This is an optimization exercise on Yosys and OpenROAD, whose aim is small area, not a production implementation. RTL that was checked went through simulation tests only; none was proved equivalent to the original. Some runs may be left out. An edit can pass the tests and still lose a function that they never use. Function not checked in run 4: the RTL went through the layout flow alone. Power is estimated from default activity; no workload was simulated.

### flow/run.sh
#!/bin/bash
# synth_recipe.tcl (not shown) runs the flow's synth.tcl, then flattens the netlist and writes it again
# the make line also repeats each setting of config.mk as NAME=value (left out here)
make -C /OpenROAD-flow-scripts/flow DESIGN_CONFIG=/design/flow/config.mk WORK_HOME=/design/flow/orfs CLKGATE_MAP_FILE= SYNTH_SCRIPT=/design/flow/synth_recipe.tcl finish
### flow/config.mk
export PLATFORM = sky130hd
export DESIGN_NAME = PID
export DESIGN_NICKNAME = PID
export VERILOG_FILES = /design/flow/design.v
export SDC_FILE = /design/flow/constraint.sdc
export NUM_CORES = 4
export LEC_CHECK = 0
export CAP_MARGIN = 20
export CORE_MARGIN = 2
export CORE_UTILIZATION = 40
export SLEW_MARGIN = 20
### flow/constraint.sdc
create_clock -name core_clock -period 20.0 [get_ports {i_Clk}]
set_input_delay 4.0000 -clock core_clock [delete_from_list [all_inputs] [get_ports {i_Clk}]]
set_output_delay 4.0000 -clock core_clock [all_outputs]
set_load 0.01 [all_outputs]
### flow/design.v
module PID(
	input i_Clk,
	input [13:0]number_of_pulses,
	input [4:0]SW,
	input PID_timer,
	output reset_nop_0,
	input reset,
	output [13:0]signal_dc,
	input [35:0] KP,
	input [35:0] KI,
	input [35:0] KD
);
	reg        rn;
	reg  [5:0] cnt;           
	reg [17:0] ep;            
	reg [24:0] sum;           
	reg [20:0] dd;            
	reg        cm, be, bd;    
	reg [18:0] a1;            
	reg [24:0] a2;            
	reg [18:0] a3;            
	reg        ca, cb;        
	reg        sx;            
	reg        gt;            
	reg [13:0] res;           
	reg [13:0] dc_out;
	assign reset_nop_0 = rn;
	assign signal_dc = dc_out;
	wire running = (cnt != 6'd45);
	wire start   = PID_timer & ~rn & ~reset;
	wire pre     = (cnt >= 6'd46);
	wire prod    = (cnt <= 6'd35);
	wire neg     = (cnt == 6'd35);
	wire last    = (cnt == 6'd44);
	wire [4:0] pt = cnt[4:0] - 5'd14;    
	wire np_t   = (pt < 5'd14) & dd[2];       
	wire np_t2  = (pt < 5'd16) & dd[0];       
	wire s_t    = (pt >= 5'd8) & (pt <= 5'd12) & dd[8];   
	wire m_t    = np_t ^ np_t2 ^ cm;          
	wire m_c    = (np_t & np_t2) | (cm & (np_t ^ np_t2));
	wire e_t    = s_t ^ m_t ^ be;             
	wire e_b    = (~s_t & (m_t | be)) | (m_t & be);
	wire de_t   = e_t ^ ep[0] ^ bd;           
	wire de_b   = (~e_t & (ep[0] | bd)) | (ep[0] & bd);
	wire kp_b = prod & KP[cnt];
	wire ki_b = prod & KI[cnt];
	wire kd_b = prod & KD[cnt];
	wire [18:0] x1 = {ep, 1'b0};
	wire [24:0] x2 = sum;
	wire [18:0] x3 = {dd[20:3], 1'b0};
	wire [18:0] o1 = kp_b ? (neg ? ~x1 : x1) : 19'd0;
	wire [24:0] o2 = ki_b ? (neg ? ~x2 : x2) : 25'd0;
	wire [18:0] o3 = kd_b ? (neg ? ~x3 : x3) : 19'd0;
	wire [19:0] s1 = {a1[18], a1} + {o1[18], o1} + {19'd0, kp_b & neg};
	wire [25:0] s2 = {a2[24], a2} + {o2[24], o2} + {25'd0, ki_b & neg};
	wire [19:0] s3 = {a3[18], a3} + {o3[18], o3} + {19'd0, kd_b & neg};
	wire p1 = s1[0], p2 = s2[0], p3 = s3[0];
	wire u   = p1 ^ p2 ^ ca;
	wire uc  = (p1 & p2) | (ca & (p1 ^ p2));
	wire y   = u ^ p3 ^ cb;                   
	wire yc  = (u & p3) | (cb & (u ^ p3));
	wire acc = (cnt >= 6'd9) & (cnt <= 6'd43);
	wire [13:0] lim = 14'd10000;
	wire [3:0]  lk  = cnt[3:0] - 4'd2;        
	wire in_res = (cnt >= 6'd18) & (cnt <= 6'd31);
	wire c_k    = in_res & lim[lk];
	wire gt_n   = (y & ~c_k) | (~(y ^ c_k) & gt);
	wire pw35 = ca ^ cb ^ sx;
	wire [25:0] sn  = {sum[24], sum} + {{7{ep[17]}}, ep, 1'b0};
	wire        ovf = sn[25] ^ sn[24];
	wire [24:0] sat = ovf ? (sn[25] ? 25'h1000000 : 25'h0FFFFFF) : sn[24:0];
	always @(posedge i_Clk) begin
		a1 <= {prod & s1[19], s1[18:1]};
		a2 <= {prod & s2[25], s2[24:1]};
		a3 <= {prod & s3[19], s3[18:1]};
		ca <= acc & uc;
		cb <= acc & yc;
		gt <= (cnt >= 6'd18) & (cnt <= 6'd43) & gt_n;
		if (cnt == 6'd36) sx <= a1[18] ^ a2[24] ^ a3[18];
		if (in_res) res <= {y, res[13:1]};
		if (start) begin
			dd <= {SW, number_of_pulses, 2'b00};
			cm <= 1'b0; be <= 1'b0; bd <= 1'b0;
		end else if (pre) begin
			dd <= {de_t, dd[20:1]};
			ep <= {e_t, ep[17:1]};
			cm <= m_c; be <= e_b; bd <= de_b;
		end
		if (reset) begin
			rn <= 1'b1;
			cnt <= 6'd45;
			ep <= 18'd0;
			sum <= 25'd0;
			dc_out <= 14'd0;
		end else begin
			if (start | running) cnt <= cnt + 6'd1;
			if (start) rn <= 1'b1;
			else if (!running || last) rn <= 1'b0;
			if (last) begin
				dc_out <= pw35 ? 14'd0 : (gt ? 14'd10000 : res);
				sum <= sat;
			end
		end
	end
endmodule
==> impl_results.md, run 1 <==
* Final period utilization at 43.2%
* Prevailing post-synth register cell: dfxtp_1
* Worst Path Class, Setup: input port to flop
* M2 GR Usage at 30.5%
* Tot Pwr at 1440 uW
* Min-delay src: res[4]
* Most frequent cells in the layout: clkdlybuf4s50_1 (144), nand2_1 (142), dfxtp_1 (134)
* Via count at 9269
* Number of synthesized flops with an enable pin at 34
* Vias in the first global route at 9103
* IO buf count at 144
* RSZ-0062 raised after global routing: false
* Core region area at 27900 um^2
* FILL cells at 2589
* # diodes at 0
* Number of nets in the layout at 1629
* Peak VDD IR at 66.8 uV
* Largest family of logic cells by synthesized area: compound AO/OA/AOI/OAI gates
* Post-synthesis instance area at 11400 um^2
* Min-delay worst type: flop to flop
* DRC viols at 0
* # Post-CTS Setup Buffers at 0
* Sw frac at 39.7%
* Area grow syn2layout at 21.0%
* Synth Register Bits at 169
* Seq pwr share at 35.7%
* Syn nets at 1501
* Detail Placement HPWL at 20500 um
* Commonest non-fill, non-tap cell in the layout: clkdlybuf4s50_1
* Synthesized instance count at 1262
* Hold Path Cell Cnt at 0
* Drt first pass iters at 5
* # rows at 61
* Post-Synth XOR/XNOR Area at 10.4%
* Iter 0 DRT Violations at 459
* Via density at 5.20
* Final setup vio count at 0
* Synth Area in Simple Gates at 15.2%
* Mux cell area share after synthesis at 7.07%
* Worst reg2reg startpoint: cnt[0]
* Post-synthesis compound-gate area fraction at 18.2%
* Combinational Power Share at 41.2%
* Final hold vios at 0
* P_sw at 572 uW
* Routability-driven placement congestion ratio at 0.793
* # IOs at 145
* PD cells at 105 nW/um^2
* Final ANT Viol Nets at 0
* Die Footprint at 29800 um^2
* Clock power share at 23.1%
* P_int at 869 uW
* CP endpoint kind: flop
* Clock Skew at 0.0215 ns
* Post-DR wirelength/cell at 14.9 um
* Largest net degree at the start of global routing at 63
* Tightest Pin Transition at 1.02 ns
* Rel. slew slack at 31.9%
* Cts hold-fix bufs at 0
* R2R cell count at 19
* Startpoint types: input port
* Final WL at 26600 um
* Worst Hold End: res[3]
* Slew Viols, Final at 0
* Post-synthesis adder-cell area fraction at 12.7%
* CTS H-tree lvls at 4
* Mapped Avg Cell Area at 9.00 um^2
* F_max at 116 MHz
* M3 GR Usage at 3.45%
* CP required at 20.37 ns
* Setup TNS at 0 ns
* Flop2flop setup slack at 14.25 ns
* Num CTS Buffers at 17
* Worst-Skew Late Latency at 0.45 ns
* Max-cap violations at 0
* GRT busiest layer: met2
* Critical Path AT at 9.02 ns
* Overflow after GRT at 0
* Post-synth ARST share at 0%
* Seq/Total Area, Yosys at 32.8%
* Status: timing/DRC/antenna clean
* Ys Warns at 1
* Root buf cell: clkbuf_16
* Clock slew at reported path FFs at 0.07 ns
* Die height at 173 um
* Antenna violations before repair at 0
* Clock sink count at 169
* Crit Path Max Fanout at 26
* Final Critical Period at 8.65 ns
* FF-to-FF End: a2[21]
* PostCTS Resize Cnt at 0
* CTS tree: yes
* Yosys cell types at 67
* CTS Buffer Depth at 2
* Global-route wire length before repair at 44900 um
* Die W at 173 um
* Layout cell share with drive strength beyond 1 at 7.48%
* LEAKAGE at 0.00572 uW
* Initial core utilization at 40.8%
==> run 1: metrics by stage <==
| stage | hold slack (ns) | util, % | area [um^2] | worst slack (ns) | std cells |
|---|---|---|---|---|---|
| 2_1_floorplan | 0.421 | - | 11400 | 12.10 | 1262 |
| 3_3_place_gp | 0.425 | 47.2 | 13200 | 10.94 | 1749 |
| 3_5_place_dp | 0.427 | 47.2 | 13200 | 10.87 | 1749 |
| 4_1_cts | 0.437 | 49.4 | 13800 | 11.33 | 1781 |
| 5_1_grt | 0.446 | 49.4 | 13800 | 11.03 | 1781 |
| 6_report | 0.440 | 49.4 | 13800 | 11.35 | 1781 |
==> run 1: cell type report <==
type | count | area, um^2 | share of cell area, %
Multi-Input combinational cell | 995 | 7240 | 52.6
Sequential cell | 169 | 3720 | 27.1
Timing Repair Buffer | 155 | 1520 | 11.1
Tap cell | 378 | 473 | 3.44
Clock buffer | 18 | 439 | 3.19
Inverter | 52 | 195 | 1.42
Clock inverter | 14 | 158 | 1.15
==> run 1: worst max path at each step <==
stage	from	to	slack, ns	cells after the start
finish	KI[28]	a2[21]	11.35	19
global route	KI[28]	a2[21]	11.03	19
CTS	KI[28]	a2[21]	11.33	19
detailed placement	KI[28]	a2[21]	10.87	19
global placement	KI[18]	a2[21]	10.94	19
floorplan	KI[31]	a2[21]	12.10	18
==> run 1: layer usage <==
layer  vias up  share of wire, %
met3        21               4.4
met2       208                46
met5         -                 0
met1      4305                48
met4         0               1.2
li1       4735                 -
==> run 1: synthesized netlist by cell type, types with 9 or more instances <==
cell type	number	share of area [%]
nand2_1	143	4.7
nor2b_1	12	0.66
inv_1	52	1.7
edfxtp_1	34	9.0
clkbuf_1	27	0.89
xor2_1	80	6.2
buf_2	9	0.40
mux4_2	33	6.5
a21oi_1	105	4.6
fa_1	10	1.8
nand2b_1	14	0.77
o21ai_0	78	3.4
dfxtp_1	135	24
nor3_1	19	0.84
xnor2_1	55	4.2
ha_1	99	11
and3_1	12	0.66
a21o_1	31	2.0
nand3_1	20	0.88
a22oi_1	9	0.59
nor2_1	129	4.3
o21a_1	16	1.1
==> run 1: critical path, stage by stage <==
cell             delay [ns]
clkdlybuf4s50_1        0.44
mux4_2                 0.46
mux4_2                 0.48
mux2i_1                0.15
nor2_1                 0.08
a21oi_4                0.57
or2_2                  0.23
fa_1                   0.19
inv_1                  0.06
fa_1                   0.41
a21o_1                 0.21
a21oi_2                0.19
o21ai_1                0.11
a41oi_2                0.26
o22ai_1                0.16
a221o_1                0.42
a211o_1                0.28
a21oi_1                0.18
xnor2_1                0.13
==> run 1: sequential cells by signal (all words and copies together) (netlist names), 6 cells and up <==
| register | flops |
|---|---|
| a1 | 19 |
| sum | 25 |
| a2 | 25 |
| ep | 18 |
| res | 14 |
| cnt | 6 |
| dc_out | 14 |
| dd | 21 |
| a3 | 19 |
==> run 1: cell families (layout without fill, tap and decap cells) <==
| family | count (synthesis) | after routing |
|---|---|---|
| AND/OR/NAND/NOR | 389 | 389 |
| XOR/XNOR | 135 | 135 |
| buffers and inverters | 98 | 239 |
| multiplexers | 39 | 39 |
| AO/OA/AOI/OAI | 323 | 323 |
| flip-flops | 169 | 169 |
| adder cells (fa/ha/maj) | 109 | 109 |
==> run 1: power by group through the flow <==
stage	sequential (uW)	combinational, uW	clock (uW)
after global placement	522	587	0
after global routing	526	664	355
final	515	594	332
after CTS	516	597	340
after floorplan	490	455	0
after detailed placement	524	595	0
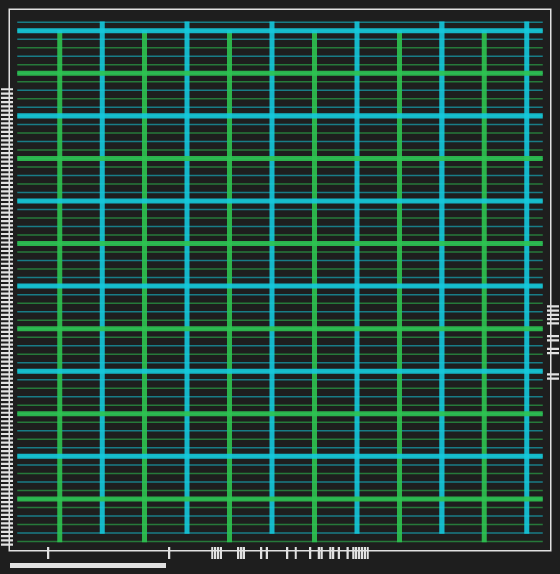
run_1/pdn.png
Bar = 50 um. Pins as bars on the die edge.
Key: VSS = green; VDD = cyan
12 straps on met5. The core has 61 rows.

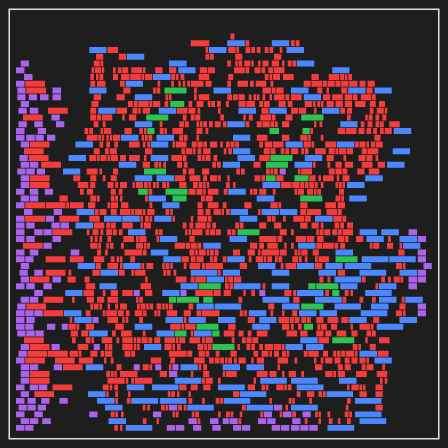
run_1/cell_classes.png
Key: all other logic = red [cells 1047, share of their area 56%]; other buffers and delay cells = purple [cells 155, share of their area 11%]; flip-flops = blue [cells 169, share of their area 28%]; clock drivers and dummy loads = green [cells 32, share of their area 4.5%]

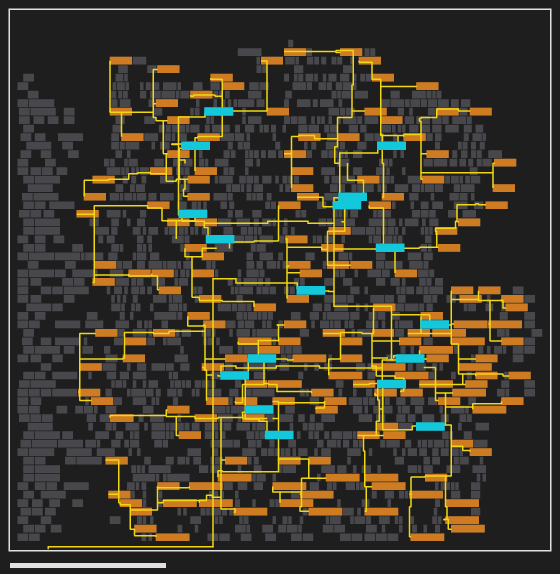
run_1/clock_map.png
Bar = 50 um.
Key: clock wires = yellow [length 2370 um]; cells driving clock nets = cyan [count 17]; flip-flops = orange [count 169]
Position of the flops: spread over the die. There are 18 routed clock nets.

## Run 2: files that changed since run 1, shown whole
removed: flow/run.sh
==> flow/design.v <==
module PID(
	input i_Clk,
	input [13:0]number_of_pulses,
	input [4:0]SW,
	input PID_timer,
	output reset_nop_0,
	input reset,
	output [13:0]signal_dc,
	input [35:0] KP,
	input [35:0] KI,
	input [35:0] KD
);
	reg        rn;
	reg  [5:0] cnt;
	reg [17:0] ep;            
	reg [24:0] sum;           
	reg        sc;            
	reg        sg;            
	reg [20:0] dd;            
	reg        cm, be, bd;    
	reg [18:0] n1;            
	reg [24:0] n2;            
	reg [18:0] n3;            
	wire [18:0] a1 = ~n1;
	wire [24:0] a2 = ~n2;
	wire [18:0] a3 = ~n3;
	reg        ca, cb;        
	reg        sx;            
	reg        gt;            
	reg [13:0] res;           
	reg [13:0] dc_out;
	assign reset_nop_0 = rn;
	assign signal_dc = dc_out;
	wire running = (cnt != 6'd45);
	wire start   = PID_timer & ~rn & ~reset;
	wire pre     = (cnt >= 6'd46);
	wire prod    = (cnt <= 6'd35);
	wire neg     = (cnt == 6'd35);
	wire last    = (cnt == 6'd44);
	wire [4:0] pt = cnt[4:0] - 5'd14;    
	wire np_t   = (pt < 5'd14) & dd[2];       
	wire np_t2  = (pt < 5'd16) & dd[0];       
	wire s_t    = (pt >= 5'd8) & (pt <= 5'd12) & dd[8];   
	wire m_t    = np_t ^ np_t2 ^ cm;          
	wire m_c    = (np_t & np_t2) | (cm & (np_t ^ np_t2));
	wire e_t    = s_t ^ m_t ^ be;             
	wire e_b    = (~s_t & (m_t | be)) | (m_t & be);
	wire de_t   = e_t ^ ep[0] ^ bd;           
	wire de_b   = (~e_t & (ep[0] | bd)) | (ep[0] & bd);
	wire       tail  = (cnt >= 6'd36) & (cnt <= 6'd44);     
	wire       spre  = (cnt >= 6'd46) & (cnt <= 6'd61);     
	wire       srot  = tail | spre;
	wire       slast = (cnt == 6'd61);
	wire       ssat  = (cnt == 6'd62);
	wire [3:0] tk    = cnt[3:0] - 4'd5;                     
	wire       e_lo  = (cnt != 6'd36) & ep[tk[2:0]];
	wire       e_hi  = (pt <= 5'd9) ? ep[8] : sg;
	wire       e_s   = tail ? e_lo : e_hi;
	wire       sr    = sum[0] ^ e_s ^ sc;
	wire       scn   = (sum[0] & e_s) | (sc & (sum[0] ^ e_s));
	wire       s25   = sum[0] ^ e_s ^ scn;                  
	wire       ovf   = sc ^ sum[24];
	wire kp_b = prod & KP[cnt];
	wire ki_b = prod & KI[cnt];
	wire kd_b = prod & KD[cnt];
	wire g1p = kp_b & ~neg, g1n = kp_b & neg;
	wire g2p = ki_b & ~neg, g2n = ki_b & neg;
	wire g3p = kd_b & ~neg, g3n = kd_b & neg;
	wire [19:0] s1, s3;
	wire [25:0] s2;
	wire [19:0] c1, c3;
	wire [25:0] c2;
	assign s1[0] = a1[0];
	assign c1[1] = g1n;
	assign s3[0] = a3[0];
	assign c3[1] = g3n;
	assign c2[0] = g2n;
	genvar k;
	generate
		for (k = 1; k < 19; k = k + 1) begin : acc13
			wire o1 = ep[k-1] ? g1p : g1n;
			wire o3 = dd[k+2] ? g3p : g3n;
			assign s1[k] = a1[k] ^ o1 ^ c1[k];
			assign s3[k] = a3[k] ^ o3 ^ c3[k];
			if (k < 18) begin : cy
				assign c1[k+1] = (a1[k] & o1) | (c1[k] & (a1[k] ^ o1));
				assign c3[k+1] = (a3[k] & o3) | (c3[k] & (a3[k] ^ o3));
			end else begin : top
				wire c1t = (a1[k] & o1) | (c1[k] & (a1[k] ^ o1));
				wire c3t = (a3[k] & o3) | (c3[k] & (a3[k] ^ o3));
				assign s1[19] = a1[18] ^ o1 ^ c1t;
				assign s3[19] = a3[18] ^ o3 ^ c3t;
			end
		end
		for (k = 0; k < 25; k = k + 1) begin : acc2
			wire o2 = sum[k] ? g2p : g2n;
			assign s2[k] = a2[k] ^ o2 ^ c2[k];
			if (k < 24) begin : cy
				assign c2[k+1] = (a2[k] & o2) | (c2[k] & (a2[k] ^ o2));
			end else begin : top
				wire c2t = (a2[k] & o2) | (c2[k] & (a2[k] ^ o2));
				assign s2[25] = a2[24] ^ o2 ^ c2t;
			end
		end
	endgenerate
	wire p1 = s1[0], p2 = s2[0], p3 = s3[0];
	wire u   = p1 ^ p2 ^ ca;
	wire uc  = (p1 & p2) | (ca & (p1 ^ p2));
	wire y   = u ^ p3 ^ cb;                   
	wire yc  = (u & p3) | (cb & (u ^ p3));
	wire acc = (cnt >= 6'd9) & (cnt <= 6'd43);
	wire [13:0] lim = 14'd10000;
	wire [3:0]  lk  = cnt[3:0] - 4'd2;        
	wire in_res = (cnt >= 6'd18) & (cnt <= 6'd31);
	wire c_k    = in_res & lim[lk];
	wire gt_n   = (y & ~c_k) | (~(y ^ c_k) & gt);
	wire pw35 = ca ^ cb ^ sx;
	always @(posedge i_Clk) begin
		n1 <= ~{prod & s1[19], s1[18:1]};
		n2 <= ~{prod & s2[25], s2[24:1]};
		n3 <= ~{prod & s3[19], s3[18:1]};
		ca <= acc & uc;
		cb <= acc & yc;
		gt <= (cnt >= 6'd18) & (cnt <= 6'd43) & gt_n;
		if (cnt == 6'd36) sx <= a1[18] ^ a2[24] ^ a3[18];
		if (in_res) res <= {y, res[13:1]};
		if (start) begin
			dd <= {SW, number_of_pulses, 2'b00};
			cm <= 1'b0; be <= 1'b0; bd <= 1'b0;
			sg <= ep[17];
		end else if (pre) begin
			dd <= {de_t, dd[20:1]};
			ep <= {e_t, ep[17:1]};
			cm <= m_c; be <= e_b; bd <= de_b;
		end
		if (srot) begin
			sum <= {sr, sum[24:1]};
			sc  <= slast ? s25 : scn;
		end else if (ssat) begin
			if (ovf) sum <= sc ? 25'h1000000 : 25'h0FFFFFF;
			sc <= 1'b0;
		end
		if (reset) begin
			rn <= 1'b1;
			cnt <= 6'd45;
			ep <= 18'd0;
			sum <= 25'd0;
			sc <= 1'b0;
			dc_out <= 14'd0;
		end else begin
			if (start | running) cnt <= cnt + 6'd1;
			if (start) rn <= 1'b1;
			else if (!running || last) rn <= 1'b0;
			if (last) dc_out <= pw35 ? 14'd0 : (gt ? 14'd10000 : res);
		end
	end
endmodule
==> flow/flow/run.sh <==
#!/bin/bash
set -euo pipefail
export BUFFER_PORTS_ARGS="-buffer_cell sky130_fd_sc_hd__buf_1"
bash standard.sh > standard_flow.log 2>&1
==> flow/standard.sh <==
#!/bin/bash
# synth_recipe.tcl (not shown) runs the flow's synth.tcl, then flattens the netlist and writes it again
# the make line also repeats each setting of config.mk as NAME=value (left out here)
make -C /OpenROAD-flow-scripts/flow DESIGN_CONFIG=/design/flow/config.mk WORK_HOME=/design/flow/orfs CLKGATE_MAP_FILE= SYNTH_SCRIPT=/design/flow/synth_recipe.tcl "${@:-finish}"
==> flow/config.mk <==
export PLATFORM = sky130hd
export DESIGN_NAME = PID
export DESIGN_NICKNAME = PID
export VERILOG_FILES = /design/flow/design.v
export SDC_FILE = /design/flow/constraint.sdc
export NUM_CORES = 4
export LEC_CHECK = 0
export CAP_MARGIN = 20
export CORE_MARGIN = 2
export CORE_UTILIZATION = 40
export CTS_BUF_LIST = sky130_fd_sc_hd__clkbuf_8
export CTS_CLUSTER_SIZE = 30
export SLEW_MARGIN = 20
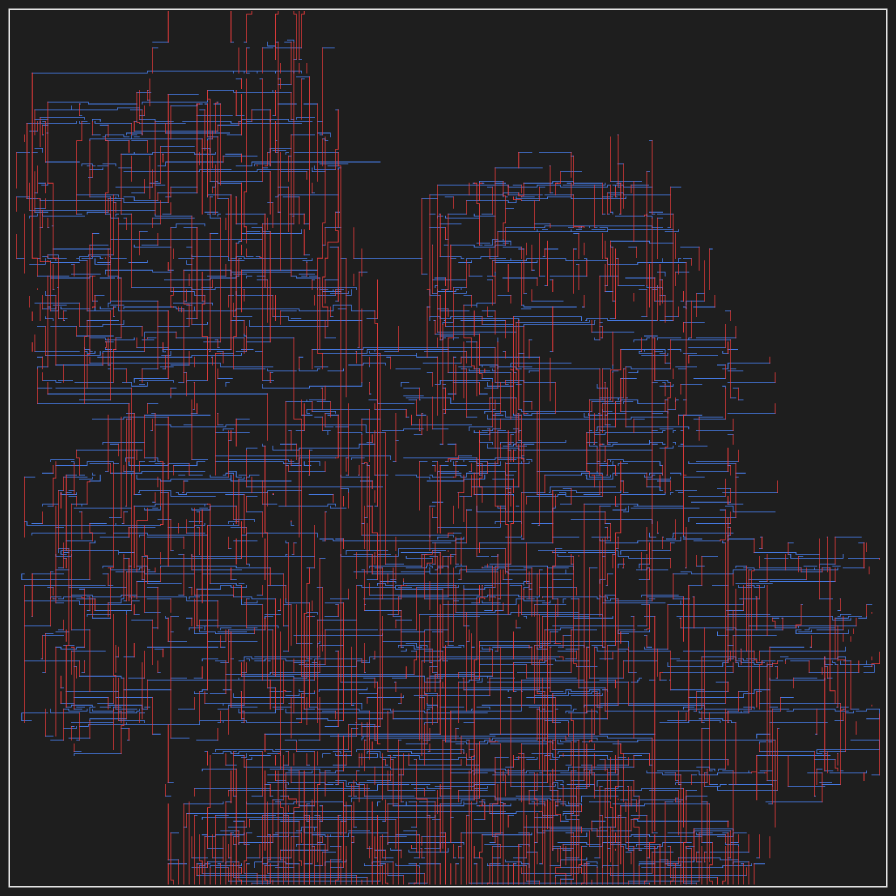
run_2/metal_stack.png
Two of the layers only.
Key: met1 = blue [wire length 9580 um]; met2 = red [wire length 9350 um]

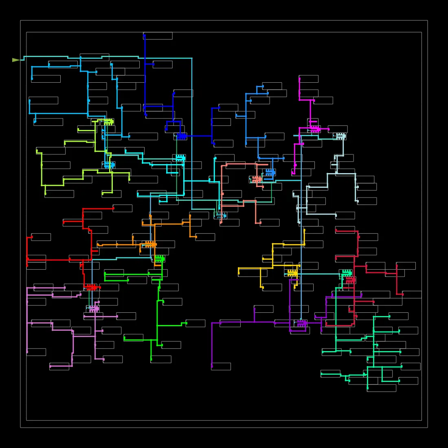
run_2/cts_layout.png
clock sink count: 171
Num CTS Buffers: 17
CTS H-tree lvls: 4
root buf cell: clkbuf_8

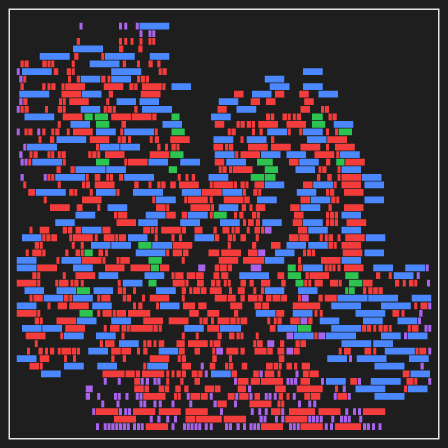
run_2/cell_classes.png
Key: other buffers and delay cells = purple [cells 156, share of their area 6.5%]; flip-flops = blue [cells 171, share of their area 39%]; all other logic = red [cells 655, share of their area 51%]; clock drivers and dummy loads = green [cells 32, share of their area 3.8%]

==> run 2 against run 1 <==
Combinational power is 43% lower. Critical path depth up 13. Via count down 29%. Clock skew is 0.0016 ns lower. Global-route usage down 0.76 points. First-iteration DRC count decreased by 5.4%. Register-to-register slack worse by 6.3 ns. Largest power group is now registers. Worst hold slack gained 0.012 ns. Wire length decreased by 26%.
==> impl_results.md, run 2 <==
* Startpoint types: input port
* # IOs at 145
* Drt first pass iters at 5
* Die height at 154 um
* Final Critical Period at 14.47 ns
* Crit Path Max Fanout at 25
* CTS tree: yes
* Min-delay worst type: flop to flop
* Final setup vio count at 0
* Dpl cells at 1261
* Max-cap violations at 0
* Post-synthesis instance area at 9010 um^2
* Peak VDD IR at 67.2 uV
* Overflow after GRT at 0
* Detail Placement HPWL at 13700 um
* Clock slew at reported path FFs at 0.10 ns
* Number of synthesized flops with an enable pin at 35
* Worst Path Class, Setup: input port to flop
* CP required at 20.41 ns
* Tightest Pin Transition at 0.963 ns
* Global-route wire length before repair at 33400 um
* Clock Skew at 0.0199 ns
* Layout Cells excl Fill at 1294
* Worst-Skew Late Latency at 0.47 ns
* PostCTS Resize Cnt at 0
* Synth area leader: dfxtp_1
* CTS Buffer Depth at 2
* Prevailing post-synth register cell: dfxtp_1
* Commonest non-fill, non-tap cell in the layout: nand2_1
* Slew Viols, Final at 0
* Number of nets in the layout at 1210
* Setup TNS at 0 ns
* Die Footprint at 23700 um^2
* Status: timing/DRC/antenna clean
* Final period utilization at 72.4%
* Cts hold-fix bufs at 0
* Routability-driven placement congestion ratio at 0.814
* IO buf count at 144
* # Post-CTS Setup Buffers at 0
* LEAKAGE at 0.00339 uW
* Syn nets at 1089
* Largest net degree at the start of global routing at 63
* Via density at 5.07
* Commonest cells in the netlist: nand2_1 (188), dfxtp_1 (136), o21ai_0 (92)
* Area share of the largest cell type after synthesis at 30.2%
* Regs by FF count: n2 (25), sum (25), dd (21)
* CP Launch Point: KI[17]
* Layout cell share with drive strength beyond 1 at 7.79%
* Flop2flop setup slack at 7.96 ns
* Critical-path top delay cell: a221o_2
* Antenna violations before repair at 0
* Final Util at 46.3%
* RSZ-0062 raised after global routing: false
* R2R cell count at 31
* Final hold vios at 0
* Worst path bufs/invs at 3
* Most frequent cell after synthesis: nand2_1
* Post-DR wirelength/cell at 15.3 um
* Post-synth ARST share at 0%
* Mapped Avg Cell Area at 10.2 um^2
* Most frequent cells in the layout: nand2_1 (188), buf_1 (143), dfxtp_1 (134)
* DRC viols at 0
* Worst path most repeated cell: fa_1
* CP endpoint kind: flop
* Iter 0 DRT Violations at 434
* Crit-path leading delay family: adder cells
[run 2: cell types whose count changed after synthesis, sizes merged, moves of 22 or more]
cell	delta
a221o	+22
ha	-88
a21o	-31
nand2	+45
mux2i	+32
nor2	-77
xnor2	-47
xor2	-77
a21oi	-92
fa	+58
[run 2: worst min-delay path by stage]
stage | endpoint | cells after the start | startpoint | slack (ns)
global route | res[5] | 0 | res[6] | 0.47
floorplan | res[12] | 0 | res[13] | 0.42
CTS | res[12] | 0 | res[13] | 0.45
finish | res[12] | 0 | res[13] | 0.45
detailed placement | res[12] | 0 | res[13] | 0.43
global placement | res[12] | 0 | res[13] | 0.43
[run 2: area by class of cell]
| cell class | instances | area (um^2) |
|---|---|---|
| Multi-Input combinational cell | 621 | 4890 |
| Timing Repair Buffer | 156 | 636 |
| Fill cell | 2099 | 11800 |
| Inverter | 34 | 128 |
| Clock buffer | 18 | 248 |
| Tap cell | 280 | 350 |
| Sequential cell | 171 | 3780 |
| Clock inverter | 14 | 128 |
[run 2: through the flow]
step                hold slack [ns]  instance area (um^2)  worst slack [ns]  total power [uW]
finish                        0.453                 10200              5.53              1020
global route                  0.471                 10200              5.06              1090
CTS                           0.454                 10100              5.50              1030
detailed placement            0.430                  9770              4.98               797
global placement              0.428                  9770              5.13               793
floorplan                     0.421                  9010              5.82               702
[run 2: cells by family (layout without fill, tap and decap cells)]
family                   after synthesis  in the layout  share of synthesized area, %
AO/OA/AOI/OAI                        169            169                          11.6
AND/OR/NAND/NOR                      299            299                          14.1
buffers and inverters                 88            222                          4.22
XOR/XNOR                              11             11                          1.07
flip-flops                           171            171                          41.9
multiplexers                          63             63                          10.4
adder cells (fa/ha/maj)               79             79                          16.6
[run 2: routing by layer]
layer	routed length (um)	up-vias	GRT usage, %
met3	621	17	2.79
met4	226	0	4.76
li1	-	3273	-
met2	9350	108	27.7
met1	9580	3162	25.1
met5	0	-	0
[run 2: power by group]
group	switching (uW)	total, uW	internal (uW)	leakage (uW)
logic	204	338	133	0.00176
clock network	141	235	94.5	0.000198
registers	45.7	450	405	0.00143
==> run 2 -> run 3 <==
==> flow/run.sh (new file) <==
#!/bin/bash
# synth_recipe.tcl (not shown) runs the flow's synth.tcl, then flattens the netlist and writes it again
# the make line also repeats each setting of config.mk as NAME=value (left out here)
make -C /OpenROAD-flow-scripts/flow DESIGN_CONFIG=/design/flow/config.mk WORK_HOME=/design/flow/orfs CLKGATE_MAP_FILE= SYNTH_SCRIPT=/design/flow/synth_recipe.tcl finish
--- a/flow/config.mk
+++ b/flow/config.mk
@@ -10,4 +10,2 @@
 export CORE_UTILIZATION = 40
-export CTS_BUF_LIST = sky130_fd_sc_hd__clkbuf_8
-export CTS_CLUSTER_SIZE = 30
 export SLEW_MARGIN = 20
removed: flow/flow/run.sh
removed: flow/standard.sh
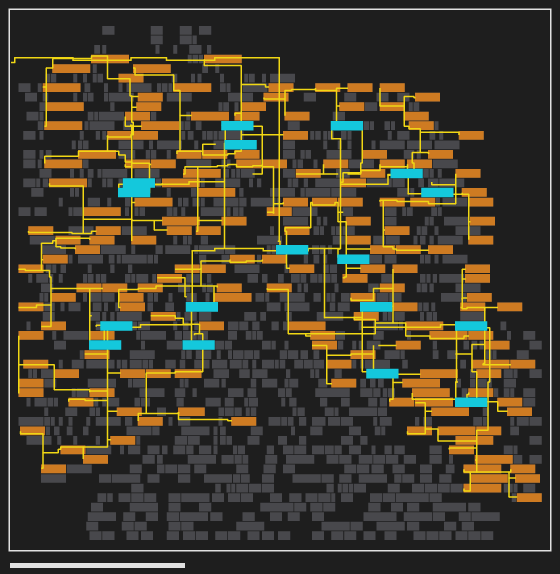
run_3/clock_map.png
Bar = 50 um.
Key: clock wires = yellow [length 2180 um]; cells driving clock nets = cyan [count 17]; flip-flops = orange [count 171]
There are 18 routed clock nets.

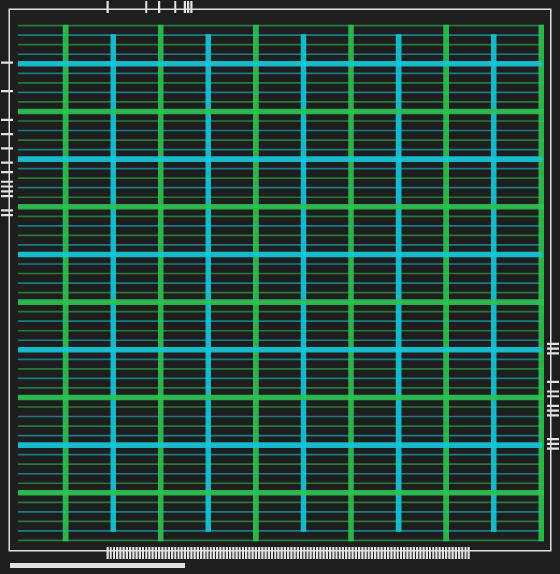
run_3/pdn.png
Bar = 50 um. Pins as bars on the die edge.
Key: VDD = cyan; VSS = green
10 straps on met5. 11 straps on met4. The core has 54 rows.

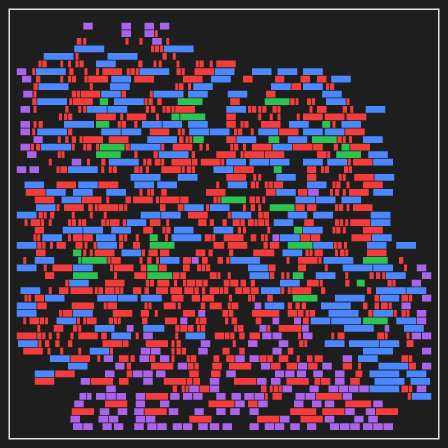
run_3/cell_classes.png
Key: other buffers and delay cells = purple [cells 157, share of their area 14%]; clock drivers and dummy loads = green [cells 32, share of their area 5.2%]; flip-flops = blue [cells 171, share of their area 35%]; all other logic = red [cells 655, share of their area 46%]

==> run 3 against run 2 <==
Critical path depth unchanged. Area after synthesis unchanged. Die area unchanged. Highest routed layer unchanged.
==> impl_results.md, run 3 <==
* Status: timing/DRC/antenna clean
* # IOs at 145
* PostCTS Resize Cnt at 0
* Final ANT Viol Nets at 0
* Die height at 154 um
* Max-cap violations at 0
* Regs by FF count: n2 (25), sum (25), dd (21)
* Clock slew at reported path FFs at 0.07 ns
* Detail Placement HPWL at 14700 um
* Area share of the largest cell type after synthesis at 30.2%
* Final period utilization at 74.5%
* Via density at 5.09
* Min-delay worst type: flop to flop
* Die Footprint at 23700 um^2
* Seq/Total Area, Yosys at 41.9%
* Mapped Avg Cell Area at 10.2 um^2
* Layout Cells excl Fill at 1295
* Post-synth ARST share at 0%
* Seq pwr share at 38.7%
* Post-DR wirelength/cell at 16.0 um
* Final hold vios at 0
* Dpl cells at 1261
* Final WL at 20700 um
* Slew Viols, Final at 0
* Clock Skew at 0.0120 ns
* Final Critical Period at 14.90 ns
* Multi-input logic area at 4890 um^2
* Yosys cell types at 49
* Commonest non-fill, non-tap cell in the layout: nand2_1
* Ys Warns at 1
* Num CTS Buffers at 17
* Crit-path leading delay family: adder cells
* Most frequent cell after synthesis: nand2_1
* Via count at 6596
* Tot Pwr at 1140 uW
* CP endpoint kind: flop
* FILL cells at 2009
* CTS H-tree lvls at 4
* CP peak stage delay at 0.49 ns
* Cell Area, Placed at 10700 um^2
* Peak VDD IR at 60.4 uV
* Worst-Skew Late Latency at 0.43 ns
* Critical-path top delay cell: clkdlybuf4s50_1
* # rows at 54
* Post-synthesis instance area at 9010 um^2
* Root buf cell: clkbuf_16
* Combinational Power Share at 33.1%
* Worst path most repeated cell: fa_1
* Vias in the first global route at 6525
* Worst Path Class, Setup: input port to flop
* Routability-driven placement congestion ratio at 0.793
* Area grow syn2layout at 24.9%
* Tightest Pin Transition at 0.927 ns
* Die W at 154 um
* P_int at 731 uW
* Global-route wire length before repair at 34600 um
* CTS Buffer Depth at 2
* Largest net degree at the start of global routing at 64
* CTS tree: yes
* Final setup vio count at 0
* Setup TNS at 0 ns
* Drt first pass iters at 5
* Syn nets at 1089
* Top cells by area, synth: dfxtp_1 (30%), fa_1 (15%), edfxtp_1 (12%)
* P_sw at 405 uW
* Prevailing post-synth register cell: dfxtp_1
* Worst path bufs/invs at 3
* Core region area at 22000 um^2
* LEAKAGE at 0.00387 uW
* Seq. cell area at 3780 um^2
* Clock power share at 28.2%
* Overflow after GRT at 0
* IO buf count at 144
* PD cells at 101 nW/um^2
* Iter 0 DRT Violations at 380
* Most frequent cells in the layout: nand2_1 (188), clkdlybuf4s50_1 (143), dfxtp_1 (134)
* Synthesized instance count at 880
* Number of nets in the layout at 1211
* Final instance area at 11200 um^2
* Synth area leader: dfxtp_1
* CP required at 20.38 ns
* DRC viols at 0
* Sw frac at 35.7%
* Initial core utilization at 41.0%
* Startpoint types: input port
* Rel. slew slack at 38.2%
* F_max at 67.1 MHz
* Synth Register Bits at 171
* # diodes at 0
* Number of synthesized flops with an enable pin at 35
* Clock sink count at 171
* Layout cell share with drive strength beyond 1 at 7.88%
* Cts hold-fix bufs at 0
* Commonest cells in the netlist: nand2_1 (188), dfxtp_1 (136), o21ai_0 (92)
* RSZ-0062 raised after global routing: false
* Critical Path AT at 15.28 ns
* Antenna violations before repair at 0
* # Post-CTS Setup Buffers at 0
* Crit Path Max Fanout at 25
* GRT Resource Usage Total at 18.4%
## run 3: changes by cell type in the layout (fill, tap and decap cells not counted), moves of 2 or more
cell             change
buf_1              -143
clkdlybuf4s50_1    +143
clkbuf_16           +17
clkbuf_8            -17
buf_2                +2
inv_8                +2
## run 3: layer usage
metal  vias up  wire length (um)  share of wire (%)  GRT usage, %
met5         -                 0                  0             0
met1      3216             10200                 49          26.3
li1       3275                 -                  -             -
met3        20               579                2.8          3.18
met2        85              9690                 47          29.1
met4         0               216                1.0          4.76
## run 3: path summary, 6_finish.rpt
path | startpoint | endpoint | slack (ns) | cells past startpoint
worst max-delay path | KI[30] | n2[23] | 5.10 | 32
worst min-delay path | dc_out[4] | dc_out[4] | 0.45 | 2
worst max register to register | cnt[0] | n2[23] | 8.00 | 34
worst min register to register | dc_out[4] | dc_out[4] | 0.45 | 2
## run 3: stage by stage
stage | setup WS (ns) | hold slack [ns] | utilization (%)
floorplan | 5.82 | 0.421 | -
global placement | 4.73 | 0.428 | 48.6
detailed placement | 4.60 | 0.444 | 48.6
CTS | 5.02 | 0.455 | 51.1
global route | 4.65 | 0.464 | 51.2
finish | 5.10 | 0.451 | 51.2
## run 3: cell families (layout without fill, tap and decap cells)
kind of cell	after synthesis	in the layout	synth area share [%]
AO/OA/AOI/OAI	169	169	11.6
adder cells (fa/ha/maj)	79	79	16.6
buffers and inverters	88	223	4.22
XOR/XNOR	11	11	1.07
flip-flops	171	171	41.9
multiplexers	63	63	10.4
AND/OR/NAND/NOR	299	299	14.1
## run 3: area by class of cell
cell class,instances,area share [%]
Tap cell,280,3.12
Inverter,34,1.13
Timing Repair Buffer,157,13.7
Sequential cell,171,33.6
Clock inverter,14,1.13
Multi-Input combinational cell,621,43.5
Clock buffer,18,3.91
## run 3: tightest hold or removal path: stages (launching register included)
cell     delay [ns]
dfxtp_1        0.31
nand2_1        0.05
a21oi_1        0.05
## run 3: power groups by stage
stage | logic, uW | clock network [uW] | registers [uW]
floorplan | 265 | 0 | 437
global placement | 371 | 0 | 447
detailed placement | 375 | 0 | 448
CTS | 377 | 328 | 440
global route | 414 | 342 | 447
finish | 376 | 321 | 440
==> run 4: a larger rewrite; changed files in full <==
removed: flow/run.sh
==> flow/design.v <==
module PID(
	input i_Clk,
	input [13:0]number_of_pulses,
	input [4:0]SW,
	input PID_timer,
	output reset_nop_0,
	input reset,
	output [13:0]signal_dc,
	input [35:0] KP,
	input [35:0] KI,
	input [35:0] KD
);
	reg        rn;
	reg  [5:0] cnt;
	reg [17:0] ep;            
	reg [24:0] sum;           
	reg        sc;            
	reg        sg;            
	reg [20:0] dd;            
	reg        cm, be, bd;    
	reg [18:0] a1;            
	reg [24:0] a2;            
	reg [18:0] a3;            
	reg        ca, cb;        
	reg        w1, w2, w3;    
	reg        sx;            
	reg        gt;            
	reg [13:0] res;           
	reg [13:0] dc_out;
	assign reset_nop_0 = rn;
	assign signal_dc = dc_out;
	wire running = (cnt != 6'd45);
	wire start   = PID_timer & ~rn & ~reset;
	wire pre     = (cnt >= 6'd46);
	wire prod    = (cnt <= 6'd35);
	wire last    = (cnt == 6'd44);
	wire [4:0] pt = cnt[4:0] - 5'd14;    
	wire np_t   = (pt < 5'd14) & dd[2];       
	wire np_t2  = (pt < 5'd16) & dd[0];       
	wire s_t    = (pt >= 5'd8) & (pt <= 5'd12) & dd[8];   
	wire m_t    = np_t ^ np_t2 ^ cm;          
	wire m_c    = (np_t & np_t2) | (cm & (np_t ^ np_t2));
	wire e_t    = s_t ^ m_t ^ be;             
	wire e_b    = (~s_t & (m_t | be)) | (m_t & be);
	wire de_t   = e_t ^ ep[0] ^ bd;           
	wire de_b   = (~e_t & (ep[0] | bd)) | (ep[0] & bd);
	wire       tail  = (cnt >= 6'd36) & (cnt <= 6'd44);     
	wire       spre  = (cnt >= 6'd46) & (cnt <= 6'd61);     
	wire       srot  = tail | spre;
	wire       slast = (cnt == 6'd61);
	wire       ssat  = (cnt == 6'd62);
	wire [3:0] tk    = cnt[3:0] - 4'd5;                     
	wire       e_lo  = (cnt != 6'd36) & ep[tk[2:0]];
	wire       e_hi  = (pt <= 5'd9) ? ep[8] : sg;
	wire       e_s   = tail ? e_lo : e_hi;
	wire       sr    = sum[0] ^ e_s ^ sc;
	wire       scn   = (sum[0] & e_s) | (sc & (sum[0] ^ e_s));
	wire       s25   = sum[0] ^ e_s ^ scn;                  
	wire       ovf   = sc ^ sum[24];
	wire [35:0] oh;           
	wire kp_b, ki_b, kd_b;
	PID_dec  u_dec (.sel(cnt), .oh(oh));
	PID_kbit u_kp (.k(KP), .oh(oh), .b(kp_b));
	PID_kbit u_ki (.k(KI), .oh(oh), .b(ki_b));
	PID_kbit u_kd (.k(KD), .oh(oh), .b(kd_b));
	wire [19:0] s1, s3;
	wire [25:0] s2;
	wire [19:0] c1, c3;
	wire [25:0] c2;
	assign s1[0] = a1[0];
	assign c1[1] = 1'b0;
	assign s3[0] = a3[0];
	assign c3[1] = 1'b0;
	assign c2[0] = 1'b0;
	genvar k;
	generate
		for (k = 1; k < 19; k = k + 1) begin : acc13
			wire o1 = ep[k-1] & kp_b;
			wire o3 = dd[k+2] & kd_b;
			assign s1[k] = a1[k] ^ o1 ^ c1[k];
			assign s3[k] = a3[k] ^ o3 ^ c3[k];
			if (k < 18) begin : cy
				assign c1[k+1] = (a1[k] & o1) | (c1[k] & (a1[k] ^ o1));
				assign c3[k+1] = (a3[k] & o3) | (c3[k] & (a3[k] ^ o3));
			end else begin : top
				wire c1t = (a1[k] & o1) | (c1[k] & (a1[k] ^ o1));
				wire c3t = (a3[k] & o3) | (c3[k] & (a3[k] ^ o3));
				assign s1[19] = a1[18] ^ o1 ^ c1t;
				assign s3[19] = a3[18] ^ o3 ^ c3t;
			end
		end
		for (k = 0; k < 25; k = k + 1) begin : acc2
			wire o2 = sum[k] & ki_b;
			assign s2[k] = a2[k] ^ o2 ^ c2[k];
			if (k < 24) begin : cy
				assign c2[k+1] = (a2[k] & o2) | (c2[k] & (a2[k] ^ o2));
			end else begin : top
				wire c2t = (a2[k] & o2) | (c2[k] & (a2[k] ^ o2));
				assign s2[25] = a2[24] ^ o2 ^ c2t;
			end
		end
	endgenerate
	wire tc  = (cnt >= 6'd36) & (cnt <= 6'd43);
	wire xb1 = tc & KP[35] & e_lo;
	wire xb2 = tc & KI[35] & sum[0];
	wire xb3 = tc & KD[35] & (cnt != 6'd36) & dd[2];
	wire p1 = s1[0] ^ xb1 ^ w1;
	wire p2 = s2[0] ^ xb2 ^ w2;
	wire p3 = s3[0] ^ xb3 ^ w3;
	wire w1n = (~s1[0] & (xb1 | w1)) | (xb1 & w1);
	wire w2n = (~s2[0] & (xb2 | w2)) | (xb2 & w2);
	wire w3n = (~s3[0] & (xb3 | w3)) | (xb3 & w3);
	wire sg1 = KP[35] ? (~ep[17] & (ep != 18'd0)) : a1[18];
	wire sg2 = KI[35] ? (~sum[24] & (sum != 25'd0)) : a2[24];
	wire sg3 = KD[35] ? (~dd[20] & (dd[20:3] != 18'd0)) : a3[18];
	wire u   = p1 ^ p2 ^ ca;
	wire uc  = (p1 & p2) | (ca & (p1 ^ p2));
	wire y   = u ^ p3 ^ cb;                   
	wire yc  = (u & p3) | (cb & (u ^ p3));
	wire acc = (cnt >= 6'd9) & (cnt <= 6'd43);
	wire [13:0] lim = 14'd10000;
	wire [3:0]  lk  = cnt[3:0] - 4'd2;        
	wire in_res = (cnt >= 6'd18) & (cnt <= 6'd31);
	wire c_k    = in_res & lim[lk];
	wire gt_n   = (y & ~c_k) | (~(y ^ c_k) & gt);
	wire pw35 = ca ^ cb ^ sx;
	always @(posedge i_Clk) begin
		a1 <= {prod & s1[19], s1[18:1]};
		a2 <= {prod & s2[25], s2[24:1]};
		a3 <= {prod & s3[19], s3[18:1]};
		ca <= acc & uc;
		cb <= acc & yc;
		gt <= (cnt >= 6'd18) & (cnt <= 6'd43) & gt_n;
		if (cnt == 6'd36) sx <= sg1 ^ sg2 ^ sg3;
		w1 <= tc & w1n;
		w2 <= tc & w2n;
		w3 <= tc & w3n;
		res <= {in_res ? y : res[0], res[13:1]};
		if (start) begin
			dd <= {SW, number_of_pulses, 2'b00};
			cm <= 1'b0; be <= 1'b0; bd <= 1'b0;
			sg <= ep[17];
		end else if (pre | tail) begin
			dd <= {de_t, dd[20:1]};
			if (pre) begin
				ep <= {e_t, ep[17:1]};
				cm <= m_c; be <= e_b; bd <= de_b;
			end
		end
		if (srot) begin
			sum <= {sr, sum[24:1]};
			sc  <= slast ? s25 : scn;
		end else if (ssat) begin
			if (ovf) sum <= sc ? 25'h1000000 : 25'h0FFFFFF;
			sc <= 1'b0;
		end
		if (reset) begin
			rn <= 1'b1;
			cnt <= 6'd45;
			ep <= 18'd0;
			sum <= 25'd0;
			sc <= 1'b0;
			dc_out <= 14'd0;
		end else begin
			if (start | running) cnt <= cnt + 6'd1;
			if (start) rn <= 1'b1;
			else if (!running || last) rn <= 1'b0;
			if (last) dc_out <= pw35 ? 14'd0 : (gt ? 14'd10000 : {res[1:0], res[13:2]});
		end
	end
endmodule
module PID_dec(
	input  [5:0]  sel,
	output [35:0] oh
);
	wire [7:0] lo = 8'd1 << sel[2:0];
	wire [7:0] hi = 8'd1 << sel[5:3];
	genvar i;
	generate
		for (i = 0; i < 36; i = i + 1) begin : d
			assign oh[i] = hi[i / 8] & lo[i % 8];
		end
	endgenerate
endmodule
module PID_kbit(
	input  [35:0] k,
	input  [35:0] oh,
	output        b
);
	assign b = |(k & oh);
endmodule
==> flow/flow/run.sh <==
#!/bin/bash
set -euo pipefail
export BUFFER_PORTS_ARGS="-buffer_cell sky130_fd_sc_hd__buf_1"
bash standard.sh > standard_flow.log 2>&1
==> flow/standard.sh <==
#!/bin/bash
# synth_recipe.tcl (not shown) runs the flow's synth.tcl, then flattens the netlist and writes it again
# the make line also repeats each setting of config.mk as NAME=value (left out here)
make -C /OpenROAD-flow-scripts/flow DESIGN_CONFIG=/design/flow/config.mk WORK_HOME=/design/flow/orfs CLKGATE_MAP_FILE= SYNTH_SCRIPT=/design/flow/synth_recipe.tcl "${@:-finish}"
==> flow/config.mk <==
export PLATFORM = sky130hd
export DESIGN_NAME = PID
export DESIGN_NICKNAME = PID
export VERILOG_FILES = /design/flow/design.v
export SDC_FILE = /design/flow/constraint.sdc
export NUM_CORES = 4
export LEC_CHECK = 0
export CAP_MARGIN = 20
export CORE_MARGIN = 2
export CORE_UTILIZATION = 40
export CTS_BUF_LIST = sky130_fd_sc_hd__clkbuf_8
export CTS_CLUSTER_SIZE = 30
export SLEW_MARGIN = 20
export SYNTH_HIERARCHICAL = 1
export SYNTH_MINIMUM_KEEP_SIZE = 0
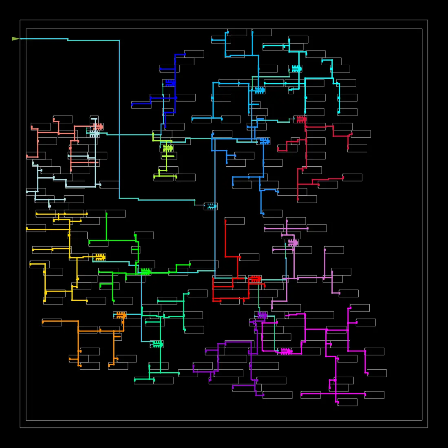
run_4/cts_layout.png
Seq Cell Count: 174
clock sink count: 174

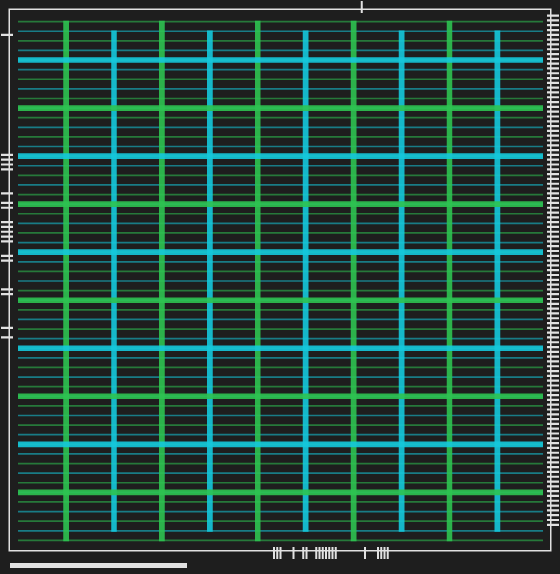
run_4/pdn.png
Bar = 50 um. Pins as bars on the die edge.
Key: VDD = cyan; VSS = green
145 signal pins sit on the boundary. 10 straps on met5.

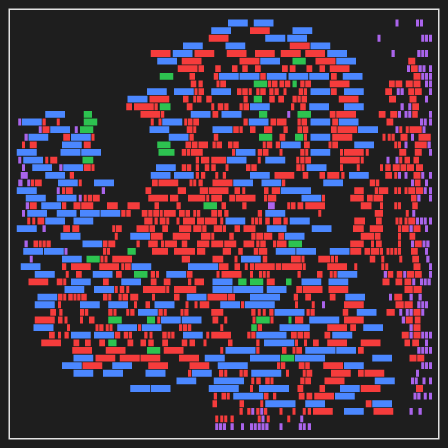
run_4/cell_classes.png
Key: other buffers and delay cells = purple [cells 146, share of their area 5.8%]; clock drivers and dummy loads = green [cells 32, share of their area 3.8%]; flip-flops = blue [cells 174, share of their area 39%]; all other logic = red [cells 674, share of their area 52%]

==> run 4 against run 3 <==
Non-clock buffer count shrank 11. Final cell count grew 0.85%. First-iteration DRC count grew 35%. Largest cell class unchanged. Largest power group unchanged.
==> impl_results.md, run 4 <==
* Seq pwr share at 46.6%
* Yosys cell types at 58
* Combinational Power Share at 30.7%
* Detail Placement HPWL at 15800 um
* CTS Buffer Depth at 2
* Post-synth ARST share at 0%
* Clock Skew at 0.0225 ns
* Setup TNS at 0 ns
* IO buf count at 144
* Root buf cell: clkbuf_8
* Initial core utilization at 40.6%
* Vias in the first global route at 6884
* FILL cells at 2162
* Area grow syn2layout at 11.8%
* P_int at 608 uW
* Final period utilization at 73.2%
* Cell Area, Placed at 9550 um^2
* Startpoint types: input port
* Core region area at 21800 um^2
* Regs by FF count: a2 (25), sum (25), dd (21)
* Post-synthesis instance area at 8870 um^2
* CP Launch Point: KI[20]
* Tot Pwr at 1010 uW
* CTS tree: yes
* Worst path most repeated cell: fa_1
* Final setup vio count at 0
* Number of synthesized flops with an enable pin at 21
* F_max at 68.3 MHz
* CTS H-tree lvls at 4
* Most frequent cells in the layout: dfxtp_1 (153), buf_1 (143), nand2_1 (129)
* Min-delay src: res[2]
* Clock power share at 22.7%
* Multi-input logic area at 4800 um^2
* Critical Path AT at 15.04 ns
* Commonest non-fill, non-tap cell in the layout: dfxtp_1
* Synth Register Bits at 174
* Area share of the largest cell type after synthesis at 34.5%
* # rows at 54
* CP required at 20.41 ns
* Top cells by area, synth: dfxtp_1 (35%), fa_1 (15%), edfxtp_1 (7.1%)
* Crit Path Max Fanout at 25
* Worst reg2reg startpoint: cnt[2]
* Die Footprint at 23400 um^2
* LEAKAGE at 0.00385 uW
* DRC viols at 0
* Final Critical Period at 14.63 ns
* Critical-path top delay cell: nand4_1
* RSZ-0062 raised after global routing: false
* Peak VDD IR at 70.1 uV
* Seq/Total Area, Yosys at 41.7%
* Max-cap violations at 0
* Die height at 153 um
* Num CTS Buffers at 17
* Syn nets at 1102
* Worst Path Class, Setup: input port to flop
* Via density at 5.29
* Routability-driven placement congestion ratio at 0.995
* Cts hold-fix bufs at 0
* Clock slew at reported path FFs at 0.09 ns
* Number of nets in the layout at 1225
* Drt first pass iters at 6
* Prevailing post-synth register cell: dfxtp_1
* Layout cell share with drive strength beyond 1 at 6.24%
* Most frequent cell after synthesis: dfxtp_1
* Ys Warns at 7
* Seq. cell area at 3690 um^2
* Via count at 6909
* Tightest Pin Transition at 1.06 ns
* Synth area leader: dfxtp_1
* Post-DR wirelength/cell at 16.3 um
* Final ANT Viol Nets at 0
* Global-route wire length before repair at 35300 um
* Synthesized instance count at 890
* # IOs at 145
* Hold Path Cell Cnt at 0
* Slew Viols, Final at 0
* Final WL at 21200 um
* Final hold vios at 0
* Mapped Avg Cell Area at 9.96 um^2
* PostCTS Resize Cnt at 0
* Rel. slew slack at 28.9%
* Min-delay worst type: flop to flop
* Final instance area at 9910 um^2
* R2R cell count at 36
* Status: timing/DRC/antenna clean
* Commonest cells in the netlist: dfxtp_1 (153), nand2_1 (129), fa_1 (68)
* Overflow after GRT at 0
* PD cells at 102 nW/um^2
* Largest net degree at the start of global routing at 64
* # Post-CTS Setup Buffers at 0
* Worst-Skew Late Latency at 0.48 ns
* Die W at 153 um
* GRT Resource Usage Total at 18.9%
* # diodes at 0
* Sw frac at 39.8%
* WHS at 0.354 ns
* Antenna violations before repair at 0
* P_sw at 402 uW
* CP peak stage delay at 0.66 ns
* CP endpoint kind: flop
* Iter 0 DRT Violations at 512
-- run 4: worst max-delay path: cells and delay by family --
family                     cells  cell delay, ns
adders and majority gates     25            8.80
and+or+nand+nor                4            1.52
AOI/OAI and AO/OA              1            0.37
buffers and inverters          5            0.30
-- run 4: final cells by class --
cell class / count / area share [%]
clock buffers: 17 / 2.36
clock inverters: 15 / 1.31
inverters: 38 / 1.44
multi-input cells: 636 / 48.5
flip-flops and latches: 174 / 37.3
well taps: 280 / 3.54
repair buffers: 146 / 5.62
-- run 4: per-module statistics from Yosys (local to each module, per instance) --
module,times used,flops+latches,area (um^2)
PID,1,174,8000
PID_kbit,3,0,178
PID_dec,1,0,338
-- run 4: power groups by stage --
stage               logic [uW]  clock network, uW  registers [uW]
floorplan                  269                  0             451
global placement           307                  0             479
detailed placement         310                  0             478
CTS                        311                237             470
global route               352                250             479
finish                     310                229             471
-- run 4: worst paths after layout --
kind,end,slack [ns]
worst max register to register,a2[23],7.45
worst min register to register,res[1],0.35
worst max-delay path,a2[23],5.37
worst min-delay path,res[1],0.35
-- run 4: cells by family after synthesis --
kind of cell               Yosys count  share of synthesized area, %
adders and majority gates           82                          17.3
and+or+nand+nor                    363                          20.9
buffers and inverters               80                          4.19
DFF                                174                          41.7
muxes                               14                          1.90
xor gates and xnor gates            13                          1.28
AOI/OAI and AO/OA                  164                          12.7
-- run 4: through the flow --
| stage | cells | setup WS (ns) | util (%) |
|---|---|---|---|
| after floorplan | 890 | 6.06 | - |
| after global placement | 1274 | 4.99 | 43.7 |
| after detailed placement | 1274 | 4.78 | 43.7 |
| after CTS | 1306 | 5.31 | 45.4 |
| after global routing | 1306 | 4.63 | 45.4 |
| final | 1306 | 5.37 | 45.4 |
-- run 4: layer usage --
metal | track usage [%] | wire length [um] | vias to the layer above
li1 | - | - | 3335
met1 | 25.3 | 9480 | 3299
met2 | 29.3 | 9720 | 229
met3 | 4.65 | 1340 | 46
met4 | 8.29 | 699 | 0
met5 | 0 | 0 | -
==> run 4 -> run 5 <==
--- a/flow/design.v
+++ b/flow/design.v
@@ -20,5 +20,5 @@
 	reg        cm, be, bd;    
-	reg [18:0] a1;            
-	reg [24:0] a2;            
-	reg [18:0] a3;            
+	reg [18:0] n1;            
+	reg [24:0] n2;            
+	reg [18:0] n3;            
 	reg        ca, cb;        
@@ -65,11 +65,14 @@
 	PID_kbit u_kd (.k(KD), .oh(oh), .b(kd_b));
-	wire [19:0] s1, s3;
-	wire [25:0] s2;
-	wire [19:0] c1, c3;
-	wire [25:0] c2;
-	assign s1[0] = a1[0];
-	assign c1[1] = 1'b0;
-	assign s3[0] = a3[0];
-	assign c3[1] = 1'b0;
-	assign c2[0] = 1'b0;
+	wire [17:0] no1v, no3v;
+	wire [24:0] no2v;
+	PID_opnd #(18) u_o1 (.x(ep), .k(kp_b), .no(no1v));
+	PID_opnd #(25) u_o2 (.x(sum), .k(ki_b), .no(no2v));
+	PID_opnd #(18) u_o3 (.x(dd[20:3]), .k(kd_b), .no(no3v));
+	wire [19:0] ns1, ns3, nc1, nc3;
+	wire [25:0] ns2, nc2;
+	assign ns1[0] = n1[0];
+	assign nc1[1] = 1'b1;
+	assign ns3[0] = n3[0];
+	assign nc3[1] = 1'b1;
+	assign nc2[0] = 1'b1;
 	genvar k;
@@ -77,14 +80,14 @@
 		for (k = 1; k < 19; k = k + 1) begin : acc13
-			wire o1 = ep[k-1] & kp_b;
-			wire o3 = dd[k+2] & kd_b;
-			assign s1[k] = a1[k] ^ o1 ^ c1[k];
-			assign s3[k] = a3[k] ^ o3 ^ c3[k];
+			wire no1 = no1v[k-1];
+			wire no3 = no3v[k-1];
+			assign ns1[k] = n1[k] ^ no1 ^ nc1[k];
+			assign ns3[k] = n3[k] ^ no3 ^ nc3[k];
 			if (k < 18) begin : cy
-				assign c1[k+1] = (a1[k] & o1) | (c1[k] & (a1[k] ^ o1));
-				assign c3[k+1] = (a3[k] & o3) | (c3[k] & (a3[k] ^ o3));
+				assign nc1[k+1] = (n1[k] & no1) | (nc1[k] & no1) | (n1[k] & nc1[k]);
+				assign nc3[k+1] = (n3[k] & no3) | (nc3[k] & no3) | (n3[k] & nc3[k]);
 			end else begin : top
-				wire c1t = (a1[k] & o1) | (c1[k] & (a1[k] ^ o1));
-				wire c3t = (a3[k] & o3) | (c3[k] & (a3[k] ^ o3));
-				assign s1[19] = a1[18] ^ o1 ^ c1t;
-				assign s3[19] = a3[18] ^ o3 ^ c3t;
+				wire nc1t = (n1[k] & no1) | (nc1[k] & no1) | (n1[k] & nc1[k]);
+				wire nc3t = (n3[k] & no3) | (nc3[k] & no3) | (n3[k] & nc3[k]);
+				assign ns1[19] = n1[18] ^ no1 ^ nc1t;
+				assign ns3[19] = n3[18] ^ no3 ^ nc3t;
 			end
@@ -92,9 +95,9 @@
 		for (k = 0; k < 25; k = k + 1) begin : acc2
-			wire o2 = sum[k] & ki_b;
-			assign s2[k] = a2[k] ^ o2 ^ c2[k];
+			wire no2 = no2v[k];
+			assign ns2[k] = n2[k] ^ no2 ^ nc2[k];
 			if (k < 24) begin : cy
-				assign c2[k+1] = (a2[k] & o2) | (c2[k] & (a2[k] ^ o2));
+				assign nc2[k+1] = (n2[k] & no2) | (nc2[k] & no2) | (n2[k] & nc2[k]);
 			end else begin : top
-				wire c2t = (a2[k] & o2) | (c2[k] & (a2[k] ^ o2));
-				assign s2[25] = a2[24] ^ o2 ^ c2t;
+				wire nc2t = (n2[k] & no2) | (nc2[k] & no2) | (n2[k] & nc2[k]);
+				assign ns2[25] = n2[24] ^ no2 ^ nc2t;
 			end
@@ -102,2 +105,8 @@
 	endgenerate
+	wire [19:0] s1 = ~ns1;
+	wire [25:0] s2 = ~ns2;
+	wire [19:0] s3 = ~ns3;
+	wire [18:0] a1 = ~n1;
+	wire [24:0] a2 = ~n2;
+	wire [18:0] a3 = ~n3;
 	wire tc  = (cnt >= 6'd36) & (cnt <= 6'd43);
@@ -127,5 +136,5 @@
 	always @(posedge i_Clk) begin
-		a1 <= {prod & s1[19], s1[18:1]};
-		a2 <= {prod & s2[25], s2[24:1]};
-		a3 <= {prod & s3[19], s3[18:1]};
+		n1 <= {~prod | ns1[19], ns1[18:1]};
+		n2 <= {~prod | ns2[25], ns2[24:1]};
+		n3 <= {~prod | ns3[19], ns3[18:1]};
 		ca <= acc & uc;
@@ -191 +200,8 @@
 endmodule
+module PID_opnd #(parameter W = 18) (
+	input  [W-1:0] x,
+	input          k,
+	output [W-1:0] no
+);
+	assign no = ~(x & {W{k}});
+endmodule
==> flow/flow/run.sh (replaced) <==
#!/bin/bash
set -euo pipefail
export BUFFER_PORTS_ARGS="-buffer_cell sky130_fd_sc_hd__buf_1"
export CTS_ARGS="-sink_clustering_enable -repair_clock_nets -dont_use_dummy_load -sink_clustering_size 30 -buf_list sky130_fd_sc_hd__clkbuf_8"
bash standard.sh > standard_flow.log 2>&1
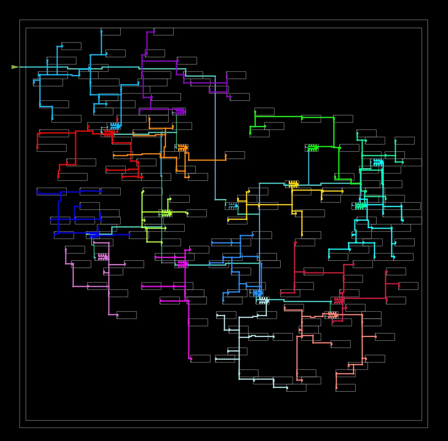
run_5/cts_layout.png

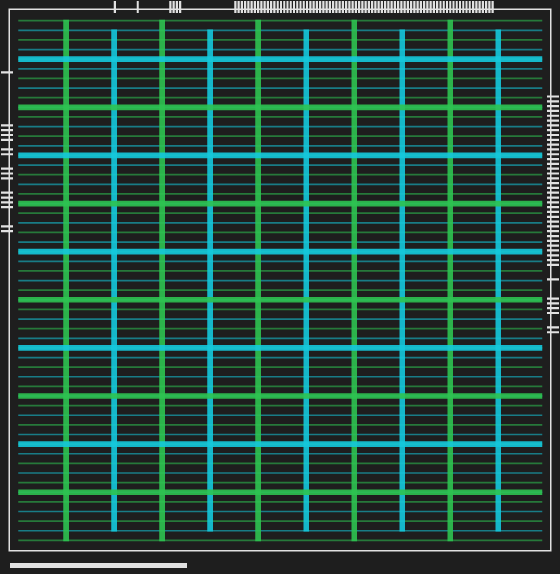
run_5/pdn.png
Bar = 50 um. Pins as bars on the die edge.
Key: VSS = green; VDD = cyan
10 straps on met5. 145 signal pins sit on the boundary. 10 straps on met4.

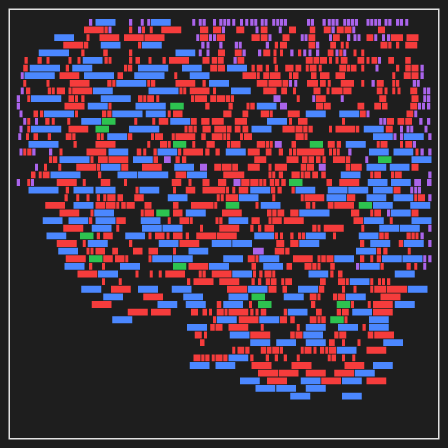
run_5/cell_classes.png
Key: other buffers and delay cells = purple [cells 153, share of their area 6.5%]; cells driving clock nets = green [cells 17, share of their area 2.5%]; all other logic = red [cells 656, share of their area 52%]; flip-flops = blue [cells 174, share of their area 39%]

==> run 5 against run 4 <==
Clock power shrank about 20%. Register-to-register slack better by 0.11 ns. Largest power group unchanged. Critical endpoint is now n2[23]. Area after synthesis down 0.35%. Synthesized cell count fell by 1.8%. Largest cell class unchanged. Via count is 1.5% lower. Cell area shrank 1.6%.
==> impl_results.md, run 5 <==
* DRC viols at 0
* CTS tree: yes
* Critical Path AT at 14.63 ns
* Clock sink count at 174
* Commonest cells in the netlist: dfxtp_1 (153), nand2_1 (128), nor2_1 (102)
* Seq/Total Area, Yosys at 41.8%
* PostCTS Resize Cnt at 0
* Clock slew at reported path FFs at 0.09 ns
* Yosys cell types at 60
* Prevailing post-synth register cell: dfxtp_1
* Worst path most repeated cell: fa_1
* Max-cap violations at 0
* Critical-path top delay cell: fa_1
* GRT Resource Usage Total at 17.3%
* # diodes at 0
* Cts hold-fix bufs at 0
* F_max at 69.9 MHz
* Setup TNS at 0 ns
* Via density at 5.32
* Number of nets in the layout at 1217
* Final Critical Period at 14.31 ns
* Area share of the largest cell type after synthesis at 34.7%
* Top cells by area, synth: dfxtp_1 (35%), fa_1 (16%), edfxtp_1 (7.1%)
* Rel. slew slack at 29.7%
* Min-delay worst type: flop to flop
* Num CTS Buffers at 17
* Final Util at 44.8%
* Post-synthesis instance area at 8840 um^2
* CP peak stage delay at 0.43 ns
* LEAKAGE at 0.00319 uW
* Setup ws final at 5.69 ns
* Final period utilization at 71.5%
* Peak VDD IR at 60.6 uV
* CP endpoint kind: flop
* # rows at 54
* IO buf count at 144
* Startpoint types: input port
* Drt first pass iters at 7
* Via count at 6805
* Overflow after GRT at 0
* Antenna violations before repair at 0
* Final setup vio count at 0
* Ys Warns at 7
* CP required at 20.32 ns
* Die Footprint at 23300 um^2
* Initial core utilization at 40.6%
* Syn nets at 1089
* Final WL at 19800 um
* Worst Path Class, Setup: input port to flop
* Final ANT Viol Nets at 0
* Core region area at 21800 um^2
* Post-synth ARST share at 0%
* Number of synthesized flops with an enable pin at 21
* Iter 0 DRT Violations at 531
* Vias in the first global route at 6568
* CTS H-tree lvls at 4
* Final hold vios at 0
* Worst path bufs/invs at 3
* Dpl ws at 4.77 ns
* Regs by FF count: n2 (25), sum (25), dd (21)
* Slew Viols, Final at 0
* WHS at 0.341 ns
* Detail Placement HPWL at 14500 um
* Layout cell share with drive strength beyond 1 at 5.30%
* Synth area leader: dfxtp_1
* Status: timing/DRC/antenna clean
* CTS Buffer Depth at 2
* Post-DR wirelength/cell at 15.4 um
* Root buf cell: clkbuf_8
* Area grow syn2layout at 10.4%
* Synthesized instance count at 874
* Most frequent cells in the layout: dfxtp_1 (153), buf_1 (143), nand2_1 (128)
* Clock Skew at 0.0306 ns
* Routability-driven placement congestion ratio at 0.834
* Crit Path Max Fanout at 7
* # Post-CTS Setup Buffers at 0
* Synth Register Bits at 174
* Worst-Skew Late Latency at 0.46 ns
* Largest net degree at the start of global routing at 63
* PD cells at 112 nW/um^2
* RSZ-0062 raised after global routing: false
* Crit-path leading delay family: adder cells
* Mapped Avg Cell Area at 10.1 um^2
* # IOs at 145
* Die height at 153 um
* Most frequent cell after synthesis: dfxtp_1
* Tightest Pin Transition at 1.05 ns
* Global-route wire length before repair at 33200 um
* Die W at 153 um
* Commonest non-fill, non-tap cell in the layout: dfxtp_1
-- run 5: modules after synthesis (local to each module, per instance), a selection --
| module | cells inside | cell area (um^2) | copies in the design | flip-flops and latches |
|---|---|---|---|---|
| PID | 677 | 7620 | 1 | 174 |
| PID_dec | 57 | 338 | 1 | 0 |
| PID_kbit | 24 | 178 | 3 | 0 |
-- run 5: final cells by class --
| cell class | count | area [um^2] |
|---|---|---|
| inverters | 33 | 124 |
| multi-input cells | 623 | 4740 |
| clock buffers | 17 | 234 |
| fillers | 2159 | 12000 |
| flip-flops and latches | 174 | 3690 |
| repair buffers | 153 | 613 |
| well taps | 280 | 350 |
-- run 5: report_power, final --
part / leakage (uW) / internal (uW) / switching [uW]
registers: 0.00146 / 444 / 70.1
clock network: 0.000122 / 75.2 / 109
logic: 0.00161 / 152 / 242
-- run 5: metal layers --
metal	vias to the layer above	wire length (um)	global-route usage, %
li1	3292	-	-
met4	0	182	4.72
met5	-	0	0
met1	3313	9700	25.9
met3	17	1070	3.61
met2	183	8810	25.3
-- run 5: per-stage QoR --
step,instances,power (uW),cell area (um^2)
floorplan,874,814,8840
global placement,1262,910,9510
detailed placement,1262,916,9510
CTS,1279,1100,9740
global route,1280,1180,9760
finish,1280,1090,9760
-- run 5: cells by family (layout without fill, tap and decap cells) --
| group | count (synthesis) | in the layout | synth area share, % |
|---|---|---|---|
| xor+xnor | 13 | 13 | 1.29 |
| fa+ha+maj | 85 | 85 | 18.1 |
| buf+inv | 77 | 203 | 4.64 |
| mux | 29 | 29 | 3.61 |
| compound gates | 173 | 173 | 13.3 |
| flops | 174 | 174 | 41.8 |
| simple gates | 323 | 323 | 17.2 |
-- run 5: path summary, 6_finish.rpt --
path | from | to | slack, ns | depth (start not counted)
hold / removal | res[13] | res[12] | 0.34 | 0
hold reg to reg | res[13] | res[12] | 0.34 | 0
setup / recovery | KI[35] | n2[23] | 5.69 | 33
setup reg to reg | cnt[0] | n2[23] | 7.56 | 34

==> port drivers added, routing unchanged <==
In the flow no input, the clock included, has a driving cell. The finished layouts below were timed again as built, in two steps. Step 1, drivers: a clkbuf_16 drives i_Clk and a buf_2 each remaining input, both assumed. Step 2 also shifts input and output timing later by t, the mid clock arrival at the registers, as if the neighbouring blocks saw the same clock. Slacks: ideal ports / drivers / drivers and shift; pairs: ideal ports / drivers.
run	t, ns	setup slack, ns	worst data-port slew with drivers (ns)
run 1	0.486	11.353 / 11.381 / 10.895	0.04
run 2	0.501	5.529 / 5.537 / 5.036	0.06
run 3	0.470	5.097 / 5.116 / 4.647	0.07
run 4	0.504	5.367 / 5.383 / 4.879	0.06
run 5	0.487	5.691 / 5.688 / 5.201	0.06
After both steps every run listed still meets setup and hold. For run 2, which loses most, drivers alone change the setup slack by +0.008 ns; drivers and shift together by -0.493 ns.
